What follows belongs to an exercise in optimizing a design on an open flow for small area; a production flow would make more cautious choices.
At most, simulation tests tie the RTL to the original design; equivalence was not proved.
Some runs may be left out. An edit can pass the tests and still lose a function that they never use.
No functional check of the RTL was part of runs 2 and 4 to 7.
No activity file was given, so power comes from the tool's default toggle rates.

<file path="flow/run.sh">
#!/bin/bash
# synth_recipe.tcl (not shown) runs the flow's synth.tcl, then flattens the netlist and writes it again
# the make line also repeats each setting of config.mk as NAME=value (left out here)
make -C /OpenROAD-flow-scripts/flow DESIGN_CONFIG=/design/flow/config.mk WORK_HOME=/design/flow/orfs CLKGATE_MAP_FILE= SYNTH_SCRIPT=/design/flow/synth_recipe.tcl finish
</file>
<file path="flow/config.mk">
export PLATFORM = sky130hd
export DESIGN_NAME = lab5
export DESIGN_NICKNAME = lab5
export VERILOG_FILES = /design/flow/design.v
export SDC_FILE = /design/flow/constraint.sdc
export NUM_CORES = 4
export LEC_CHECK = 0
export ABC_AREA = 1
export CAP_MARGIN = 20
export CORE_MARGIN = 2
export CORE_UTILIZATION = 40
export CTS_BUF_LIST = sky130_fd_sc_hd__clkbuf_8
export SLEW_MARGIN = 20
</file>
<file path="flow/constraint.sdc">
create_clock -name core_clock -period 17.0 [get_ports {clk}]
set_input_delay 3.4000 -clock core_clock [delete_from_list [all_inputs] [get_ports {clk}]]
set_output_delay 3.4000 -clock core_clock [all_outputs]
set_load 0.01 [all_outputs]
</file>
<file path="flow/design.v">
module lab5 (input clk, SWO, input [15:0] IR_in, output logic [3:0] OPCODE, output logic [7:0] PC, alu_out, W_REG);
localparam logic [2:0] IF0 = 3'd0, ID = 3'd1, FD = 3'd2, EX = 3'd3, RWB = 3'd4, IF = 3'd5;
logic [2:0] state;
logic [3:0] OP, RA, RB, RD;
logic [7:0] A, B;
logic ph;
logic [7:0] S0 [0:7];
logic [7:0] S1 [0:7];
assign OP = IR_in[15:12];
assign RA = IR_in[11:8];
assign RB = IR_in[7:4];
assign RD = IR_in[3:0];
assign OPCODE = OP;
logic [7:0] ap, aq, asum;
logic [8:0] ac;
logic use_b;
always_comb begin
  use_b = (OP == 4'd7) || (OP == 4'd8);
  ap = use_b ? B : A;
  case (OP)
    4'd3:    aq = {4'b0, RB};
    4'd4, 4'd14: aq = ~B;
    4'd7:    aq = 8'h00;
    4'd8:    aq = 8'hFF;
    default: aq = B;
  endcase
  ac[0] = (OP == 4'd4) || (OP == 4'd7) || (OP == 4'd14);
  for (int i = 0; i < 8; i++) begin
    asum[i] = ap[i] ^ aq[i] ^ ac[i];
    ac[i+1] = (ap[i] & aq[i]) | (ap[i] & ac[i]) | (aq[i] & ac[i]);
  end
end
logic [7:0] mul;
always_comb begin
  logic [7:0] acc, row;
  logic c;
  acc = A & {8{B[0]}};
  for (int i = 1; i < 8; i++) begin
    row = (A << i) & {8{B[i]}};
    c = 1'b0;
    for (int j = i; j < 8; j++) begin
      logic s;
      s = acc[j] ^ row[j] ^ c;
      c = (acc[j] & row[j]) | (acc[j] & c) | (row[j] & c);
      acc[j] = s;
    end
  end
  mul = acc;
end
logic [7:0] quo;
always_comb begin
  logic [7:0] r, x, d;
  logic [8:0] c;
  logic bnz;
  r = 8'b0;
  for (int k = 7; k >= 0; k--) begin
    x = {r[6:0], A[k]};
    c[0] = 1'b1;
    for (int i = 0; i < 8 - k; i++) begin
      d[i] = x[i] ^ ~B[i] ^ c[i];
      c[i+1] = (x[i] & ~B[i]) | (x[i] & c[i]) | (~B[i] & c[i]);
    end
    quo[k] = c[8-k] && ((B >> (8 - k)) == 8'b0);
    r = 8'b0;
    for (int i = 0; i < 8 - k; i++) r[i] = quo[k] ? d[i] : x[i];
  end
  bnz = |B;
  quo = quo & {8{bnz}};
end
always_comb begin
  case (OP)
    4'd1:  alu_out = {RA, RB};
    4'd2, 4'd3, 4'd4, 4'd7, 4'd8: alu_out = asum;
    4'd5:  alu_out = mul;
    4'd6:  alu_out = quo;
    4'd9:  alu_out = ~(A | B);
    4'd10: alu_out = ~(A & B);
    4'd11: alu_out = A ^ B;
    4'd12: alu_out = ~B;
    default: alu_out = 8'b0;
  endcase
  if (state == IF) alu_out = W_REG;
end
logic wr;
assign wr = (state == EX || state == RWB) && (RD[0] != ph) && !(OP == 4'd13 || OP == 4'd14 || OP == 4'd15);
logic [7:0] pc_inc, pc_next;
always_comb begin
  pc_inc = (OP == 4'd14 && ac[8]) ? {4'b0, RD} : 8'd1;
  pc_next = (OP == 4'd13) ? {RA, RB} : PC + pc_inc;
end
logic [7:0] rda, rdb;
always_comb begin
  rda = (RA[0] ^ ph) ? S1[RA[3:1]] : S0[RA[3:1]];
  rdb = (RB[0] ^ ph) ? S1[RB[3:1]] : S0[RB[3:1]];
end
always_ff @(posedge clk or posedge SWO) begin
  if (SWO) begin
    state <= IF0;
    PC <= 8'b0;
    W_REG <= 8'b0;
    A <= 8'b0;
    B <= 8'b0;
    ph <= 1'b0;
  end else begin
    W_REG <= alu_out;
    A <= rda;
    B <= rdb;
    ph <= ~ph;
    if (state == IF) PC <= pc_next;
    case (state)
      IF0, IF: state <= ID;
      ID:      state <= FD;
      FD:      state <= EX;
      EX:      state <= RWB;
      default: state <= (OP == 4'd0) ? RWB : IF;
    endcase
  end
end
always_ff @(posedge clk or posedge SWO) begin
  if (SWO) begin
    for (int m = 0; m < 8; m++) begin
      S0[m] <= 8'b0;
      S1[m] <= 8'b0;
    end
  end else begin
    for (int m = 0; m < 8; m++) begin
      S1[m] <= S0[m];
      S0[m] <= (wr && RD[3:1] == 3'(m)) ? W_REG : S1[m];
    end
  end
end
endmodule
</file>
==> impl_metrics.py, run 1 <==
metrics = {
    "outcome": {
        "outcome": "timing/DRC/antenna clean",
    },
    "sta": {
        "fin_crit_ns": 16.18,
        "fin_crit_sh_pct": 95.16,
        "timing.hold.ws_ns": 0.3849,
        "hold_viol": 0,
        "tightestPinTransition_ns": 1.157,
        "fmax_ghz": 0.06182,
        "tns_ns": 0,
        "slew_headroom_pct": 22.29,
        "setup-violations-final": 0,
    },
    "placed_design": {
        "placed_area_sq_um": 11260,
        "portBuffers": 45,
        "dp.cells": 1604,
        "pre_cts_ws_ns": 0.3869,
        "place.gp.congestion": 0.9889,
        "place.detailed.hpwl_mm": 24.67,
    },
    "setup_path": {
        "r2r-end": "W_REG[0]",
        "r2r_slack_ns": 4.79,
        "crit_slowest_cell": "dfrtp_2",
        "cpMostUsedCell": "nand2_1",
        "reg2reg_depth": 72,
        "worstReg2RegStart": "B[6]",
        "worst_setup_path_start_kind": "flop",
        "path_delay_family": "adder cells",
        "slowest_delay_ns": 0.50,
        "cp-startpoint": "B[6]",
        "cp_data_required_time_ns": 13.60,
        "cp.depth": 72,
    },
    "synth": {
        "yosys-top-cells-count": "nand2_1 (285), inv_1 (171), dfrtp_1 (164)",
        "synth_edf_count": 0,
        "ys_ff_latch": 164,
        "yosys-top-cells-area": "dfrtp_1 (40%), nand2_1 (10%), fa_1 (7.5%)",
        "syn_area_sq_um": 10360,
        "async_flop_share_pct": 100.0,
        "seq_area_frac_synth_pct": 39.62,
        "synthSimpleGateAreaFrac_pct": 19.13,
        "yosysTopAreaCell": "dfrtp_1",
        "synth.top_cell.area_share_pct": 39.62,
        "ys_types": 49,
        "syn_nets": 1345,
        "synth.most_common_cell": "nand2_1",
        "ys_warn_count": 3,
    },
    "clocking": {
        "clockBufferDepth": 2,
        "tritoncts.num_buffers": 17,
        "clk_latency_ns": 0.49,
        "root_buffer": "clkbuf_8",
        "clk_pin_slew_ns": 0.10,
        "cts_tree": "yes",
        "postCtsHoldBufs": 0,
    },
    "worst_hold_path": {
        "hold_start": "S0[4][1]",
        "hold_class": "reg2reg",
        "holdPathEnd": "S1[4][1]",
    },
    "power_and_ir_drop": {
        "total_power_w": 0.002242,
        "seqPwrFrac_pct": 30.8,
        "power_frac_comb_pct": 52.9,
        "p_switching_w": 0.001020,
        "p_per_area_nw_per_um2": 188.7,
        "seq-power_w": 0.000690,
        "power_leader": "combinational logic",
        "cellLeakagePower_nw": 5.625,
        "p_clk_share_pct": 16.3,
        "pg_comb_w": 0.00119,
        "clk-power_w": 0.000366,
    },
    "routing": {
        "viasPerCell": 5.630,
        "wire_per_inst_microns": 20.86,
        "antenna_left": 0,
        "dr_wl_met3_mm": 2.782,
        "wl_met1_mm": 15.08,
        "drtIter0Drc": 973,
        "wl_met2_mm": 15.37,
    },
    "global_routing": {
        "met2_usage_pct": 41.52,
        "use_met1_pct": 36.30,
        "grt_usage_pct": 26.29,
        "antenna_found_initial": 0,
        "first_global_vias": 9161,
        "grt_max_degree": 98,
    },
    "finish": {
        "nClkBuffers": 19,
        "final.fill_count": 2480,
        "n_all_inverters": 173,
        "multiInputGateArea_sq_um": 5455,
        "diodes": 1,
        "drive_gt1_share_pct": 8.808,
        "fin_nets": 1409,
        "reg_top3": "S0 x64, S1 x64",
        "seqCellArea_sq_um": 4108,
        "stdcell_count": 1648,
        "nonClkBufAreaFrac_pct": 6.276,
    },
    "die": {
        "initial_core_util_pct": 40.90,
        "taps": 330,
        "rows": 58,
        "dieArea_sq_um": 27200,
        "io_pins": 46,
    },
    "job": {
        "max-cap-violations": 0,
    },
}
==> run 1: timing repair <==
item | CTS | global route
buffers inserted | 0 | 12
gates cloned | 0 | 0
setup endpoints to repair | 1 | 1
gates resized for setup | 3 | 11
hold endpoints to repair | 0 | 0
pin swaps | 0 | 3
==> run 1: layout by cell type, fill, tap and decap left out, types with 5 or more instances in the layout <==
| cell | count |
|---|---|
| a211oi_1 | 5 |
| a21oi_1 | 35 |
| a221oi_1 | 37 |
| a22oi_1 | 24 |
| buf_4 | 39 |
| bufinv_16 | 6 |
| clkbuf_8 | 19 |
| clkdlybuf4s50_1 | 44 |
| dfrtp_1 | 161 |
| fa_1 | 37 |
| ha_1 | 47 |
| inv_1 | 170 |
| inv_8 | 5 |
| nand2_1 | 284 |
| nand2_2 | 9 |
| nand3_1 | 38 |
| nand4_1 | 20 |
| nor2_1 | 63 |
| nor3_1 | 11 |
| nor3_2 | 6 |
| o2111ai_1 | 8 |
| o211ai_1 | 11 |
| o21ai_0 | 136 |
| o22ai_1 | 20 |
| or2_2 | 7 |
| xnor2_1 | 10 |
| xor2_1 | 15 |
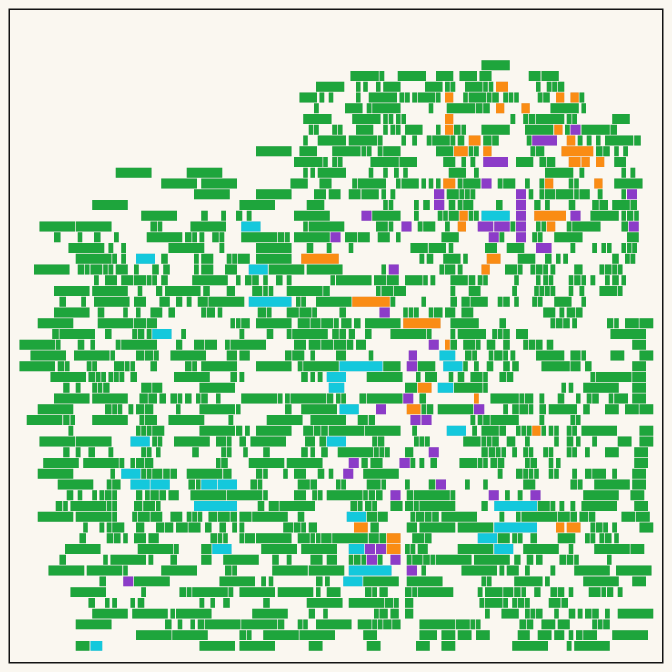
Fig. 1. Cells by drive strength (run 1).
color	size	cells	most used
orange	_2 cells	39	nand2_2
green	_0 and _1 cells	1201	nand2_1
cyan	_6 and larger	32	clkbuf_8
purple	_3 and _4 cells	45	buf_4
nonclk buf count: 84
area grow syn2layout: 14.71%
Worst Setup Slack, final: 0.8233 ns

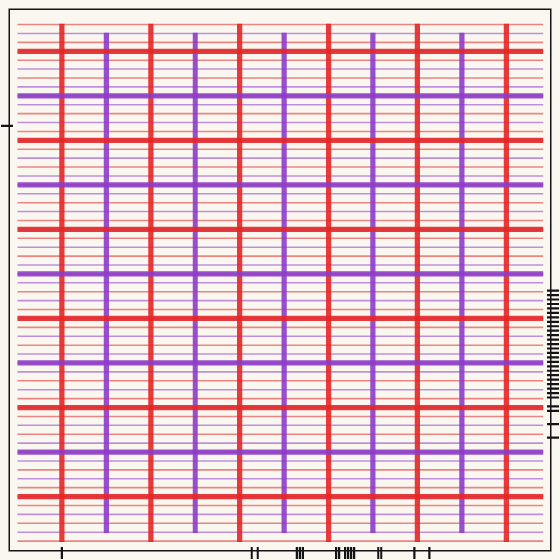
Fig. 2. Power grid (run 1).
Pins as bars on the die edge.
color	net
red	VSS
purple	VDD
met1 rails	59
rows	58
met4 straps	11
Die X-Extent: 164.9 microns
core area: 25330 sq um
Die Y: 164.9 microns
Max VDD drop: 0.1392 mV

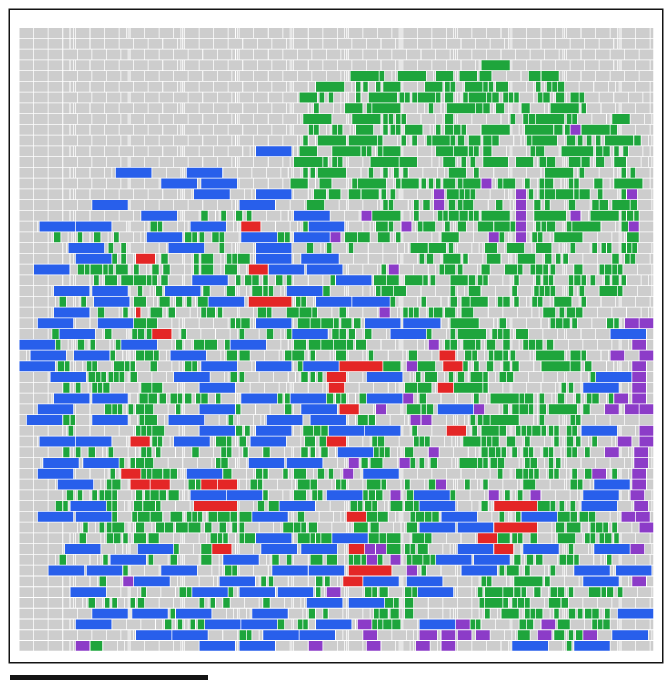
Fig. 3. Cells colored by class (run 1).
The bar under the picture is 50 microns long. Fill, decap, tap and diode cells in gray.
color	class	cells	share of their area
blue	flops	164	36%
purple	other buffers and delay cells	84	6.5%
green	combinational and other logic	1038	53%
red	clock drivers and dummy loads	31	4.4%
Final Core Density: 46.92%
post-route cell area: 11880 sq um

Fig. 4: run 1, routed metal per tile
The bar under the picture is 50 microns long. The die is cut into 33 by 33 equal tiles; black is low, pale yellow is high, scaled to the fullest tile. Values are wire area over tile area, all layers added.
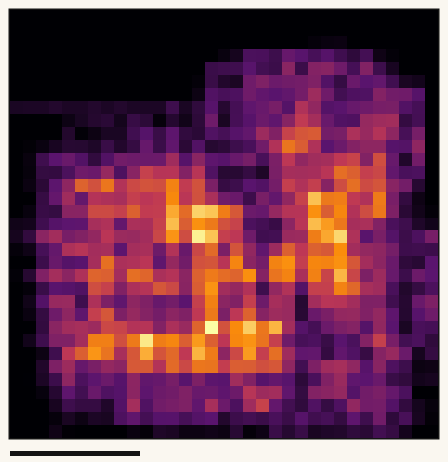

--- run 2 (diff from run 1) ---
--- a/flow/design.v
+++ b/flow/design.v
@@ -4,7 +4,5 @@
 logic [3:0] OP, RA, RB, RD;
 logic [7:0] A, B;
-logic ph;
-logic [7:0] S0 [0:7];
-logic [7:0] S1 [0:7];
+logic [7:0] RF [0:15];
 assign OP = IR_in[15:12];
 assign RA = IR_in[11:8];
@@ -80,17 +78,11 @@
     default: alu_out = 8'b0;
   endcase
-  if (state == IF) alu_out = W_REG;
 end
 logic wr;
-assign wr = (state == EX || state == RWB) && (RD[0] != ph) && !(OP == 4'd13 || OP == 4'd14 || OP == 4'd15);
+assign wr = (state == RWB) && !(OP == 4'd13 || OP == 4'd14 || OP == 4'd15);
 logic [7:0] pc_inc, pc_next;
 always_comb begin
   pc_inc = (OP == 4'd14 && ac[8]) ? {4'b0, RD} : 8'd1;
   pc_next = (OP == 4'd13) ? {RA, RB} : PC + pc_inc;
-end
-logic [7:0] rda, rdb;
-always_comb begin
-  rda = (RA[0] ^ ph) ? S1[RA[3:1]] : S0[RA[3:1]];
-  rdb = (RB[0] ^ ph) ? S1[RB[3:1]] : S0[RB[3:1]];
 end
 always_ff @(posedge clk or posedge SWO) begin
@@ -101,10 +93,8 @@
     A <= 8'b0;
     B <= 8'b0;
-    ph <= 1'b0;
   end else begin
     W_REG <= alu_out;
-    A <= rda;
-    B <= rdb;
-    ph <= ~ph;
+    A <= RF[RA];
+    B <= RF[RB];
     if (state == IF) PC <= pc_next;
     case (state)
@@ -119,13 +109,7 @@
 always_ff @(posedge clk or posedge SWO) begin
   if (SWO) begin
-    for (int m = 0; m < 8; m++) begin
-      S0[m] <= 8'b0;
-      S1[m] <= 8'b0;
-    end
-  end else begin
-    for (int m = 0; m < 8; m++) begin
-      S1[m] <= S0[m];
-      S0[m] <= (wr && RD[3:1] == 3'(m)) ? W_REG : S1[m];
-    end
+    for (int i = 0; i < 16; i++) RF[i] <= 8'b0;
+  end else if (wr) begin
+    RF[RD] <= W_REG;
   end
 end
--- a/flow/config.mk
+++ b/flow/config.mk
@@ -10,4 +10,3 @@
 export CORE_MARGIN = 2
 export CORE_UTILIZATION = 40
-export CTS_BUF_LIST = sky130_fd_sc_hd__clkbuf_8
 export SLEW_MARGIN = 20
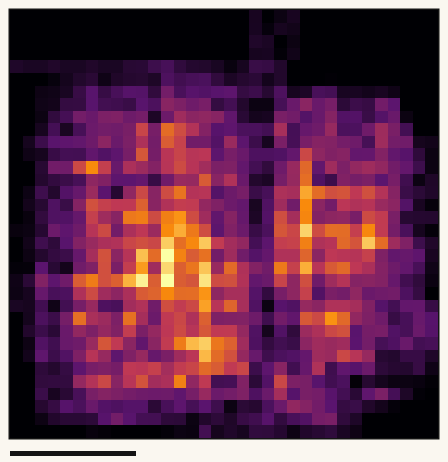
Fig. 5. Routed metal per tile (run 2).
The bar under the picture is 50 microns long. The die is cut into 34 by 34 equal tiles; black is low, pale yellow is high, scaled to the fullest tile. Values are wire area over tile area, all layers added.
tiles over half the peak	14%
mean over tiles	0.21
fullest tile	0.83
densest ninth of the die	middle
nearly empty tiles	20%
GRT Util Overall: 26.41%
DRT Wirelength: 37.01 mm
Vias: 10264

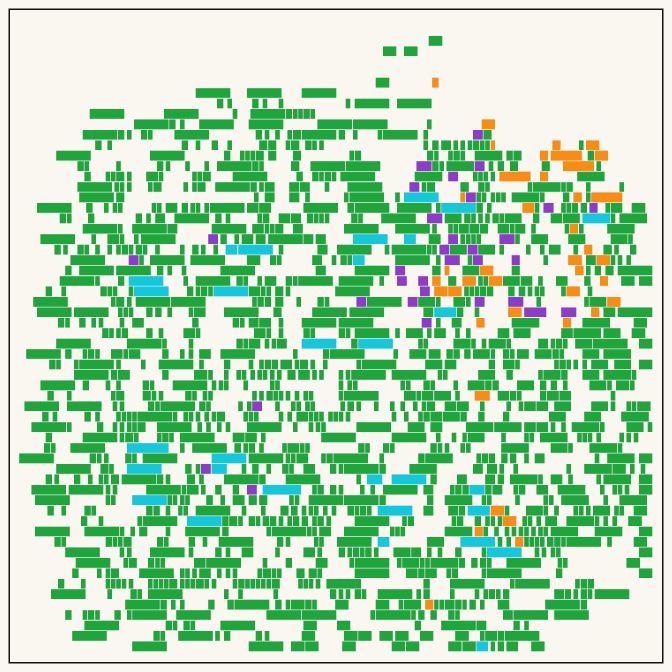
Fig. 6. Cells by drive strength (run 2).
color	size	cells	most used
green	_0 and _1 cells	1366	nand2_1
cyan	_6 and larger	30	clkbuf_16
purple	_3 and _4 cells	32	buf_4
orange	_2 cells	40	nand3_2
area grow syn2layout: 13.62%
Worst Setup Slack, final: 0.9190 ns
nonclk buf count: 65

==> impl_metrics.py, run 2 <==
metrics = {
    "placed_design": {
        "dp.cells": 1769,
        "portBuffers": 45,
        "pre_cts_ws_ns": 0.4539,
        "place.detailed.hpwl_mm": 27.19,
        "placed_area_sq_um": 11800,
        "place.gp.congestion": 0.9792,
    },
    "setup_path": {
        "cp_data_required_time_ns": 13.60,
        "crit_slowest_cell": "fa_1",
        "crit_buf_inv": 6,
        "path_delay_family": "adder cells",
        "cpMostUsedCell": "nand2_1",
        "crit_type": "reg2out",
        "cp.arrival_ns": 12.68,
        "slowest_delay_ns": 0.44,
        "worst_setup_path_start_kind": "flop",
        "r2r-end": "W_REG[0]",
        "reg2reg_depth": 67,
        "r2r_slack_ns": 4.76,
        "crit_path_end_kind": "primary output",
        "worstReg2RegStart": "B[7]",
    },
    "sta": {
        "fin_crit_sh_pct": 94.59,
        "slew_headroom_pct": 18.53,
        "tns_ns": 0,
        "fin_crit_ns": 16.08,
        "setup-violations-final": 0,
        "fmax_ghz": 0.06219,
        "hold_viol": 0,
        "timing.hold.ws_ns": 0.4846,
        "tightestPinTransition_ns": 1.191,
    },
    "clocking": {
        "post_cts_resized": 0,
        "cts_tree": "yes",
        "root_buffer": "clkbuf_16",
        "postCtsHoldBufs": 0,
        "tritoncts.num_buffers": 17,
        "clk_pin_slew_ns": 0.07,
        "post_cts_buffers": 0,
        "clk_latency_ns": 0.43,
        "htree_levels": 4,
        "clockBufferDepth": 2,
    },
    "finish": {
        "stdcell_count": 1810,
        "largest_register": "RF",
        "fin_nets": 1559,
        "final_common_cell": "nand2_1",
        "final_cell_mix": "nand2_1 (400), o21ai_0 (176), dfrtp_1 (163)",
        "drive_gt1_share_pct": 6.948,
        "largest_reg_flops": 128,
    },
    "synth": {
        "synth_xor_area_share_pct": 1.830,
        "synth.top_cell.area_share_pct": 37.06,
        "synthMuxAreaShare_pct": 0,
        "syn_nets": 1516,
        "async_flop_share_pct": 100.0,
        "synth_top_family_by_area": "simple AND/OR/NAND/NOR gates",
        "syn_inst": 1412,
        "seq_area_frac_synth_pct": 37.06,
        "yosysTopAreaCell": "dfrtp_1",
        "ys_types": 52,
        "synth_fa_ha_area_share_pct": 12.44,
        "ys_ff_latch": 163,
        "syn_area_sq_um": 11010,
        "ys_warn_count": 2,
        "yosys-top-cells-count": "nand2_1 (400), o21ai_0 (176), dfrtp_1 (163), inv_1 (163), nor2_1 (98)",
        "synth.most_common_cell": "nand2_1",
        "synth_edf_count": 0,
        "synthSimpleGateAreaFrac_pct": 24.32,
        "yosys-top-cells-area": "dfrtp_1 (37%), nand2_1 (14%), o21ai_0 (8.0%)",
    },
    "power_and_ir_drop": {
        "p_switching_w": 0.001101,
        "power_frac_comb_pct": 58.8,
        "ir_drop_mv": 0.1712,
        "p_per_area_nw_per_um2": 190.2,
        "switching_share_pct": 46.29,
        "seq-power_w": 0.000586,
        "clk-power_w": 0.000394,
        "p_clk_share_pct": 16.5,
        "seqPwrFrac_pct": 24.6,
        "total_power_w": 0.002378,
        "pg_comb_w": 0.00140,
        "power_leader": "combinational logic",
        "cellLeakagePower_nw": 5.711,
    },
    "die": {
        "dieArea_sq_um": 28860,
        "chipWidth_microns": 169.9,
        "die_h_microns": 169.9,
        "initial_core_util_pct": 40.84,
        "io_pins": 46,
    },
    "routing": {
        "antenna_left": 0,
        "drtIter0Drc": 981,
        "first_pass_iters": 6,
        "wire_per_inst_microns": 20.45,
        "viasPerCell": 5.671,
    },
    "worst_hold_path": {
        "holdPathEnd": "RF[2][6]",
        "hold_class": "reg2reg",
        "hold_start": "RF[2][6]",
        "whs_path_depth": 2,
    },
    "global_routing": {
        "antenna_found_initial": 1,
        "grt_pass1_wl_mm": 57.73,
        "first_global_vias": 9747,
        "grt_max_degree": 105,
        "overflow": 0,
    },
    "job": {
        "max-cap-violations": 0,
    },
    "outcome": {
        "outcome": "timing/DRC/antenna clean",
    },
}
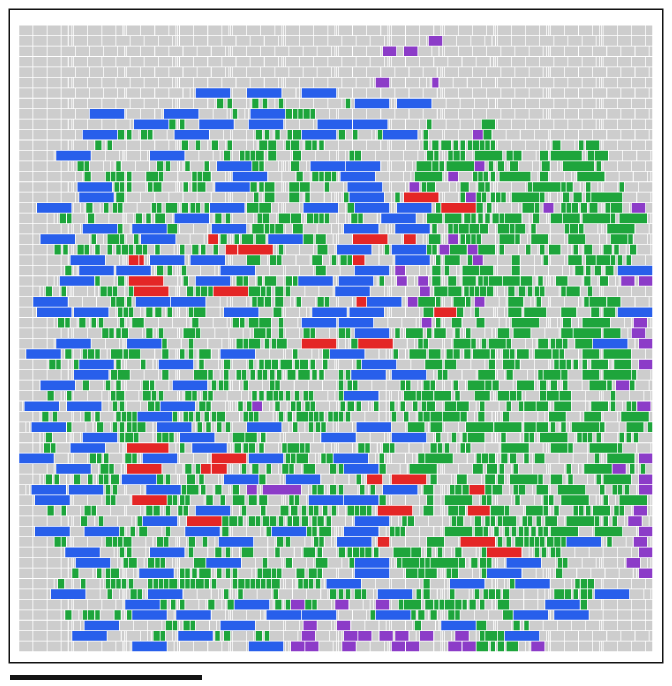
Fig. 7. Cells colored by class (run 2).
The bar under the picture is 50 microns long. Fill, decap, tap and diode cells in gray.
color	class	cells	share of their area
blue	flops	163	34%
red	clock drivers and dummy loads	32	4.9%
green	combinational and other logic	1208	56%
purple	other buffers and delay cells	65	5.1%
row count: 60
core area: 26950 sq um
Seq/total area: 32.62%
post-route cell area: 12500 sq um
Final Core Density: 46.40%

## run 2: changes by cell type after synthesis, moves of 10 or more
cell,previous run,this run
a22oi_1,24,5
nand2_1,285,400
a221oi_1,37,13
nor2_1,67,98
a211oi_1,5,15
o21ai_0,136,176
a21oi_1,35,21
o22ai_1,20,9
## run 2: worst max path at each step
stage / from / to / slack (ns) / cells after the start
after global routing: B[7] / alu_out[0] / 0.002 / 68
final: B[7] / alu_out[0] / 0.92 / 68
after floorplan: B[2] / alu_out[0] / 1.60 / 67
after global placement: B[6] / alu_out[0] / 0.78 / 67
after detailed placement: B[6] / alu_out[0] / 0.45 / 67
after CTS: B[6] / alu_out[0] / 0.02 / 67
## run 2: area by class of cell
cell class / instances / area [sq um]
Multi-Input combinational cell: 1039 / 6146
Sequential cell: 163 / 4079
Tap cell: 341 / 426.7
Clock buffer: 18 / 429.2
Inverter: 169 / 644.4
Timing Repair Buffer: 65 / 615.6
Clock inverter: 14 / 161.4
Fill cell: 2690 / 14450
Antenna cell: 1 / 2.502
## run 2: routing by layer
metal	vias up	share of wire (%)	global-route usage (%)
met5	-	0	0
met1	4941	44	36.75
li1	4758	-	-
met2	479	45	41.10
met3	86	6.6	4.209
met4	0	3.9	11.04
Fig. 8: run 2, signal routing as the flow saved it
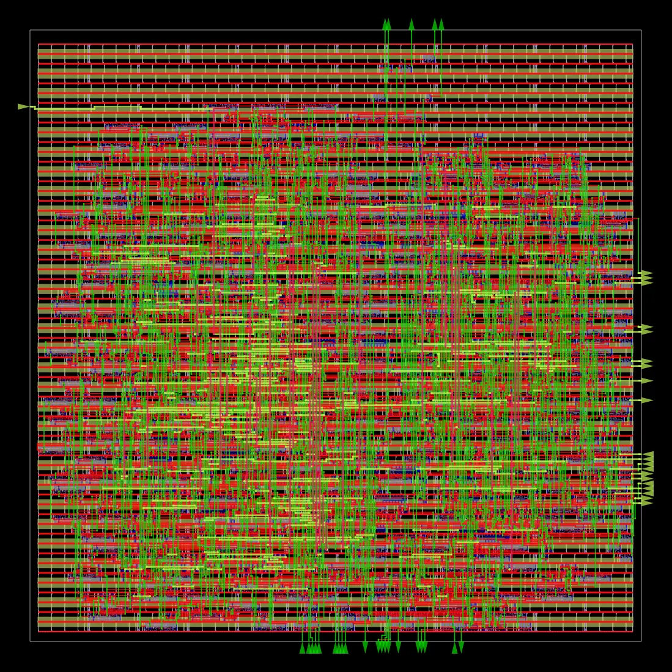

--- run 3 (diff from run 2) ---
--- a/flow/design.v
+++ b/flow/design.v
@@ -4,5 +4,7 @@
 logic [3:0] OP, RA, RB, RD;
 logic [7:0] A, B;
-logic [7:0] RF [0:15];
+logic ph;
+logic [7:0] S0 [0:7];
+logic [7:0] S1 [0:7];
 assign OP = IR_in[15:12];
 assign RA = IR_in[11:8];
@@ -78,11 +80,17 @@
     default: alu_out = 8'b0;
   endcase
+  if (state == IF) alu_out = W_REG;
 end
 logic wr;
-assign wr = (state == RWB) && !(OP == 4'd13 || OP == 4'd14 || OP == 4'd15);
+assign wr = (state == EX || state == RWB) && (RD[0] != ph) && !(OP == 4'd13 || OP == 4'd14 || OP == 4'd15);
 logic [7:0] pc_inc, pc_next;
 always_comb begin
   pc_inc = (OP == 4'd14 && ac[8]) ? {4'b0, RD} : 8'd1;
   pc_next = (OP == 4'd13) ? {RA, RB} : PC + pc_inc;
+end
+logic [7:0] rda, rdb;
+always_comb begin
+  rda = (RA[0] ^ ph) ? S1[RA[3:1]] : S0[RA[3:1]];
+  rdb = (RB[0] ^ ph) ? S1[RB[3:1]] : S0[RB[3:1]];
 end
 always_ff @(posedge clk or posedge SWO) begin
@@ -93,8 +101,10 @@
     A <= 8'b0;
     B <= 8'b0;
+    ph <= 1'b0;
   end else begin
     W_REG <= alu_out;
-    A <= RF[RA];
-    B <= RF[RB];
+    A <= rda;
+    B <= rdb;
+    ph <= ~ph;
     if (state == IF) PC <= pc_next;
     case (state)
@@ -109,7 +119,13 @@
 always_ff @(posedge clk or posedge SWO) begin
   if (SWO) begin
-    for (int i = 0; i < 16; i++) RF[i] <= 8'b0;
-  end else if (wr) begin
-    RF[RD] <= W_REG;
+    for (int m = 0; m < 8; m++) begin
+      S0[m] <= 8'b0;
+      S1[m] <= 8'b0;
+    end
+  end else begin
+    for (int m = 0; m < 8; m++) begin
+      S1[m] <= S0[m];
+      S0[m] <= (wr && RD[3:1] == 3'(m)) ? W_REG : S1[m];
+    end
   end
 end
==> flow/flow/run.sh (new file) <==
#!/bin/bash
# Own layout flow: the standard flow (standard.sh) with three changes.
#  - Synthesis maps the logic with an area-oriented ABC script (flow/abc_area.script)
#    and without Yosys's full-adder extraction; registers are mapped exactly as in the
#    standard synthesis (same script, same dfflibmap step).
#  - Port buffers use the smallest buffer cell.
#  - Clock tree synthesis uses small clock buffers and no dummy loads.
# Each make call's full output goes to a log file in the work folder.
set -euo pipefail
W=$PWD
rm -rf "$W/scripts_area"
cp -r "$FLOW_HOME/scripts" "$W/scripts_area"
cp "$W/flow/abc_area.script" "$W/scripts_area/abc_area.script"
KNOBS=(SCRIPTS_DIR="$W/scripts_area" ADDER_MAP_FILE= ABC_AREA=1
  BUFFER_PORTS_ARGS="-buffer_cell sky130_fd_sc_hd__buf_1"
  CTS_ARGS="-sink_clustering_enable -repair_clock_nets -dont_use_dummy_load -buf_list sky130_fd_sc_hd__clkbuf_8")
bash standard.sh "${KNOBS[@]}" synth > "$W/log_synth.txt" 2>&1
bash standard.sh "${KNOBS[@]}" finish > "$W/log_layout.txt" 2>&1
==> flow/flow/abc_area.script (new file) <==
strash
&get -n
&dch
&nf -R 1000
&put
topo
==> flow/standard.sh (new file) <==
#!/bin/bash
# synth_recipe.tcl (not shown) runs the flow's synth.tcl, then flattens the netlist and writes it again
# the make line also repeats each setting of config.mk as NAME=value (left out here)
make -C /OpenROAD-flow-scripts/flow DESIGN_CONFIG=/design/flow/config.mk WORK_HOME=/design/flow/orfs CLKGATE_MAP_FILE= SYNTH_SCRIPT=/design/flow/synth_recipe.tcl "${@:-finish}"
--- a/flow/config.mk
+++ b/flow/config.mk
@@ -9,4 +9,5 @@
 export CAP_MARGIN = 20
 export CORE_MARGIN = 2
-export CORE_UTILIZATION = 40
+export CORE_UTILIZATION = 60
+export GPL_TIMING_DRIVEN = 0
 export SLEW_MARGIN = 20
removed: flow/run.sh
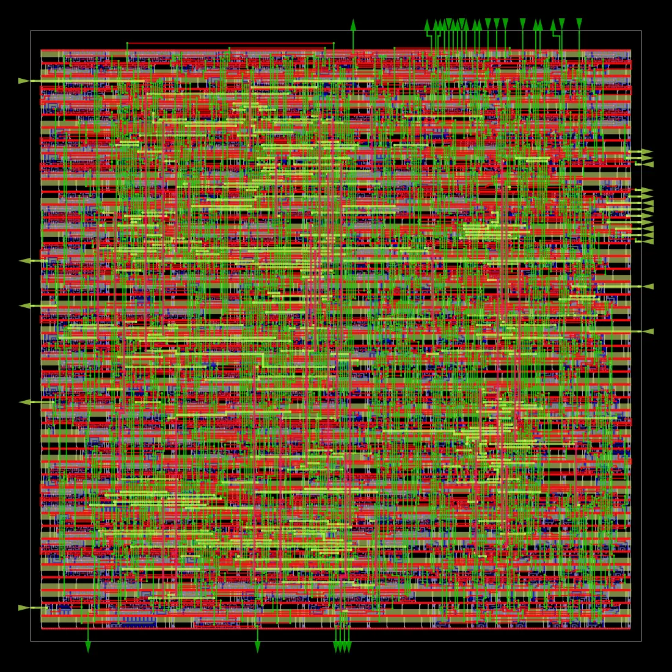
Fig. 9. Signal routing as the flow saved it (run 3).
Vias: 8315
met3 routed WL: 2.160 mm

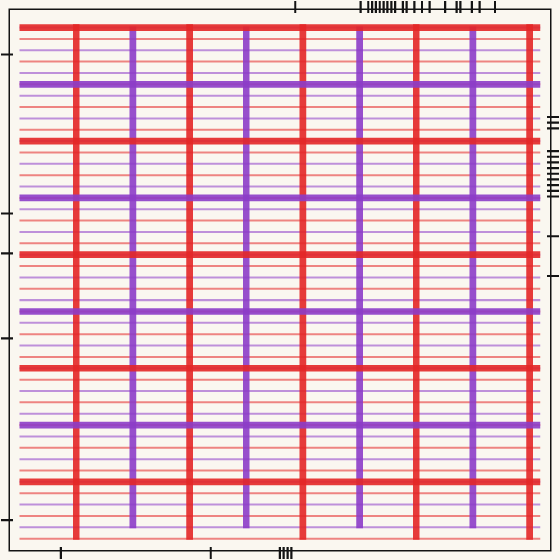
Fig. 10. Power grid (run 3).
Pins as bars on the die edge.
color	net
red	VSS
purple	VDD
met5 straps	9
signal pins	46
met4 straps	9
rows	45
core area: 15260 sq um
Max VDD drop: 0.1512 mV
Die Y: 129.3 microns
Die X-Extent: 129.3 microns

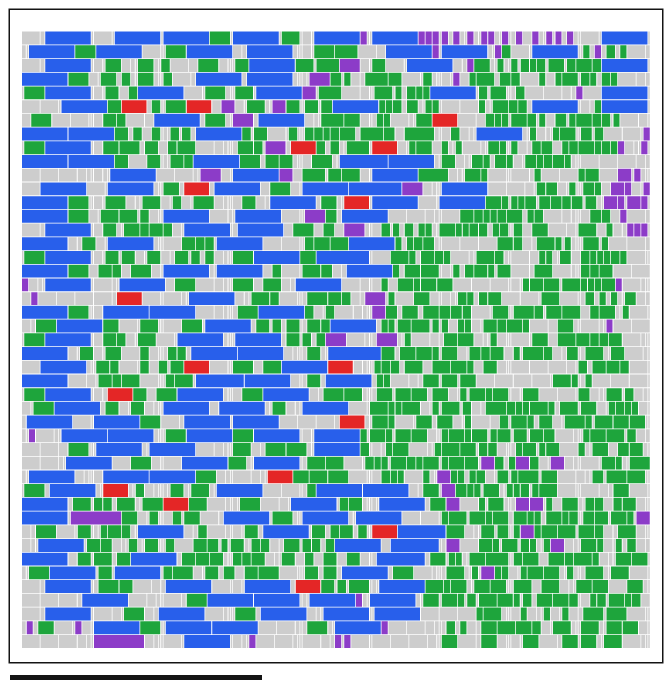
Fig. 11. Cells colored by class (run 3).
The bar under the picture is 50 microns long. Fill, decap, tap and diode cells in gray.
color	class	cells	share of their area
green	combinational and other logic	785	53%
purple	other buffers and delay cells	80	5.0%
blue	flops	164	40%
red	clock drivers	17	2.3%
Final Core Density: 69.18%
row count: 45
Seq/total area: 39.04%
post-route cell area: 10560 sq um

==> impl_metrics.py, run 3 <==
metrics = {
    "outcome": {
        "outcome": "timing/DRC/antenna clean",
    },
    "setup_path": {
        "r2r-end": "W_REG[0]",
        "cp.depth": 49,
        "worst_setup_path_start_kind": "flop",
        "worstReg2RegStart": "B[7]",
        "reg2reg_depth": 48,
        "crit_buf_inv": 1,
        "crit_type": "reg2out",
        "cp-endpoint": "alu_out[0]",
    },
    "die": {
        "initial_core_util_pct": 61.75,
        "io_pins": 46,
    },
    "finish": {
        "drive_gt1_share_pct": 8.509,
        "stdcell_count": 1257,
        "final_common_cell": "dfrtp_1",
        "fin_nets": 1066,
        "diodes": 0,
    },
    "synth": {
        "yosys-top-cells-count": "dfrtp_1 (164), nand2_1 (93), nor2_1 (77)",
        "async_flop_share_pct": 100.0,
        "ys_ff_latch": 164,
        "syn_nets": 971,
        "synthMuxAreaShare_pct": 9.282,
        "ys_types": 43,
        "seq_area_frac_synth_pct": 43.55,
    },
    "clocking": {
        "cts_tree": "yes",
        "postCtsHoldBufs": 0,
        "root_buffer": "clkbuf_8",
        "post_cts_resized": 23,
        "clockBufferDepth": 2,
        "tritoncts.num_buffers": 17,
    },
    "routing": {
        "wl_met2_mm": 12.73,
        "drtIter0Drc": 1102,
        "routed_wl_mm": 27.60,
        "first_pass_iters": 8,
        "wl_met1_mm": 11.70,
        "viasPerCell": 6.615,
    },
    "global_routing": {
        "grt_usage_pct": 33.57,
        "busiest_layer": "met2",
        "grt_max_degree": 72,
        "met2_usage_pct": 52.57,
        "antenna_found_initial": 0,
        "grt_pass1_wl_mm": 42.17,
        "use_met1_pct": 46.94,
    },
    "sta": {
        "slew_headroom_pct": 24.05,
        "timing.final.ws_setup_ns": 0.3831,
        "hold_viol": 0,
    },
    "placed_design": {
        "pre_cts_ws_ns": -1.378,
        "place.gp.congestion": 0.8502,
        "dp.cells": 1223,
        "portBuffers": 45,
    },
    "worst_hold_path": {
        "hold_class": "reg2reg",
    },
    "power_and_ir_drop": {
        "total_power_w": 0.001785,
        "p_per_area_nw_per_um2": 169.1,
    },
    "job": {
        "max-cap-violations": 0,
    },
}
## run 3: worst min-delay path by stage
| stage | end | slack [ns] | from | cells past startpoint |
|---|---|---|---|---|
| after global routing | S1[0][3] | 0.40 | S0[0][3] | 0 |
| final | S1[3][6] | 0.38 | S0[3][6] | 0 |
| after floorplan | S1[3][2] | 0.37 | S0[3][2] | 0 |
| after global placement | S1[0][6] | 0.38 | S0[0][6] | 0 |
| after CTS | S1[3][6] | 0.38 | S0[3][6] | 0 |
| after detailed placement | S1[0][6] | 0.38 | S0[0][6] | 0 |
## run 3: report_power, final
group,switching [W],internal [W]
combinational,0.000471,0.000379
clock,0.000122,0.0000881
sequential,0.000184,0.000540
## run 3: worst reg2reg max path, delay by kind of cell (launching register included)
kind                     cells  cell delay [ns]
adder cells (fa/ha/maj)     17             6.61
XOR/XNOR                     5             0.85
AND/OR/NAND/NOR             10             1.60
AO/OA/AOI/OAI               16             2.99
flip-flops                   1             0.52
## run 3: cell type report
class,instances,area (sq um)
multi-input combinational,766,5348
fill,1200,4702
sequential,164,4121
timing repair buffer,76,483.0
tap,211,264.0
clock buffer,17,234.0
inverter,19,76.32
buffer,4,30.03
Fig. 12: run 3, routed metal per tile
The bar under the picture is 50 microns long. The die is cut into 26 by 26 equal tiles; black is low, pale yellow is high, scaled to the fullest tile. Values are wire area over tile area, all layers added.
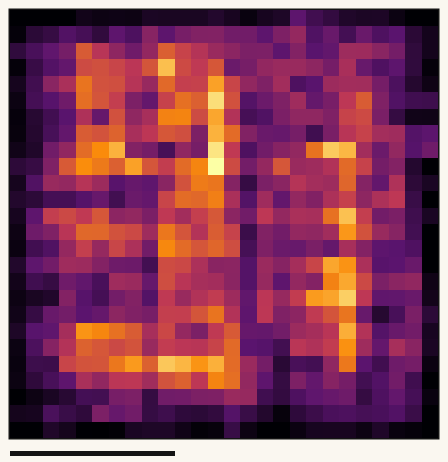

--- run 4 (diff from run 3) ---
--- a/flow/design.v
+++ b/flow/design.v
@@ -14,16 +14,21 @@
 logic [7:0] ap, aq, asum;
 logic [8:0] ac;
-logic use_b;
+logic ge_s;
 always_comb begin
-  use_b = (OP == 4'd7) || (OP == 4'd8);
-  ap = use_b ? B : A;
-  case (OP)
-    4'd3:    aq = {4'b0, RB};
-    4'd4, 4'd14: aq = ~B;
-    4'd7:    aq = 8'h00;
-    4'd8:    aq = 8'hFF;
-    default: aq = B;
-  endcase
-  ac[0] = (OP == 4'd4) || (OP == 4'd7) || (OP == 4'd14);
+  if (state == IF) begin
+    ap = PC;
+    aq = (OP == 4'd14 && ge_s) ? {4'b0, RD} : 8'd1;
+    ac[0] = 1'b0;
+  end else begin
+    ap = (OP == 4'd7 || OP == 4'd8) ? B : A;
+    case (OP)
+      4'd3:    aq = {4'b0, RB};
+      4'd4, 4'd14: aq = ~B;
+      4'd7:    aq = 8'h00;
+      4'd8:    aq = 8'hFF;
+      default: aq = B;
+    endcase
+    ac[0] = (OP == 4'd4) || (OP == 4'd7) || (OP == 4'd14);
+  end
   for (int i = 0; i < 8; i++) begin
     asum[i] = ap[i] ^ aq[i] ^ ac[i];
@@ -84,9 +89,7 @@
 logic wr;
 assign wr = (state == EX || state == RWB) && (RD[0] != ph) && !(OP == 4'd13 || OP == 4'd14 || OP == 4'd15);
-logic [7:0] pc_inc, pc_next;
-always_comb begin
-  pc_inc = (OP == 4'd14 && ac[8]) ? {4'b0, RD} : 8'd1;
-  pc_next = (OP == 4'd13) ? {RA, RB} : PC + pc_inc;
-end
+always_ff @(posedge clk) ge_s <= ac[8];
+logic [7:0] pc_next;
+assign pc_next = (OP == 4'd13) ? {RA, RB} : asum;
 logic [7:0] rda, rdb;
 always_comb begin
--- a/flow/config.mk
+++ b/flow/config.mk
@@ -9,5 +9,4 @@
 export CAP_MARGIN = 20
 export CORE_MARGIN = 2
-export CORE_UTILIZATION = 60
-export GPL_TIMING_DRIVEN = 0
+export CORE_UTILIZATION = 40
 export SLEW_MARGIN = 20
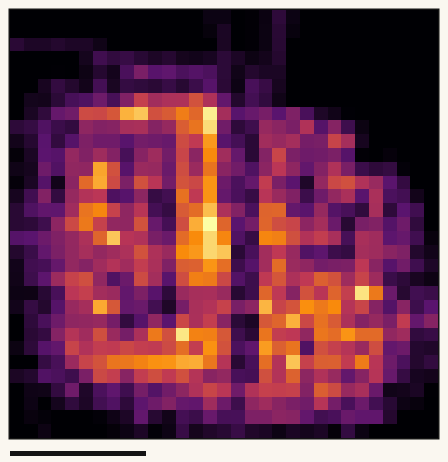
Fig. 13. Routed metal per tile (run 4).
The bar under the picture is 50 microns long. The die is cut into 31 by 31 equal tiles; black is low, pale yellow is high, scaled to the fullest tile. Values are wire area over tile area, all layers added.
emptiest ninth of the die	top right
densest ninth of the die	middle
tiles over half the peak	19%
nearly empty tiles	21%
mean over tiles	0.20
DRT Wirelength: 30.69 mm
Vias: 8410

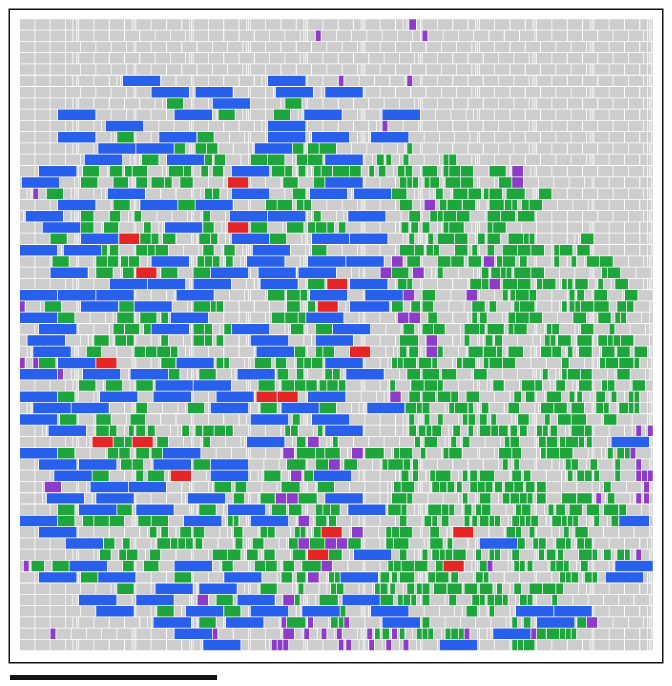
Fig. 14. Cells colored by class (run 4).
The bar under the picture is 50 microns long. Fill, decap, tap and diode cells in gray.
color	class	cells	share of their area
purple	other buffers and delay cells	79	4.2%
red	clock drivers	17	2.3%
green	combinational and other logic	800	53%
blue	flops	165	41%
core area: 23260 sq um
row count: 56
Seq/total area: 39.21%

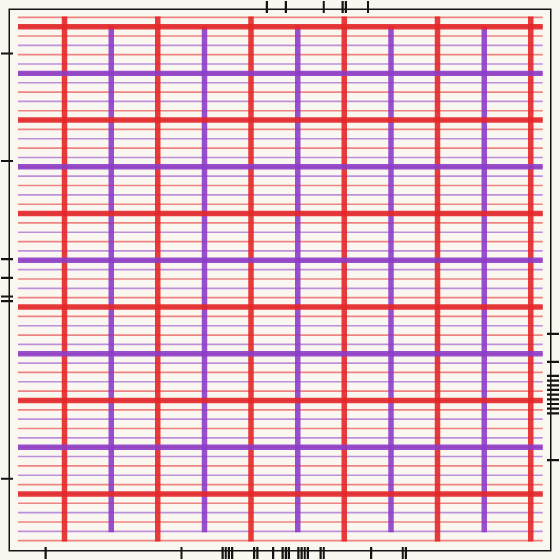
Fig. 15. Power grid (run 4).
Pins as bars on the die edge.
color	net
purple	VDD
red	VSS
met1 rails	57
rows	56
Die X-Extent: 157.2 microns
Die Y: 157.2 microns

==> impl_metrics.py, run 4 <==
metrics = {
    "sta": {
        "hold_viol": 0,
        "timing.final.ws_setup_ns": 0.6151,
        "fin_crit_sh_pct": 96.38,
        "fin_crit_ns": 16.38,
        "fmax_ghz": 0.06103,
        "slew_headroom_pct": 33.15,
    },
    "routing": {
        "viasPerCell": 6.094,
        "antenna_left": 0,
        "first_pass_iters": 6,
        "drtIter0Drc": 879,
    },
    "power_and_ir_drop": {
        "total_power_w": 0.002073,
        "switching_share_pct": 45.65,
        "seqPwrFrac_pct": 34.0,
        "p_switching_w": 0.0009464,
        "p_per_area_nw_per_um2": 197.1,
        "clk-power_w": 0.000219,
        "pg_comb_w": 0.00115,
        "p_clk_share_pct": 10.5,
        "ir_drop_mv": 0.1310,
        "seq-power_w": 0.000704,
        "intPower_w": 0.001127,
        "power_leader": "combinational logic",
        "cellLeakagePower_nw": 4.345,
        "power_frac_comb_pct": 55.5,
    },
    "setup_path": {
        "crit_type": "reg2out",
        "crit_buf_inv": 2,
        "reg2reg_depth": 49,
        "cp.depth": 50,
        "cp-startpoint": "B[6]",
        "cp-endpoint": "alu_out[0]",
        "r2r-end": "W_REG[0]",
        "worstReg2RegStart": "B[6]",
        "worst_setup_path_start_kind": "flop",
    },
    "clocking": {
        "tritoncts.num_buffers": 17,
        "htree_levels": 4,
        "clockBufferDepth": 2,
        "postCtsHoldBufs": 0,
        "root_buffer": "clkbuf_8",
        "cts_tree": "yes",
    },
    "global_routing": {
        "grt_pass1_wl_mm": 47.65,
        "overflow": 0,
        "grt_usage_pct": 25.44,
        "grt_max_degree": 85,
        "antenna_found_initial": 0,
    },
    "synth": {
        "synth_xor_area_share_pct": 8.120,
        "synthSimpleGateAreaFrac_pct": 13.79,
        "synth_edf_count": 0,
        "async_flop_share_pct": 99.39,
        "yosysTopAreaCell": "dfrtp_1",
        "ys_ff_latch": 165,
        "synthMuxAreaShare_pct": 8.240,
        "syn_area_sq_um": 9384,
        "syn_nets": 987,
        "yosys-top-cells-area": "dfrtp_1 (44%), mux2_1 (7.9%), xnor2_1 (5.9%)",
        "seq_area_frac_synth_pct": 43.95,
        "yosys-top-cells-count": "dfrtp_1 (164), nand2_1 (101), nor2_1 (89)",
        "syn_area_per_cell_sq_um": 9.684,
        "synth-compound-area-share_pct": 22.04,
        "ys_types": 43,
    },
    "die": {
        "dieArea_sq_um": 24700,
        "io_pins": 46,
        "initial_core_util_pct": 40.34,
    },
    "finish": {
        "fin_nets": 1081,
        "area_growth_pct": 12.11,
        "finish.utilization_pct": 45.22,
        "design_area_sq_um": 10520,
        "diodes": 0,
        "stdcell_count": 1380,
        "drive_gt1_share_pct": 7.352,
        "final_common_cell": "dfrtp_1",
    },
    "worst_hold_path": {
        "hold_class": "reg2reg",
        "hold_start": "S0[7][1]",
        "holdPathEnd": "S1[7][1]",
        "whs_path_depth": 0,
    },
    "placed_design": {
        "portBuffers": 45,
        "dp.cells": 1358,
        "place.gp.congestion": 0.9240,
        "pre_cts_ws_ns": 0.2609,
    },
    "job": {
        "max-cap-violations": 0,
    },
    "outcome": {
        "outcome": "timing/DRC/antenna clean",
    },
}
## run 4: cell types whose count changed after synthesis, moves of 5 or more
cell / previous run / this run
o21ai_0: 60 / 84
nor2_1: 77 / 89
a211oi_1: 15 / 5
mux2i_1: 12 / 3
nand2_1: 93 / 101
a221oi_1: 10 / 16
a21oi_1: 67 / 72
clkinv_1: 19 / 14
o22ai_1: 2 / 7
## run 4: per-layer routing
layer  share of wire [%]  GRT usage [%]
met1                  43          34.38
met2                  46          40.92
met3                 7.6          4.543
met4                 3.2          9.437
met5                   0              0
## run 4: cells by family (layout without fill, tap and decap cells)
| group | after synthesis | after routing |
|---|---|---|
| AOI/OAI and AO/OA | 314 | 314 |
| and+or+nand+nor | 288 | 288 |
| DFF | 165 | 165 |
| xor gates and xnor gates | 87 | 87 |
| muxes | 69 | 69 |
| adders and majority gates | 28 | 28 |
| buffers and inverters | 18 | 110 |
## run 4: repair_timing
action,4_1_cts,5_1_grt
buffers inserted,0,5
endpoints found under the setup margin,1,1
resized for setup,3,18
pin swaps,0,5
## run 4: cell type report
class	count	area, sq um
multi-input cells	786	5275
flip-flops and latches	165	4125
inverters	14	57.56
clock buffers	17	234.0
repair buffers	79	429.2
well taps	319	399.1
fillers	2265	12740
--- run 5 (diff from run 4) ---
--- a/flow/flow/run.sh
+++ b/flow/flow/run.sh
@@ -14,5 +14,5 @@
 KNOBS=(SCRIPTS_DIR="$W/scripts_area" ADDER_MAP_FILE= ABC_AREA=1
   BUFFER_PORTS_ARGS="-buffer_cell sky130_fd_sc_hd__buf_1"
-  CTS_ARGS="-sink_clustering_enable -repair_clock_nets -dont_use_dummy_load -buf_list sky130_fd_sc_hd__clkbuf_8")
+  CTS_ARGS="-sink_clustering_enable -repair_clock_nets -dont_use_dummy_load -buf_list sky130_fd_sc_hd__clkbuf_8 -sink_clustering_size 24 -sink_clustering_max_diameter 100")
 bash standard.sh "${KNOBS[@]}" synth > "$W/log_synth.txt" 2>&1
 bash standard.sh "${KNOBS[@]}" finish > "$W/log_layout.txt" 2>&1
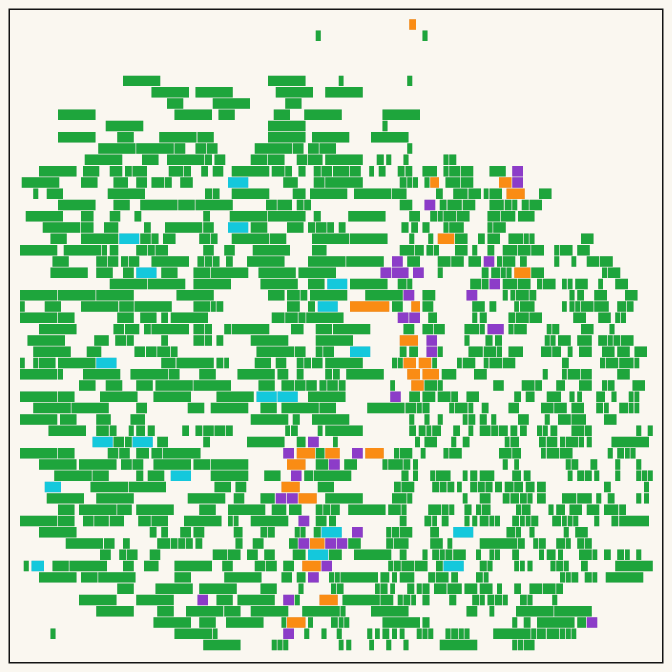
Fig. 16. Cells by drive strength (run 5).
color	size	cells	most used
purple	_3 and _4 cells	35	buf_4
cyan	_6 and larger	19	clkbuf_8
green	_0 and _1 cells	983	dfrtp_1
orange	_2 cells	24	nor3b_2
Worst Setup Slack, final: 0.6151 ns
area grow syn2layout: 12.11%
nonclk buf count: 79
post-route cell area: 10520 sq um

==> impl_metrics.py, run 5 <==
metrics = {
    "power_and_ir_drop": {
        "intPower_w": 0.001127,
        "p_clk_share_pct": 10.5,
        "ir_drop_mv": 0.1310,
        "p_switching_w": 0.0009464,
        "pg_comb_w": 0.00115,
        "cellLeakagePower_nw": 4.345,
        "total_power_w": 0.002073,
        "seqPwrFrac_pct": 34.0,
        "power_leader": "combinational logic",
        "switching_share_pct": 45.65,
        "seq-power_w": 0.000704,
        "p_per_area_nw_per_um2": 197.1,
        "clk-power_w": 0.000219,
        "power_frac_comb_pct": 55.5,
    },
    "routing": {
        "antenna_left": 0,
        "first_pass_iters": 6,
        "via_count": 8410,
        "drtIter0Drc": 879,
        "viasPerCell": 6.094,
        "routed_wl_mm": 30.69,
    },
    "synth": {
        "synth_top_family_by_area": "compound AO/OA/AOI/OAI gates",
        "async_flop_share_pct": 99.39,
        "syn_nets": 987,
        "syn_area_sq_um": 9384,
        "synth_edf_count": 0,
        "synth-compound-area-share_pct": 22.04,
        "synth_xor_area_share_pct": 8.120,
        "synthSimpleGateAreaFrac_pct": 13.79,
        "ys_types": 43,
        "syn_area_per_cell_sq_um": 9.684,
        "yosysTopAreaCell": "dfrtp_1",
        "seq_area_frac_synth_pct": 43.95,
        "yosys-top-cells-area": "dfrtp_1 (44%), mux2_1 (7.9%), xnor2_1 (5.9%)",
        "yosys-top-cells-count": "dfrtp_1 (164), nand2_1 (101), nor2_1 (89)",
    },
    "sta": {
        "fmax_ghz": 0.06103,
        "fin_crit_sh_pct": 96.38,
        "fin_crit_ns": 16.38,
        "slew_headroom_pct": 33.15,
    },
    "die": {
        "taps": 319,
        "dieArea_sq_um": 24700,
        "rows": 56,
        "chipWidth_microns": 157.2,
        "io_pins": 46,
        "coreArea_sq_um": 23260,
        "die_h_microns": 157.2,
    },
    "setup_path": {
        "reg2reg_depth": 49,
        "worstReg2RegStart": "B[6]",
        "crit_slowest_cell": "or3_4",
        "cp_data_required_time_ns": 13.60,
        "r2r-end": "W_REG[0]",
        "worst_setup_path_start_kind": "flop",
        "crit_buf_inv": 2,
        "crit_type": "reg2out",
    },
    "finish": {
        "stdcell_count": 1380,
        "nMultiInputCombCells": 786,
        "multiInputGateArea_sq_um": 5275,
        "seq_cells": 165,
        "seq_area_share_pct": 39.21,
        "largest_class": "multi-input combinational cells",
        "finish.utilization_pct": 45.22,
        "diodes": 0,
        "multi_input_area_share_pct": 50.14,
        "drive_gt1_share_pct": 7.352,
        "clk_share_pct": 2.224,
        "seqCellArea_sq_um": 4125,
        "final_common_cell": "dfrtp_1",
        "fin_nets": 1081,
        "final.fill_count": 2265,
        "n_all_inverters": 14,
        "nClkBuffers": 17,
        "nonClkBufAreaFrac_pct": 4.079,
    },
    "global_routing": {
        "grt_usage_pct": 25.44,
        "overflow": 0,
        "grt_pass1_wl_mm": 47.65,
        "grt_max_degree": 85,
        "antenna_found_initial": 0,
    },
    "clocking": {
        "root_buffer": "clkbuf_8",
        "tritoncts.num_buffers": 17,
        "htree_levels": 4,
        "cts_tree": "yes",
        "clk_latency_ns": 0.47,
        "clockBufferDepth": 2,
    },
    "placed_design": {
        "portBuffers": 45,
        "place.gp.congestion": 0.9240,
        "pre_cts_ws_ns": 0.2609,
        "dp.cells": 1358,
    },
    "job": {
        "max-cap-violations": 0,
    },
    "worst_hold_path": {
        "hold_start": "S0[7][1]",
        "hold_class": "reg2reg",
        "whs_path_depth": 0,
    },
    "outcome": {
        "outcome": "timing/DRC/antenna clean",
    },
}
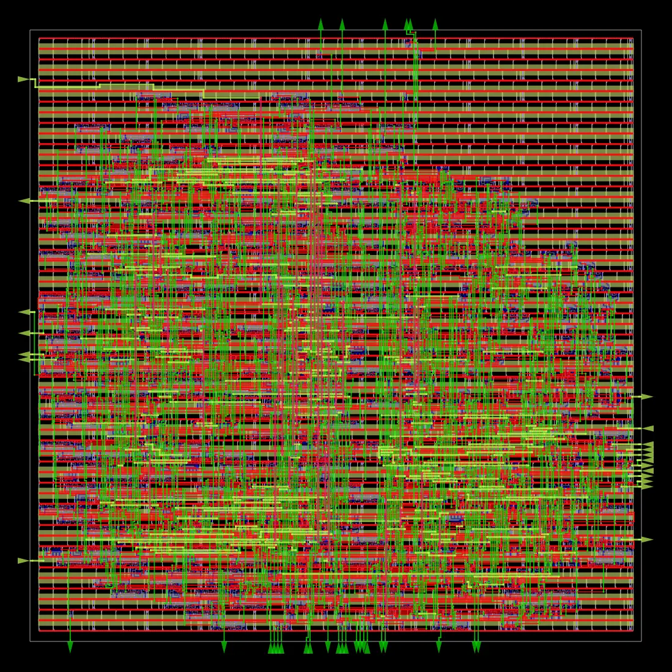
Fig. 17. Signal routing as the flow saved it (run 5).
Top Metal Used: met4
met2 wire length: 14.16 mm
wire length per cell: 22.24 microns

-- run 5: timing repair --
action / 4_1_cts / 5_1_grt
setup endpoints to repair: 1 / 1
resized for setup: 3 / 18
buffers inserted: 0 / 5
hold buffers: 0 / 0
pin swaps: 0 / 5
hold endpoints to repair: 0 / 0
-- run 5: worst max-delay path by stage --
| stage | end | slack [ns] | cells past startpoint | from |
|---|---|---|---|---|
| finish | alu_out[0] | 0.62 | 50 | B[6] |
| global route | alu_out[0] | -0.04 | 50 | B[6] |
| CTS | alu_out[0] | 0.04 | 50 | B[6] |
| detailed placement | alu_out[0] | 0.26 | 50 | B[6] |
| global placement | alu_out[0] | 0.44 | 50 | B[6] |
| floorplan | alu_out[0] | 0.51 | 48 | B[5] |
-- run 5: cell families after synthesis --
logic type	Yosys count
flops	165
fa+ha+maj	28
simple gates	288
buf+inv	18
xor+xnor	87
mux	69
compound gates	314
-- run 5: per-layer routing --
layer | routed length, microns | vias up | track usage (%)
li1 | - | 3849 | -
met1 | 13210 | 4089 | 34.38
met2 | 14160 | 396 | 40.92
met3 | 2325 | 76 | 4.543
met4 | 994 | 0 | 9.437
met5 | 0 | - | 0
--- run 6 (diff from run 5) ---
--- a/flow/design.v
+++ b/flow/design.v
@@ -1,4 +1,4 @@
 module lab5 (input clk, SWO, input [15:0] IR_in, output logic [3:0] OPCODE, output logic [7:0] PC, alu_out, W_REG);
-localparam logic [2:0] IF0 = 3'd0, ID = 3'd1, FD = 3'd2, EX = 3'd3, RWB = 3'd4, IF = 3'd5;
+localparam logic [2:0] IF0 = 3'd0, ID = 3'd1, FD = 3'd2, EX = 3'd3, RWB = 3'd4, IF = 3'd5, ID0 = 3'd6;
 logic [2:0] state;
 logic [3:0] OP, RA, RB, RD;
@@ -92,4 +92,6 @@
 logic [7:0] pc_next;
 assign pc_next = (OP == 4'd13) ? {RA, RB} : asum;
+logic clr;
+assign clr = (state == IF0) || (state == ID0);
 logic [7:0] rda, rdb;
 always_comb begin
@@ -107,11 +109,12 @@
   end else begin
     W_REG <= alu_out;
-    A <= rda;
-    B <= rdb;
+    A <= clr ? 8'b0 : rda;
+    B <= clr ? 8'b0 : rdb;
     ph <= ~ph;
     if (state == IF) PC <= pc_next;
     case (state)
-      IF0, IF: state <= ID;
-      ID:      state <= FD;
+      IF0:     state <= ID0;
+      IF:      state <= ID;
+      ID, ID0: state <= FD;
       FD:      state <= EX;
       EX:      state <= RWB;
@@ -120,15 +123,8 @@
   end
 end
-always_ff @(posedge clk or posedge SWO) begin
-  if (SWO) begin
-    for (int m = 0; m < 8; m++) begin
-      S0[m] <= 8'b0;
-      S1[m] <= 8'b0;
-    end
-  end else begin
-    for (int m = 0; m < 8; m++) begin
-      S1[m] <= S0[m];
-      S0[m] <= (wr && RD[3:1] == 3'(m)) ? W_REG : S1[m];
-    end
+always_ff @(posedge clk) begin
+  for (int m = 0; m < 8; m++) begin
+    S1[m] <= S0[m];
+    S0[m] <= (wr && RD[3:1] == 3'(m)) ? W_REG : (clr ? 8'b0 : S1[m]);
   end
 end
--- a/flow/flow/run.sh
+++ b/flow/flow/run.sh
@@ -14,5 +14,5 @@
 KNOBS=(SCRIPTS_DIR="$W/scripts_area" ADDER_MAP_FILE= ABC_AREA=1
   BUFFER_PORTS_ARGS="-buffer_cell sky130_fd_sc_hd__buf_1"
-  CTS_ARGS="-sink_clustering_enable -repair_clock_nets -dont_use_dummy_load -buf_list sky130_fd_sc_hd__clkbuf_8 -sink_clustering_size 24 -sink_clustering_max_diameter 100")
+  CTS_ARGS="-sink_clustering_enable -repair_clock_nets -dont_use_dummy_load -buf_list sky130_fd_sc_hd__clkbuf_8")
 bash standard.sh "${KNOBS[@]}" synth > "$W/log_synth.txt" 2>&1
 bash standard.sh "${KNOBS[@]}" finish > "$W/log_layout.txt" 2>&1
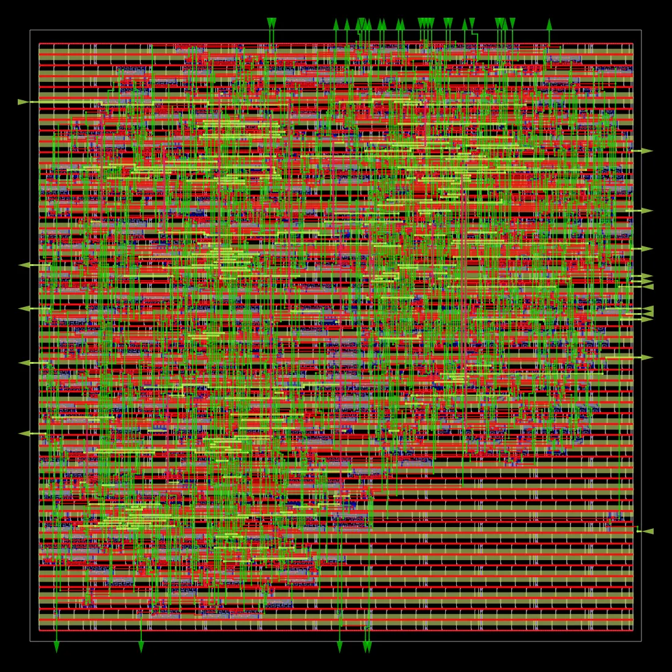
Fig. 18. Signal routing as the flow saved it (run 6).
wire length per cell: 19.65 microns
Vias: 8580
GRT Util Overall: 24.24%

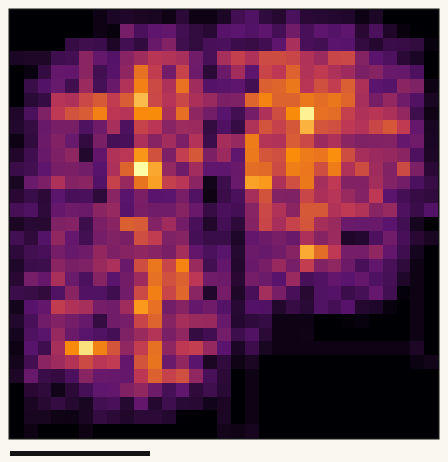
Fig. 19. Routed metal per tile (run 6).
The bar under the picture is 50 microns long. The die is cut into 31 by 31 equal tiles; black is low, pale yellow is high, scaled to the fullest tile. Values are wire area over tile area, all layers added.
nearly empty tiles	16%
emptiest ninth of the die	bottom right
tiles over half the peak	15%
fullest tile	0.74
mean over tiles	0.20
DRT Wirelength: 28.57 mm

==> impl_metrics.py, run 6 <==
metrics = {
    "routing": {
        "first_pass_iters": 10,
        "antenna_left": 0,
        "drtIter0Drc": 1207,
        "viasPerCell": 5.901,
    },
    "setup_path": {
        "reg2reg_depth": 52,
        "cp_data_required_time_ns": 13.60,
        "worstReg2RegStart": "B[6]",
        "path_max_fanout": 12,
        "crit_slowest_cell": "or3_4",
        "r2r-end": "W_REG[0]",
        "worst_setup_path_start_kind": "flop",
        "cp-endpoint": "alu_out[0]",
        "crit_type": "reg2out",
    },
    "synth": {
        "synth_edf_count": 0,
        "syn_nets": 1111,
        "syn_area_per_cell_sq_um": 8.125,
        "async_flop_share_pct": 21.82,
        "seq_area_frac_synth_pct": 39.22,
        "yosys-top-cells-area": "dfxtp_1 (29%), dfrtp_1 (10%), nand2_1 (9.1%)",
        "ys_types": 43,
        "yosysTopAreaCell": "dfxtp_1",
        "syn_area_sq_um": 8881,
        "ys_warn_count": 3,
        "yosys-top-cells-count": "nand2_1 (216), dfxtp_1 (129), o21ai_0 (125)",
    },
    "finish": {
        "final_cell_mix": "nand2_1 (216), dfxtp_1 (129), o21ai_0 (121)",
        "area_growth_pct": 11.78,
        "fin_nets": 1194,
        "final_common_cell": "nand2_1",
        "diodes": 0,
        "drive_gt1_share_pct": 6.048,
        "final.fill_count": 2241,
        "stdcell_count": 1454,
    },
    "worst_hold_path": {
        "whs_path_depth": 0,
        "holdPathEnd": "S1[2][4]",
        "hold_class": "reg2reg",
        "hold_start": "S0[2][4]",
    },
    "power_and_ir_drop": {
        "p_clk_share_pct": 12.0,
        "p_switching_w": 0.0008388,
        "seq-power_w": 0.000598,
        "total_power_w": 0.001801,
        "p_per_area_nw_per_um2": 181.4,
        "switching_share_pct": 46.57,
        "power_frac_comb_pct": 54.8,
        "ir_drop_mv": 0.07831,
        "pg_comb_w": 0.000987,
        "intPower_w": 0.0009623,
        "power_leader": "combinational logic",
        "cellLeakagePower_nw": 3.454,
        "seqPwrFrac_pct": 33.2,
        "clk-power_w": 0.000216,
    },
    "sta": {
        "hold_viol": 0,
        "timing.final.ws_setup_ns": 0.5503,
        "slew_headroom_pct": 20.50,
        "fin_crit_sh_pct": 96.76,
        "fmax_ghz": 0.06079,
        "fin_crit_ns": 16.45,
    },
    "outcome": {
        "outcome": "timing/DRC/antenna clean",
    },
    "clocking": {
        "htree_levels": 4,
        "clk_latency_ns": 0.46,
        "tritoncts.num_buffers": 17,
        "cts_tree": "yes",
        "clockBufferDepth": 2,
        "root_buffer": "clkbuf_8",
        "post_cts_resized": 5,
        "post_cts_buffers": 0,
        "postCtsHoldBufs": 0,
    },
    "placed_design": {
        "pre_cts_ws_ns": 0.06188,
        "place.gp.congestion": 0.9130,
        "portBuffers": 45,
        "place.detailed.hpwl_mm": 20.33,
        "dp.cells": 1433,
    },
    "global_routing": {
        "busiest_layer": "met2",
        "groute.layer.met3.usage_pct": 4.196,
        "grt_max_degree": 64,
        "overflow": 0,
        "antenna_found_initial": 0,
        "grt_pass1_wl_mm": 45.48,
        "use_met1_pct": 33.58,
        "met2_usage_pct": 39.10,
    },
    "die": {
        "dieArea_sq_um": 23410,
        "rows": 54,
        "io_pins": 46,
        "die_h_microns": 153.0,
        "chipWidth_microns": 153.0,
    },
    "job": {
        "max-cap-violations": 0,
    },
}
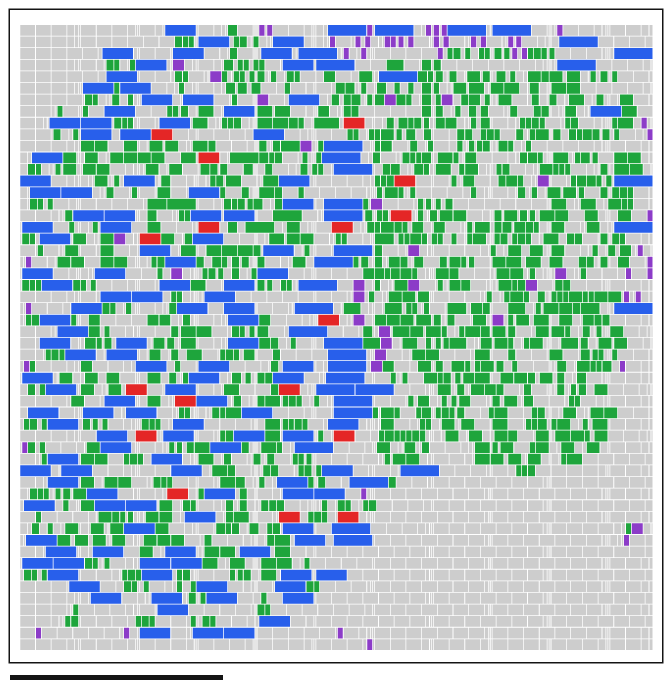
Fig. 20. Cells colored by class (run 6).
The bar under the picture is 50 microns long. Fill, decap, tap and diode cells in gray.
color	class	cells	share of their area
blue	flops	165	36%
red	clock drivers	17	2.4%
green	combinational and other logic	924	58%
purple	other buffers and delay cells	68	3.6%
Final Core Density: 45.49%
core area: 21820 sq um
Seq/total area: 35.09%
post-route cell area: 9927 sq um

==> run 6: worst max-delay path, delay by kind of cell (launching register included) <==
kind	cells	cell delay [ns]
AOI/OAI and AO/OA	14	2.29
xor gates and xnor gates	5	0.88
adders and majority gates	17	6.50
buffers and inverters	4	0.59
DFF	1	0.38
muxes	1	0.17
and+or+nand+nor	12	1.82
==> run 6: kinds of logic after synthesis <==
family / share of synthesized area [%]
mux: 0.2395
fa+ha+maj: 3.494
buf+inv: 1.057
simple gates: 20.36
flops: 39.22
compound gates: 26.75
xor+xnor: 8.876
==> run 6: area by class of cell <==
type,count,area (sq um),area share [%]
clock buffer,17,234.0,2.357
timing repair buffer,68,341.6,3.441
sequential,165,3483,35.09
multi-input combinational,907,5454,54.94
tap,280,350.3,3.529
inverter,17,63.81,0.6428
==> run 6: per-layer routing <==
layer	vias to the layer above	part of all wire, %
met2	336	47
li1	4199	-
met4	0	1.7
met1	4005	45
met5	-	0
met3	40	6.8
==> run 6: stage by stage <==
stage,util (%),TNS [ns]
after global routing,45.49,-0.02284
after global placement,43.75,0
final,45.49,0
after detailed placement,43.80,0
after floorplan,-,0
after CTS,44.91,0
--- run 7 (diff from run 6) ---
--- a/flow/flow/run.sh
+++ b/flow/flow/run.sh
@@ -14,5 +14,5 @@
 KNOBS=(SCRIPTS_DIR="$W/scripts_area" ADDER_MAP_FILE= ABC_AREA=1
   BUFFER_PORTS_ARGS="-buffer_cell sky130_fd_sc_hd__buf_1"
-  CTS_ARGS="-sink_clustering_enable -repair_clock_nets -dont_use_dummy_load -buf_list sky130_fd_sc_hd__clkbuf_8")
+  CTS_ARGS="-repair_clock_nets -dont_use_dummy_load -buf_list sky130_fd_sc_hd__clkbuf_8")
 bash standard.sh "${KNOBS[@]}" synth > "$W/log_synth.txt" 2>&1
 bash standard.sh "${KNOBS[@]}" finish > "$W/log_layout.txt" 2>&1
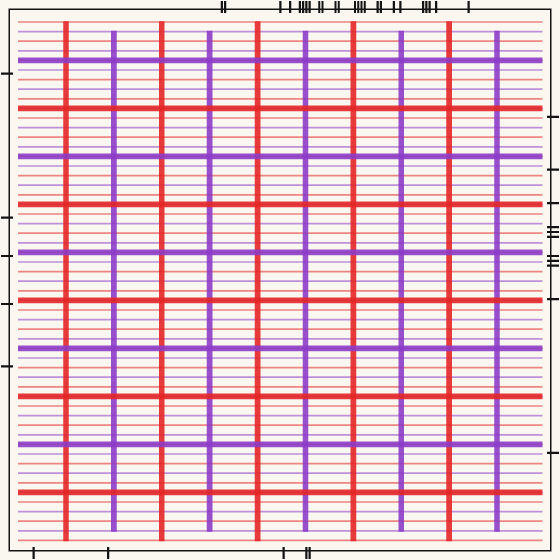
Fig. 21. Power grid (run 7).
Pins as bars on the die edge.
color	net
red	VSS
purple	VDD
rows	54
met5 straps	10
signal pins	46
Die X-Extent: 153.0 microns
Die Y: 153.0 microns

==> impl_metrics.py, run 7 <==
metrics = {
    "placed_design": {
        "pre_cts_ws_ns": 0.06188,
        "dp.cells": 1433,
        "place.gp.congestion": 0.9130,
        "place.detailed.hpwl_mm": 20.33,
        "portBuffers": 45,
    },
    "die": {
        "rows": 54,
        "dieArea_sq_um": 23410,
        "coreArea_sq_um": 21820,
        "io_pins": 46,
    },
    "job": {
        "max-cap-violations": 0,
    },
    "synth": {
        "seq_area_frac_synth_pct": 39.22,
        "ys_types": 43,
        "yosys-top-cells-area": "dfxtp_1 (29%), dfrtp_1 (10%), nand2_1 (9.1%)",
        "async_flop_share_pct": 21.82,
        "synth-compound-area-share_pct": 26.75,
        "ys_warn_count": 3,
        "syn_area_sq_um": 8881,
        "synthMuxAreaShare_pct": 0.2395,
        "syn_area_per_cell_sq_um": 8.125,
        "synth_fa_ha_area_share_pct": 3.494,
        "synth_top_family_by_area": "compound AO/OA/AOI/OAI gates",
        "syn_nets": 1111,
        "yosys-top-cells-count": "nand2_1 (216), dfxtp_1 (129), o21ai_0 (125)",
        "yosysTopAreaCell": "dfxtp_1",
        "synth_edf_count": 0,
        "synthSimpleGateAreaFrac_pct": 20.36,
        "synth_xor_area_share_pct": 8.876,
    },
    "clocking": {
        "tritoncts.num_buffers": 17,
        "htree_levels": 4,
        "cts_tree": "yes",
        "clockBufferDepth": 2,
        "post_cts_buffers": 0,
        "post_cts_resized": 5,
        "postCtsHoldBufs": 0,
        "root_buffer": "clkbuf_8",
        "clk_latency_ns": 0.46,
    },
    "routing": {
        "drtIter0Drc": 1207,
        "first_pass_iters": 10,
        "routed_wl_mm": 28.57,
        "dr_wl_met3_mm": 1.943,
        "highest_layer": "met4",
        "via_count": 8580,
        "viasPerCell": 5.901,
        "wl_met1_mm": 12.84,
        "wire_per_inst_microns": 19.65,
        "antenna_left": 0,
        "wl_met2_mm": 13.30,
    },
    "setup_path": {
        "crit_slowest_cell": "or3_4",
        "reg2reg_depth": 52,
        "slowest_delay_ns": 0.44,
        "crit_type": "reg2out",
        "crit_buf_inv": 4,
        "path_max_fanout": 12,
        "cp.arrival_ns": 13.05,
        "worstReg2RegStart": "B[6]",
        "r2r-end": "W_REG[0]",
        "path_delay_family": "adder cells",
        "worst_setup_path_start_kind": "flop",
        "cp_data_required_time_ns": 13.60,
    },
    "sta": {
        "fin_crit_ns": 16.45,
        "fmax_ghz": 0.06079,
        "slew_headroom_pct": 20.50,
        "tns_ns": 0,
        "hold_viol": 0,
        "fin_crit_sh_pct": 96.76,
    },
    "finish": {
        "finish.utilization_pct": 45.49,
        "diodes": 0,
        "stdcell_count": 1454,
        "final_common_cell": "nand2_1",
        "final_cell_mix": "nand2_1 (216), dfxtp_1 (129), o21ai_0 (121)",
        "drive_gt1_share_pct": 6.048,
        "fin_nets": 1194,
        "design_area_sq_um": 9927,
    },
    "global_routing": {
        "grt_max_degree": 64,
        "overflow": 0,
        "antenna_found_initial": 0,
        "first_global_vias": 8087,
        "grt_usage_pct": 24.24,
        "grt_pass1_wl_mm": 45.48,
    },
    "outcome": {
        "outcome": "timing/DRC/antenna clean",
    },
    "worst_hold_path": {
        "whs_path_depth": 0,
        "hold_start": "S0[2][4]",
        "holdPathEnd": "S1[2][4]",
        "hold_class": "reg2reg",
    },
    "power_and_ir_drop": {
        "p_per_area_nw_per_um2": 181.4,
        "cellLeakagePower_nw": 3.454,
        "total_power_w": 0.001801,
    },
}
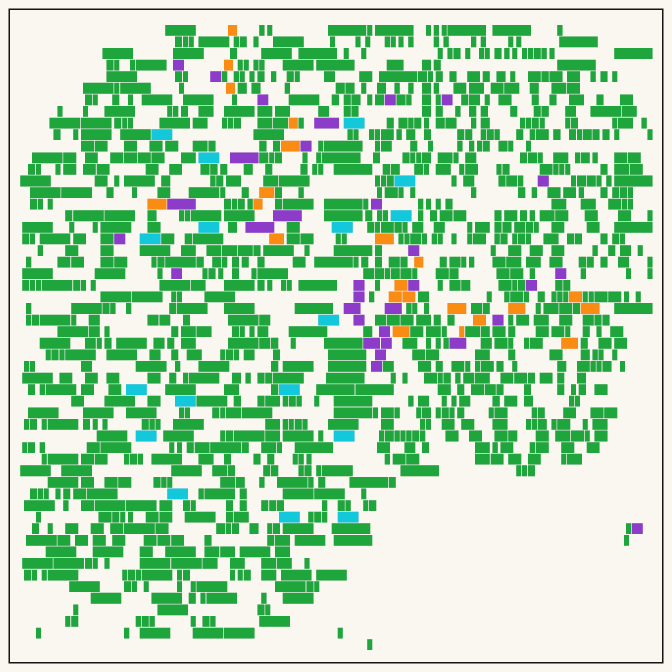
Fig. 22. Cells by drive strength (run 7).
color	size	cells	most used
purple	_3 and _4 cells	32	buf_4
cyan	_6 and larger	17	clkbuf_8
green	_0 and _1 cells	1103	nand2_1
orange	_2 cells	22	nor2_2
Worst Setup Slack, final: 0.5503 ns
nonclk buf count: 68
area grow syn2layout: 11.78%

[run 7: cell counts in the layout (fill, tap and decap cells not counted)]
Identical to the previous run, type by type.
[run 7: worst max-delay path by stage]
stage,start,end,slack (ns),depth (start not counted)
finish,B[6],alu_out[0],0.55,53
global route,B[6],alu_out[0],-0.02,53
CTS,B[6],alu_out[0],0.04,53
detailed placement,B[6],alu_out[0],0.06,53
global placement,B[6],alu_out[0],0.37,53
floorplan,B[5],alu_out[0],0.57,50
[run 7: power by group]
part | switching (W) | total, W | internal (W)
clock | 0.000128 | 0.000216 | 0.0000885
sequential | 0.000115 | 0.000598 | 0.000483
combinational | 0.000596 | 0.000987 | 0.000391
[run 7: area by class of cell]
cell class / count / area, sq um
well taps: 280 / 350.3
repair buffers: 68 / 341.6
flip-flops and latches: 165 / 3483
fillers: 2241 / 11900
multi-input cells: 907 / 5454
inverters: 17 / 63.81
clock buffers: 17 / 234.0
[run 7: per-layer routing]
metal	vias to the layer above	track usage, %
met5	-	0
met4	0	6.702
met3	40	4.196
met2	336	39.10
met1	4005	33.58
li1	4199	-
--- run 8 (diff from run 7) ---
--- a/flow/design.v
+++ b/flow/design.v
@@ -123,8 +123,14 @@
   end
 end
+logic [7:0] ld, hold;
+always_comb
+  for (int m = 0; m < 8; m++) begin
+    ld[m] = wr && RD[3:1] == 3'(m);
+    hold[m] = !ld[m] && !clr;
+  end
 always_ff @(posedge clk) begin
   for (int m = 0; m < 8; m++) begin
     S1[m] <= S0[m];
-    S0[m] <= (wr && RD[3:1] == 3'(m)) ? W_REG : (clr ? 8'b0 : S1[m]);
+    S0[m] <= (W_REG & {8{ld[m]}}) | (S1[m] & {8{hold[m]}});
   end
 end
--- a/flow/flow/run.sh
+++ b/flow/flow/run.sh
@@ -14,5 +14,5 @@
 KNOBS=(SCRIPTS_DIR="$W/scripts_area" ADDER_MAP_FILE= ABC_AREA=1
   BUFFER_PORTS_ARGS="-buffer_cell sky130_fd_sc_hd__buf_1"
-  CTS_ARGS="-repair_clock_nets -dont_use_dummy_load -buf_list sky130_fd_sc_hd__clkbuf_8")
+  CTS_ARGS="-sink_clustering_enable -repair_clock_nets -dont_use_dummy_load -buf_list sky130_fd_sc_hd__clkbuf_8")
 bash standard.sh "${KNOBS[@]}" synth > "$W/log_synth.txt" 2>&1
 bash standard.sh "${KNOBS[@]}" finish > "$W/log_layout.txt" 2>&1
==> flow/flow/abc_area.script (replaced) <==
strash
dch -f
&get -n
&dch -f
&nf -R 1000
&put
topo
--- a/flow/config.mk
+++ b/flow/config.mk
@@ -7,6 +7,9 @@
 export LEC_CHECK = 0
 export ABC_AREA = 1
-export CAP_MARGIN = 20
+export CAP_MARGIN = 10
+export CELL_PAD_IN_SITES_DETAIL_PLACEMENT = 1
+export CELL_PAD_IN_SITES_GLOBAL_PLACEMENT = 1
 export CORE_MARGIN = 2
-export CORE_UTILIZATION = 40
-export SLEW_MARGIN = 20
+export CORE_UTILIZATION = 35
+export GPL_TIMING_DRIVEN = 0
+export SLEW_MARGIN = 10
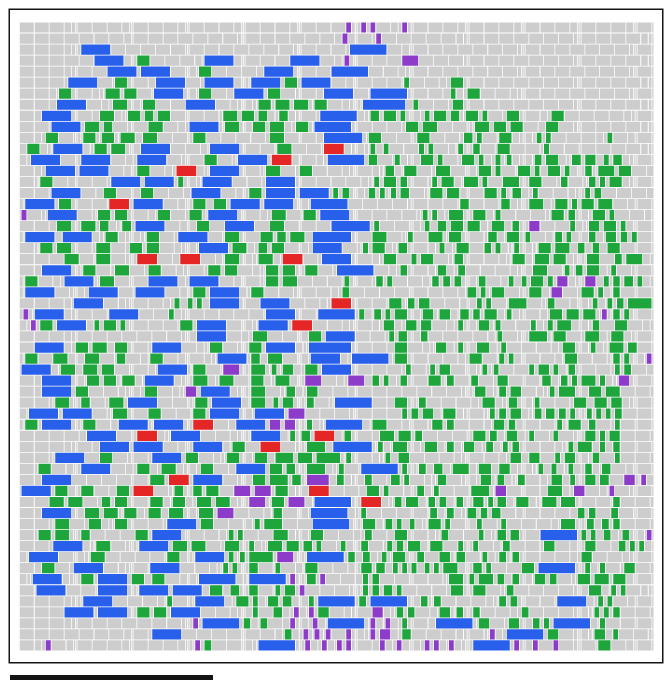
Fig. 23. Cells colored by class (run 8).
The bar under the picture is 50 microns long. Fill, decap, tap and diode cells in gray.
color	class	cells	share of their area
red	clock drivers	17	2.5%
green	combinational and other logic	759	56%
blue	flops	165	37%
purple	other buffers and delay cells	70	4.3%
Seq/total area: 35.89%
row count: 57
Final Core Density: 40.17%
post-route cell area: 9741 sq um

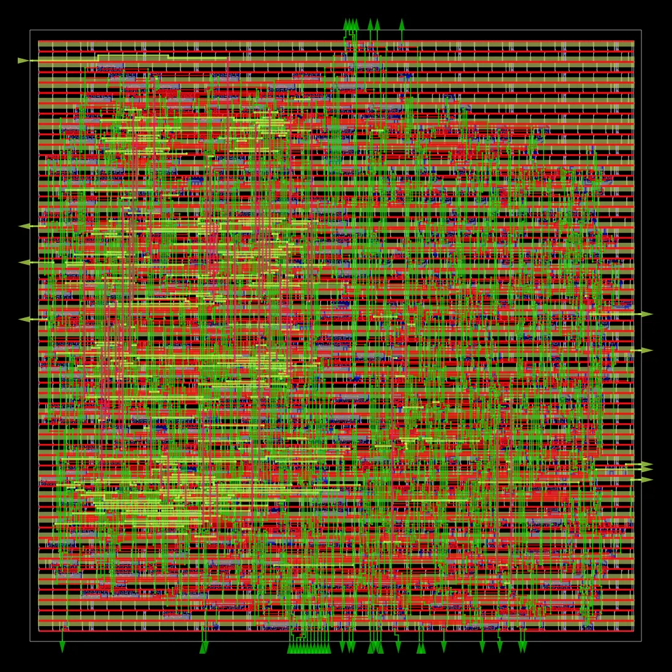
Fig. 24. Signal routing as the flow saved it (run 8).
GRT Util Overall: 26.93%
met3 routed WL: 2.297 mm
met2 wire length: 16.95 mm
wire length per cell: 26.46 microns

==> impl_metrics.py, run 8 <==
metrics = {
    "outcome": {
        "outcome": "timing/DRC/antenna clean",
    },
    "synth": {
        "syn_area_per_cell_sq_um": 9.263,
        "synthSimpleGateAreaFrac_pct": 12.85,
        "syn_nets": 946,
        "ys_warn_count": 3,
        "yosys-top-cells-count": "dfxtp_1 (129), nor2_1 (87), nand2_1 (78)",
        "synth_xor_area_share_pct": 8.457,
        "yosysTopAreaCell": "dfxtp_1",
        "synth_edf_count": 0,
        "seq_area_frac_synth_pct": 40.52,
        "syn_area_sq_um": 8596,
        "synthMuxAreaShare_pct": 1.441,
        "ys_types": 46,
        "synth-compound-area-share_pct": 32.85,
        "synth_fa_ha_area_share_pct": 2.213,
        "synth_top_family_by_area": "compound AO/OA/AOI/OAI gates",
    },
    "finish": {
        "seqCellArea_sq_um": 3496,
        "nMultiInputCombCells": 729,
        "fin_nets": 1031,
        "largest_class": "multi-input combinational cells",
        "multi_input_area_share_pct": 52.19,
        "diodes": 1,
        "buffers": 70,
        "nonClkBufAreaFrac_pct": 4.162,
        "area_growth_pct": 13.32,
        "final_cell_mix": "dfxtp_1 (129), nor2_1 (83), nand2_1 (78)",
        "stdcell_count": 1336,
        "seq_cells": 165,
        "drive_gt1_share_pct": 7.122,
    },
    "routing": {
        "antenna_left": 0,
        "via_count": 8632,
        "routed_wl_mm": 35.35,
        "first_pass_iters": 7,
    },
    "power_and_ir_drop": {
        "power_frac_comb_pct": 55.1,
        "p_switching_w": 0.0008412,
        "seqPwrFrac_pct": 32.7,
        "pg_comb_w": 0.000953,
        "seq-power_w": 0.000565,
        "p_clk_share_pct": 12.2,
        "power_leader": "combinational logic",
        "switching_share_pct": 48.65,
        "intPower_w": 0.0008877,
        "total_power_w": 0.001729,
        "clk-power_w": 0.000210,
    },
    "sta": {
        "timing.final.ws_setup_ns": 0.9972,
        "hold_viol": 0,
        "fmax_ghz": 0.06249,
        "tns_ns": 0,
        "slew_headroom_pct": 7.092,
        "fin_crit_ns": 16.00,
        "fin_crit_sh_pct": 94.13,
    },
    "setup_path": {
        "crit_type": "reg2out",
        "path_delay_family": "compound AO/OA/AOI/OAI gates",
        "cp.arrival_ns": 12.60,
        "crit_buf_inv": 5,
        "path_max_fanout": 15,
        "slowest_delay_ns": 0.59,
        "crit_slowest_cell": "dfrtp_4",
        "worstReg2RegStart": "B[1]",
        "r2r-end": "W_REG[0]",
    },
    "worst_hold_path": {
        "holdPathEnd": "S1[2][0]",
        "whs_path_depth": 0,
        "hold_class": "reg2reg",
    },
    "placed_design": {
        "place.gp.congestion": 0.8484,
        "dp.cells": 1312,
    },
    "clocking": {
        "tritoncts.num_buffers": 17,
        "clk_latency_ns": 0.44,
        "cts_tree": "yes",
        "htree_levels": 4,
        "root_buffer": "clkbuf_8",
        "post_cts_buffers": 1,
    },
    "die": {
        "io_pins": 46,
        "chipWidth_microns": 160.7,
        "dieArea_sq_um": 25830,
    },
    "global_routing": {
        "antenna_found_initial": 0,
        "grt_pass1_wl_mm": 52.70,
        "grt_max_degree": 40,
    },
}
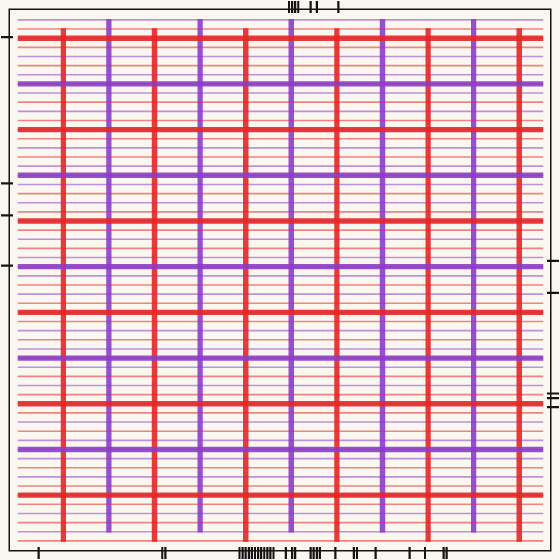
Fig. 25. Power grid (run 8).
Pins as bars on the die edge.
color	net
red	VSS
purple	VDD
met1 rails	58
rows	57
signal pins	46
met4 straps	11
met5 straps	11
Max VDD drop: 0.1237 mV
core area: 24250 sq um
Die Y: 160.7 microns

==> run 8: cell types whose count changed after synthesis, moves of 8 or more <==
cell and delta:
nand2_1 -138, o22ai_1 -11, xor2_1 -8, maj3_1 -12, a222oi_1 +30, clkinv_1 +13, a31oi_1 +9, mux2i_1 +8
nor2_1 -30, a22o_1 +41, a31o_1 +15, o21ai_0 -60, nand3_1 -28, a21oi_1 -18
==> run 8: worst max path at each step <==
| stage | end | from | depth (start not counted) |
|---|---|---|---|
| 2_1_floorplan | alu_out[0] | B[1] | 57 |
| 3_3_place_gp | alu_out[0] | B[2] | 58 |
| 3_5_place_dp | alu_out[0] | B[0] | 59 |
| 4_1_cts | alu_out[0] | B[1] | 60 |
| 5_1_grt | alu_out[0] | B[1] | 60 |
| 6_report | alu_out[0] | B[1] | 60 |
==> run 8: per-layer routing <==
layer  up-vias  wire length, microns  global-route usage [%]
li1       3827                     -                       -
met1      4315                 14770                   34.21
met2       390                 16950                   45.91
met3       100                  2297                   4.442
met4         0                  1322                   10.43
met5         -                     0                       0
Fig. 26: run 8, cells by drive strength
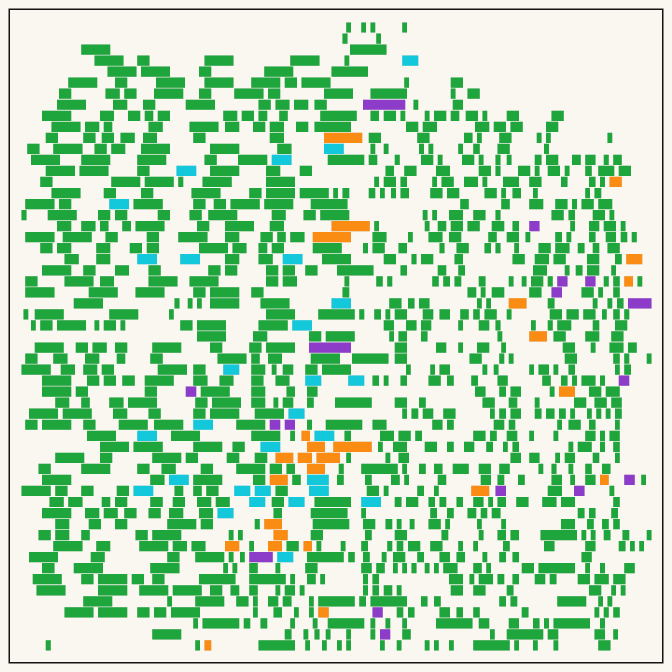

--- run 9 (diff from run 8) ---
--- a/flow/config.mk
+++ b/flow/config.mk
@@ -7,9 +7,8 @@
 export LEC_CHECK = 0
 export ABC_AREA = 1
-export CAP_MARGIN = 10
+export CAP_MARGIN = 0
 export CELL_PAD_IN_SITES_DETAIL_PLACEMENT = 1
 export CELL_PAD_IN_SITES_GLOBAL_PLACEMENT = 1
 export CORE_MARGIN = 2
 export CORE_UTILIZATION = 35
-export GPL_TIMING_DRIVEN = 0
-export SLEW_MARGIN = 10
+export SLEW_MARGIN = 0
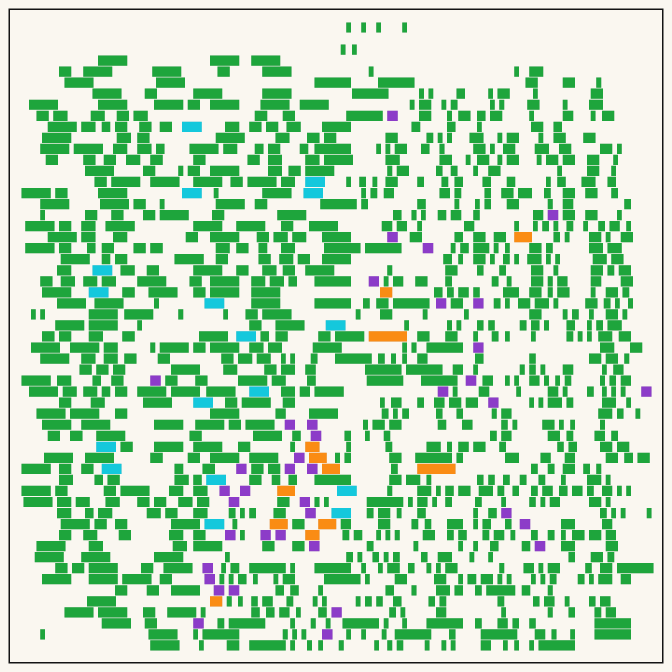
Fig. 27. Cells by drive strength (run 9).
color	size	cells	most used
green	_0 and _1 cells	957	dfxtp_1
orange	_2 cells	12	nor3b_2
purple	_3 and _4 cells	39	buf_4
cyan	_6 and larger	17	clkbuf_8
Worst Setup Slack, final: 1.205 ns
post-route cell area: 9717 sq um
nonclk buf count: 84
area grow syn2layout: 13.04%

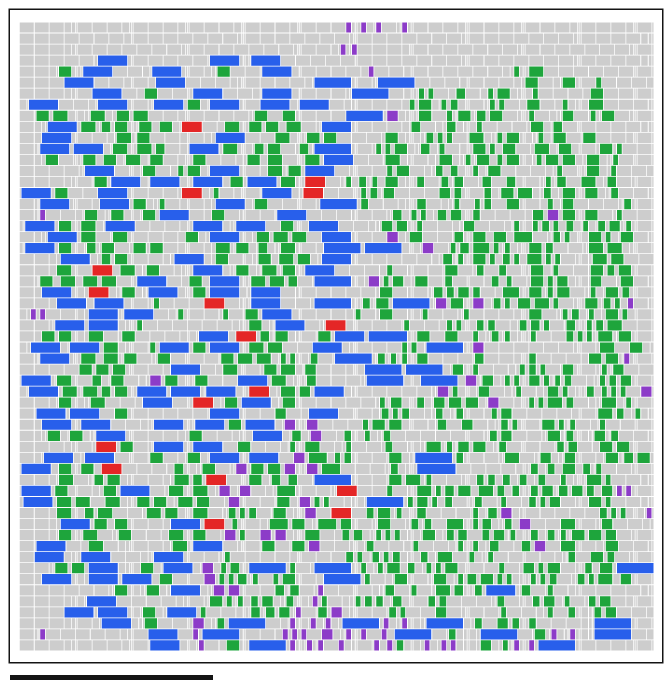
Fig. 28. Cells colored by class (run 9).
The bar under the picture is 50 microns long. Fill, decap, tap and diode cells in gray.
color	class	cells	share of their area
red	clock drivers	17	2.5%
purple	other buffers and delay cells	84	5.0%
blue	flops	165	37%
green	combinational and other logic	759	55%
Final Core Density: 40.07%
Seq/total area: 35.87%

==> impl_metrics.py, run 9 <==
metrics = {
    "power_and_ir_drop": {
        "power_leader": "combinational logic",
        "seq-power_w": 0.000533,
        "ir_drop_mv": 0.09419,
        "total_power_w": 0.001713,
        "clk-power_w": 0.000216,
        "pg_comb_w": 0.000964,
        "p_switching_w": 0.0008329,
        "switching_share_pct": 48.62,
        "power_frac_comb_pct": 56.3,
        "intPower_w": 0.0008803,
        "seqPwrFrac_pct": 31.1,
        "p_clk_share_pct": 12.6,
    },
    "global_routing": {
        "grt_pass1_wl_mm": 53.90,
        "antenna_found_initial": 2,
        "grt_usage_pct": 27.53,
        "grt_max_degree": 40,
    },
    "synth": {
        "synth_fa_ha_area_share_pct": 2.213,
        "yosysTopAreaCell": "dfxtp_1",
        "synth-compound-area-share_pct": 32.85,
        "synth_xor_area_share_pct": 8.457,
        "synthMuxAreaShare_pct": 1.441,
        "syn_area_per_cell_sq_um": 9.263,
        "yosys-top-cells-count": "dfxtp_1 (129), nor2_1 (87), nand2_1 (78)",
        "seq_area_frac_synth_pct": 40.52,
        "syn_nets": 946,
        "synth_edf_count": 0,
        "ys_types": 46,
        "syn_area_sq_um": 8596,
        "ys_warn_count": 3,
        "synth_top_family_by_area": "compound AO/OA/AOI/OAI gates",
        "ys_ff_latch": 165,
    },
    "clocking": {
        "tritoncts.num_buffers": 17,
        "htree_levels": 4,
        "root_buffer": "clkbuf_8",
        "cts_tree": "yes",
        "cts_sinks": 165,
    },
    "setup_path": {
        "crit_type": "reg2out",
        "cp.arrival_ns": 12.39,
        "r2r-end": "W_REG[0]",
        "path_delay_family": "compound AO/OA/AOI/OAI gates",
        "cp.depth": 61,
        "crit_slowest_cell": "or4_1",
        "cp-startpoint": "B[3]",
        "worstReg2RegStart": "B[3]",
        "slowest_delay_ns": 0.48,
    },
    "finish": {
        "final_cell_mix": "dfxtp_1 (129), nor2_1 (87), nand2_1 (78)",
        "final.fill_count": 2860,
        "fin_nets": 1045,
        "diodes": 0,
    },
    "sta": {
        "slew_headroom_pct": 22.41,
        "fin_crit_sh_pct": 92.91,
        "fin_crit_ns": 15.79,
        "skew_ns": 0.03767,
        "fmax_ghz": 0.06331,
        "hold_viol": 0,
        "tns_ns": 0,
    },
    "worst_hold_path": {
        "hold_start": "S0[2][0]",
        "hold_class": "reg2reg",
        "holdPathEnd": "S1[2][0]",
    },
    "routing": {
        "drc": 0,
        "antenna_left": 0,
        "first_pass_iters": 8,
    },
    "die": {
        "io_pins": 46,
        "rows": 57,
        "chipWidth_microns": 160.7,
        "coreArea_sq_um": 24250,
        "dieArea_sq_um": 25830,
        "die_h_microns": 160.7,
    },
    "placed_design": {
        "place.gp.congestion": 0.8632,
    },
    "outcome": {
        "outcome": "timing/DRC/antenna clean",
    },
}
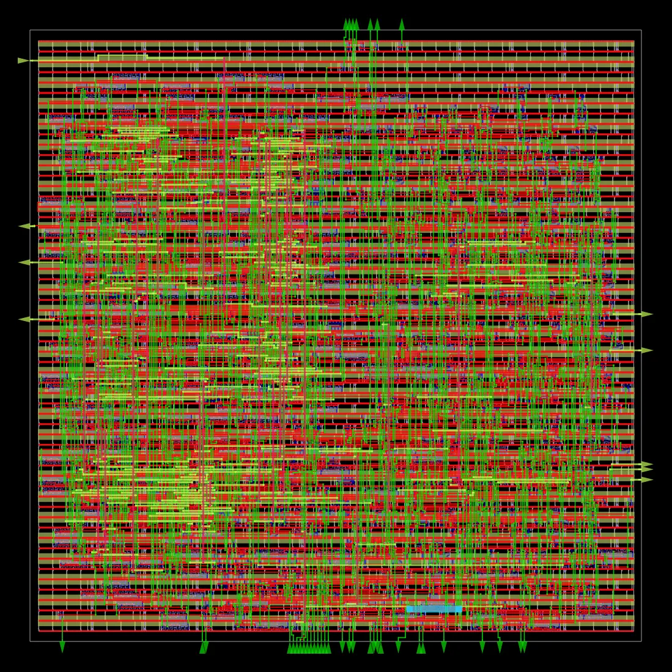
Fig. 29. Signal routing as the flow saved it (run 9).
Top Metal Used: met5
met2 wire length: 16.43 mm
wire length per cell: 26.37 microns
Vias: 8551
met3 routed WL: 2.370 mm

==> run 9: cell counts after synthesis <==
No cell type changed its count.
==> run 9: what timing repair did <==
item                                    in CTS  in global routing
endpoints found under the setup margin       0                  1
setup buffers                                0                  1
gates resized for setup                      0                  9
==> run 9: per-stage QoR <==
| stage | hold WS (ns) | cells | utilization (%) | setup slack [ns] |
|---|---|---|---|---|
| after floorplan | 0.3489 | 928 | - | 2.179 |
| after global placement | 0.3558 | 1331 | 39.03 | 1.519 |
| after detailed placement | 0.3597 | 1331 | 39.03 | 1.103 |
| after CTS | 0.3187 | 1348 | 39.99 | 0.5530 |
| after global routing | 0.3107 | 1349 | 40.07 | -0.01095 |
| final | 0.3220 | 1349 | 40.07 | 1.205 |
==> run 9: area by class of cell <==
cell class                      instances  area, sq um  area share, %
Clock buffer                           17        234.0          2.408
Inverter                               30        112.6          1.159
Multi-Input combinational cell        729         5017          51.64
Sequential cell                       165         3486          35.87
Tap cell                              324        405.4          4.172
Timing Repair Buffer                   84        461.7          4.751
==> run 9: layer usage <==
layer | GRT usage, % | share of wire, %
met5 | 0 | 0.034
met4 | 10.67 | 3.5
met3 | 4.261 | 6.7
met2 | 45.59 | 46
met1 | 36.26 | 44
Fig. 30: run 9, routed metal per tile
The bar under the picture is 50 microns long. The die is cut into 32 by 32 equal tiles; black is low, pale yellow is high, scaled to the fullest tile. Values are wire area over tile area, all layers added.
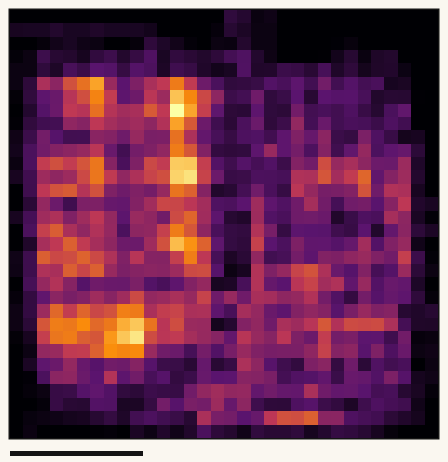

--- run 10 (diff from run 9) ---
--- a/flow/config.mk
+++ b/flow/config.mk
@@ -7,8 +7,9 @@
 export LEC_CHECK = 0
 export ABC_AREA = 1
-export CAP_MARGIN = 0
+export CAP_MARGIN = 20
 export CELL_PAD_IN_SITES_DETAIL_PLACEMENT = 1
 export CELL_PAD_IN_SITES_GLOBAL_PLACEMENT = 1
 export CORE_MARGIN = 2
 export CORE_UTILIZATION = 35
-export SLEW_MARGIN = 0
+export PLACE_DENSITY = 0.8
+export SLEW_MARGIN = 20
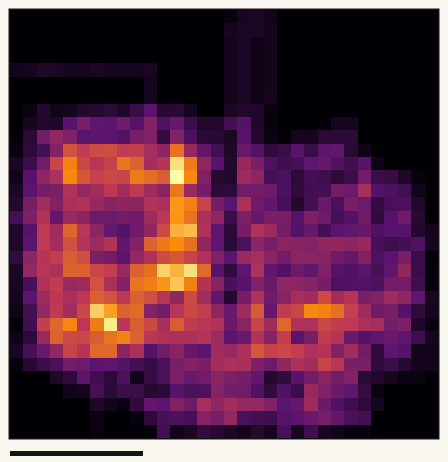
Fig. 31. Routed metal per tile (run 10).
The bar under the picture is 50 microns long. The die is cut into 32 by 32 equal tiles; black is low, pale yellow is high, scaled to the fullest tile. Values are wire area over tile area, all layers added.
fullest tile	0.99
mean over tiles	0.22
emptiest ninth of the die	top right
tiles over half the peak	12%
DRT Wirelength: 33.70 mm
wire length per cell: 25.00 microns
GRT Util Overall: 25.80%

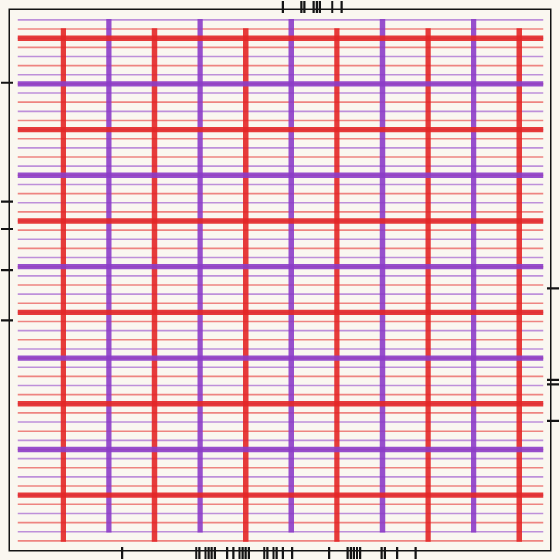
Fig. 32. Power grid (run 10).
Pins as bars on the die edge.
color	net
red	VSS
purple	VDD
signal pins	46
met5 straps	11
Die X-Extent: 160.7 microns
Max VDD drop: 0.1461 mV

==> impl_metrics.py, run 10 <==
metrics = {
    "setup_path": {
        "path_delay_family": "compound AO/OA/AOI/OAI gates",
        "worstReg2RegStart": "B[4]",
        "slowest_delay_ns": 0.43,
        "cp.arrival_ns": 12.43,
        "crit_slowest_cell": "or4_1",
        "path_max_fanout": 19,
        "crit_buf_inv": 6,
        "cp.depth": 60,
        "r2r-end": "W_REG[0]",
        "r2r_slack_ns": 5.09,
        "crit_type": "reg2out",
        "cp-startpoint": "B[4]",
    },
    "die": {
        "dieArea_sq_um": 25830,
        "rows": 57,
        "coreArea_sq_um": 24250,
        "taps": 324,
        "io_pins": 46,
    },
    "sta": {
        "tns_ns": 0,
        "skew_ns": 0.03546,
        "fin_crit_sh_pct": 93.13,
        "fin_crit_ns": 15.83,
        "fmax_ghz": 0.06316,
        "hold_viol": 0,
        "timing.hold.ws_ns": 0.3692,
        "slew_headroom_pct": 22.11,
        "timing.final.ws_setup_ns": 1.168,
        "setup-violations-final": 0,
    },
    "finish": {
        "seq_cells": 165,
        "stdcell_count": 1348,
        "design_area_sq_um": 9712,
        "fin_nets": 1044,
        "buffers": 83,
        "nonClkBufAreaFrac_pct": 4.677,
        "largest_class": "multi-input combinational cells",
        "n_all_inverters": 30,
        "final.fill_count": 2912,
        "nMultiInputCombCells": 729,
        "multiInputGateArea_sq_um": 5021,
        "seqCellArea_sq_um": 3485,
        "diodes": 0,
        "clk_share_pct": 2.409,
        "multi_input_area_share_pct": 51.70,
        "final_cell_mix": "dfxtp_1 (129), nor2_1 (87), nand2_1 (78)",
        "area_growth_pct": 12.98,
        "nClkBuffers": 17,
    },
    "global_routing": {
        "antenna_found_initial": 0,
        "grt_max_degree": 40,
        "use_met1_pct": 33.47,
        "met2_usage_pct": 41.56,
        "grt_pass1_wl_mm": 51.76,
        "busiest_layer": "met2",
        "groute.layer.met3.usage_pct": 5.733,
    },
    "clocking": {
        "clockBufferDepth": 2,
        "tritoncts.num_buffers": 17,
        "htree_levels": 4,
        "cts_tree": "yes",
        "root_buffer": "clkbuf_8",
        "clk_latency_ns": 0.47,
        "cts_sinks": 165,
    },
    "synth": {
        "ys_ff_latch": 165,
        "syn_nets": 946,
        "ys_types": 46,
        "seq_area_frac_synth_pct": 40.52,
        "yosys-top-cells-area": "dfxtp_1 (30%), dfrtp_1 (10%), a222oi_1 (7.5%)",
        "syn_area_per_cell_sq_um": 9.263,
        "yosys-top-cells-count": "dfxtp_1 (129), nor2_1 (87), nand2_1 (78)",
        "yosysTopAreaCell": "dfxtp_1",
        "syn_area_sq_um": 8596,
        "ys_warn_count": 3,
        "synth_edf_count": 0,
    },
    "placed_design": {
        "place.gp.congestion": 0.9124,
        "dp.cells": 1326,
        "pre_cts_ws_ns": 0.7073,
    },
    "power_and_ir_drop": {
        "switching_share_pct": 48.29,
        "p_switching_w": 0.0008365,
        "seqPwrFrac_pct": 31.1,
        "intPower_w": 0.0008957,
        "total_power_w": 0.001732,
        "p_clk_share_pct": 12.4,
    },
    "routing": {
        "via_count": 8879,
        "first_pass_iters": 12,
        "drc": 0,
        "antenna_left": 0,
    },
    "worst_hold_path": {
        "hold_class": "reg2reg",
        "holdPathEnd": "S1[4][7]",
        "hold_start": "S0[4][7]",
    },
    "outcome": {
        "outcome": "timing/DRC/antenna clean",
    },
}
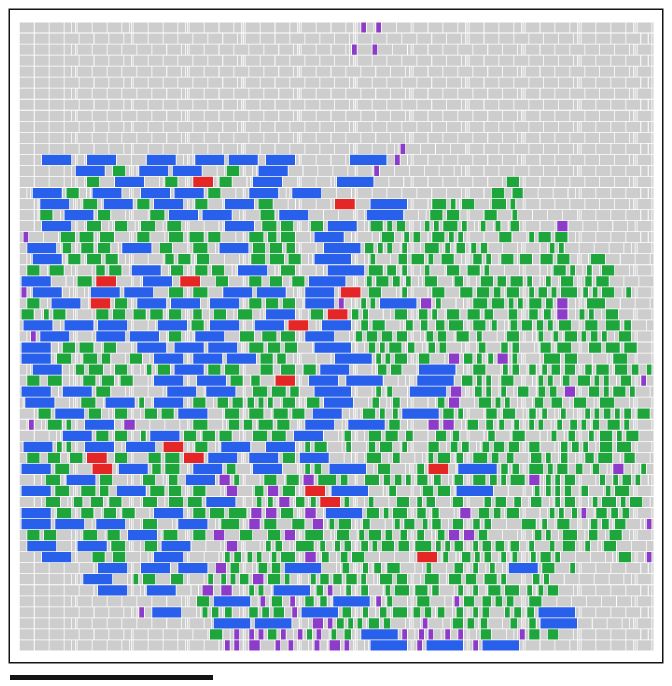
Fig. 33. Cells colored by class (run 10).
The bar under the picture is 50 microns long. Fill, decap, tap and diode cells in gray.
color	class	cells	share of their area
blue	flops	165	37%
red	clock drivers	17	2.5%
green	combinational and other logic	759	55%
purple	other buffers and delay cells	83	4.9%
Final Core Density: 40.05%
Seq/total area: 35.88%

## run 10: cell types whose count changed in the layout (fill, tap and decap cells not counted), sizes merged
cell / before / now
buf: 84 / 83
## run 10: per-layer routing
layer / part of all wire [%] / up-vias
li1: - / 3855
met1: 40 / 4367
met2: 46 / 515
met3: 9.8 / 142
met4: 4.5 / 0
met5: 0 / -
## run 10: power groups by stage
stage | Sequential, W | Clock, W | Combinational [W]
2_1_floorplan | 0.000526 | 0 | 0.000631
3_3_place_gp | 0.000540 | 0 | 0.000891
3_5_place_dp | 0.000542 | 0 | 0.000920
4_1_cts | 0.000535 | 0.000216 | 0.000926
5_1_grt | 0.000546 | 0.000233 | 0.00107
6_report | 0.000538 | 0.000215 | 0.000979
## run 10: logic make-up (layout without fill, tap and decap cells)
kind of cell    count (synthesis)  after routing  share of synthesized area [%]
xor+xnor                       83             83                          8.457
flops                         165            165                          40.52
compound gates                371            371                          32.85
simple gates                  244            244                          12.85
buf+inv                        34            130                          1.659
fa+ha+maj                      19             19                          2.212
mux                            12             12                          1.441
## run 10: what timing repair did
item	in CTS	in global routing
endpoints found under the hold margin	0	0
buffers inserted	0	5
resized for setup	0	9
endpoints found under the setup margin	0	2
--- run 11 (diff from run 10) ---
--- a/flow/config.mk
+++ b/flow/config.mk
@@ -12,4 +12,3 @@
 export CORE_MARGIN = 2
 export CORE_UTILIZATION = 35
-export PLACE_DENSITY = 0.8
 export SLEW_MARGIN = 20
==> impl_metrics.py, run 11 <==
metrics = {
    "outcome": {
        "outcome": "timing/DRC/antenna clean",
    },
    "power_and_ir_drop": {
        "p_switching_w": 0.0008329,
        "p_clk_share_pct": 12.6,
        "ir_drop_mv": 0.09419,
        "pg_comb_w": 0.000964,
        "total_power_w": 0.001713,
        "power_leader": "combinational logic",
    },
    "finish": {
        "design_area_sq_um": 9717,
        "finish.utilization_pct": 40.07,
        "diodes": 0,
        "final_cell_mix": "dfxtp_1 (129), nor2_1 (87), nand2_1 (78)",
        "final.fill_count": 2860,
        "area_growth_pct": 13.04,
        "fin_nets": 1045,
    },
    "sta": {
        "hold_viol": 0,
        "fin_crit_ns": 15.79,
        "timing.hold.ws_ns": 0.3220,
        "slew_headroom_pct": 22.41,
        "skew_ns": 0.03767,
        "fmax_ghz": 0.06331,
    },
    "setup_path": {
        "crit_buf_inv": 7,
        "crit_type": "reg2out",
        "crit_slowest_cell": "or4_1",
        "cp.arrival_ns": 12.39,
        "path_max_fanout": 22,
        "path_delay_family": "compound AO/OA/AOI/OAI gates",
    },
    "routing": {
        "routed_wl_mm": 35.57,
        "first_pass_iters": 8,
        "drc": 0,
        "highest_layer": "met5",
        "wl_met1_mm": 15.51,
        "wire_per_inst_microns": 26.37,
        "antenna_left": 0,
    },
    "synth": {
        "yosysTopAreaCell": "dfxtp_1",
        "syn_area_sq_um": 8596,
        "syn_nets": 946,
        "synth_edf_count": 0,
        "seq_area_frac_synth_pct": 40.52,
        "ys_types": 46,
        "syn_area_per_cell_sq_um": 9.263,
        "ys_warn_count": 3,
    },
    "global_routing": {
        "use_met1_pct": 36.26,
        "met2_usage_pct": 45.59,
        "antenna_found_initial": 2,
        "busiest_layer": "met2",
        "grt_usage_pct": 27.53,
    },
    "placed_design": {
        "pre_cts_ws_ns": 1.103,
        "place.gp.congestion": 0.8632,
    },
    "die": {
        "io_pins": 46,
        "rows": 57,
        "coreArea_sq_um": 24250,
        "chipWidth_microns": 160.7,
    },
    "clocking": {
        "tritoncts.num_buffers": 17,
        "clk_latency_ns": 0.46,
        "htree_levels": 4,
        "cts_tree": "yes",
    },
}
run 11: changes by cell type in the layout (fill, tap and decap cells not counted), sizes merged:
cell | before | now
buf | 83 | 84
run 11: worst paths after layout:
kind,slack [ns],end,depth (start not counted),startpoint
max in group asynchronous,13.56,B[4],3,SWO
min in group asynchronous,3.01,state[1],3,SWO
worst min-delay path,0.32,S1[2][0],0,S0[2][0]
worst max register to register,5.09,W_REG[0],61,B[3]
worst max-delay path,1.21,alu_out[0],61,B[3]
worst min register to register,0.32,S1[2][0],0,S0[2][0]
run 11: cells by family after synthesis:
group	after synthesis	share of synthesized area [%]
compound gates	371	32.85
xor+xnor	83	8.457
fa+ha+maj	19	2.212
buf+inv	34	1.659
flops	165	40.52
mux	12	1.441
simple gates	244	12.85
run 11: layout make-up:
class / count / area (sq um) / share of cell area (%)
well taps: 324 / 405.4 / 4.172
multi-input cells: 729 / 5017 / 51.64
inverters: 30 / 112.6 / 1.159
repair buffers: 84 / 461.7 / 4.751
flip-flops and latches: 165 / 3486 / 35.87
clock buffers: 17 / 234.0 / 2.408
run 11: timing repair:
item | 4_1_cts | 5_1_grt
resized for setup | 0 | 9
endpoints found under the setup margin | 0 | 1
buffers inserted | 0 | 1
--- run 12 (diff from run 11) ---
==> flow/flow/abc_area.script (replaced) <==
strash
dch -f
&get -n
&dch -f
&nf -R 1000
&put
topo
stime -c
upsize -c
dnsize -c
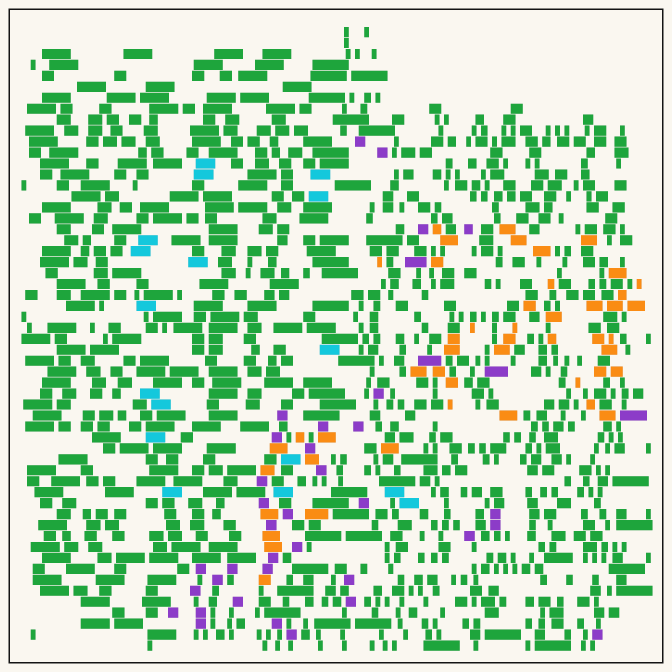
Fig. 34. Cells by drive strength (run 12).
color	size	cells	most used
purple	_3 and _4 cells	39	buf_4
cyan	_6 and larger	17	clkbuf_8
green	_0 and _1 cells	916	dfxtp_1
orange	_2 cells	48	maj3_2
post-route cell area: 9811 sq um
Worst Setup Slack, final: 2.487 ns
nonclk buf count: 79
area grow syn2layout: 12.46%

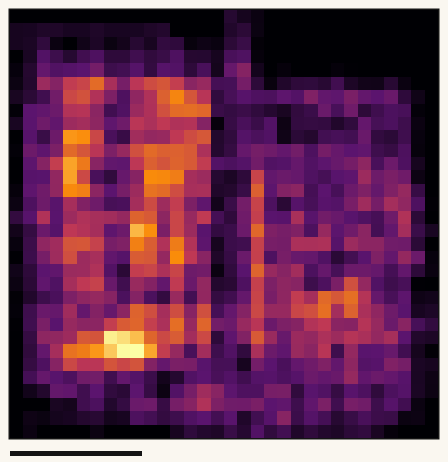
Fig. 35. Routed metal per tile (run 12).
The bar under the picture is 50 microns long. The die is cut into 32 by 32 equal tiles; black is low, pale yellow is high, scaled to the fullest tile. Values are wire area over tile area, all layers added.
tiles over half the peak	12%
fullest tile	0.88
mean over tiles	0.22
emptiest ninth of the die	top right
nearly empty tiles	14%
DRT Wirelength: 35.86 mm
GRT Util Overall: 27.31%
wire length per cell: 26.68 microns
Vias: 8577

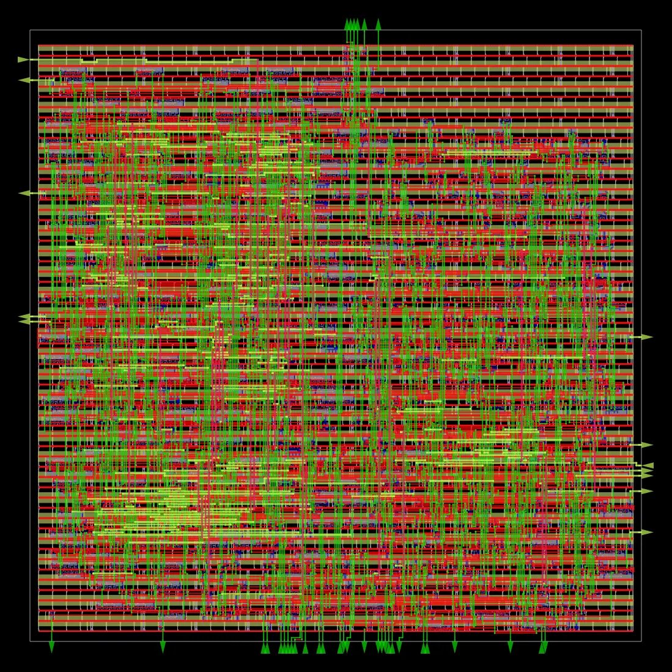
Fig. 36. Signal routing as the flow saved it (run 12).
met2 wire length: 16.40 mm
met1 wire length: 15.41 mm
Top Metal Used: met4
met3 routed WL: 2.502 mm

==> impl_metrics.py, run 12 <==
metrics = {
    "finish": {
        "final_cell_mix": "dfxtp_1 (129), nor2_1 (85), nand2_1 (75)",
        "fin_nets": 1040,
        "nClkBuffers": 17,
        "final.fill_count": 2886,
        "largest_class": "multi-input combinational cells",
        "seq_cells": 165,
        "nMultiInputCombCells": 729,
        "nonClkBufAreaFrac_pct": 4.323,
        "seqCellArea_sq_um": 3483,
        "multi_input_area_share_pct": 52.47,
        "n_all_inverters": 30,
        "finish.utilization_pct": 40.22,
        "seq_area_share_pct": 35.51,
        "diodes": 0,
    },
    "synth": {
        "ys_warn_count": 3,
        "synth_edf_count": 0,
        "ys_types": 66,
        "seq_area_frac_synth_pct": 39.93,
        "syn_nets": 946,
        "yosysTopAreaCell": "dfxtp_1",
        "syn_area_per_cell_sq_um": 9.400,
    },
    "setup_path": {
        "path_max_fanout": 28,
        "path_delay_family": "compound AO/OA/AOI/OAI gates",
        "crit_slowest_cell": "or4_1",
        "cp.arrival_ns": 11.11,
        "crit_buf_inv": 5,
        "crit_type": "reg2out",
    },
    "clocking": {
        "cts_tree": "yes",
        "post_cts_buffers": 0,
        "post_cts_resized": 0,
        "tritoncts.num_buffers": 17,
        "htree_levels": 4,
    },
    "routing": {
        "drc": 0,
        "first_pass_iters": 8,
        "antenna_left": 0,
    },
    "die": {
        "io_pins": 46,
        "coreArea_sq_um": 24390,
        "chipWidth_microns": 161.9,
        "taps": 324,
        "rows": 57,
    },
    "sta": {
        "fmax_ghz": 0.06891,
        "timing.hold.ws_ns": 0.3543,
        "slew_headroom_pct": 18.03,
        "fin_crit_ns": 14.51,
        "skew_ns": 0.03033,
    },
    "power_and_ir_drop": {
        "total_power_w": 0.001774,
        "p_per_area_nw_per_um2": 180.9,
        "power_leader": "combinational logic",
        "ir_drop_mv": 0.08203,
        "p_clk_share_pct": 12.3,
        "p_switching_w": 0.0008712,
    },
    "global_routing": {
        "antenna_found_initial": 0,
    },
    "outcome": {
        "outcome": "timing/DRC/antenna clean",
    },
    "placed_design": {
        "pre_cts_ws_ns": 3.036,
    },
}
[run 12: changes by cell type in the layout (fill, tap and decap cells not counted), sizes merged]
cell    delta
buf        -5
clkinv    -12
inv       +12
[run 12: layer usage]
metal / vias up / track usage [%] / part of all wire, %
met5: - / 0 / 0
met4: 0 / 12.27 / 4.3
met3: 99 / 4.341 / 7.0
met2: 401 / 44.14 / 46
met1: 4223 / 36.01 / 43
li1: 3854 / - / -
[run 12: final timing paths]
path                                    to      from  cells after the start  slack, ns
worst min register to register    S1[1][0]  S0[1][0]                      0       0.35
worst max register to register    W_REG[0]      B[1]                     58       6.40
worst min-delay path              S1[1][0]  S0[1][0]                      0       0.35
worst max-delay path            alu_out[0]      B[1]                     59       2.49
max in group asynchronous             B[0]       SWO                      3      13.60
min in group asynchronous            PC[7]       SWO                      3       3.00
[run 12: cell families after synthesis]
| group | share of synthesized area (%) |
|---|---|
| compound gates | 33.52 |
| xor+xnor | 8.333 |
| fa+ha+maj | 2.295 |
| buf+inv | 1.678 |
| flops | 39.93 |
| mux | 1.463 |
| simple gates | 12.78 |

separate check: timing with driven ports:
The results above use ideal ports. As a check the final layouts listed here were re-extracted and re-timed, cells and wires unchanged. Step 1: set_driving_cell puts a clkbuf_16 on clk and a buf_2 on each other input, an assumption about the parent block. Step 2 also shifts input and output timing later by t, the mid clock arrival at the registers, as if the neighbouring blocks saw the same clock. a / b / c = ideal / step 1 / step 2; a / b = the first two.
| run | t, ns | setup slack, ns | worst setup path after step 2 | worst register clock-pin slew, ns |
|---|---|---|---|---|
| run 1 | 0.522 | 0.823 / 0.780 / 1.302 | register to output | 0.10 / 0.10 |
| run 2 | 0.476 | 0.919 / 0.872 / 1.349 | register to output | 0.07 / 0.07 |
| run 3 | 0.501 | 0.383 / 0.341 / 0.842 | register to output | 0.09 / 0.09 |
| run 4 | 0.487 | 0.615 / 0.576 / 1.063 | register to output | 0.10 / 0.10 |
| run 5 | 0.487 | 0.615 / 0.576 / 1.063 | register to output | 0.10 / 0.10 |
| run 6 | 0.483 | 0.550 / 0.510 / 0.993 | register to output | 0.10 / 0.10 |
| run 7 | 0.483 | 0.550 / 0.510 / 0.993 | register to output | 0.10 / 0.10 |
| run 8 | 0.474 | 0.997 / 0.955 / 1.429 | register to output | 0.09 / 0.09 |
| run 9 | 0.489 | 1.205 / 1.162 / 1.651 | register to output | 0.10 / 0.10 |
| run 10 | 0.489 | 1.168 / 1.126 / 1.615 | register to output | 0.10 / 0.10 |
| run 11 | 0.489 | 1.205 / 1.162 / 1.651 | register to output | 0.10 / 0.10 |
| run 12 | 0.482 | 2.487 / 2.443 / 2.925 | register to output | 0.10 / 0.10 |
After both steps every run listed still meets setup and hold.
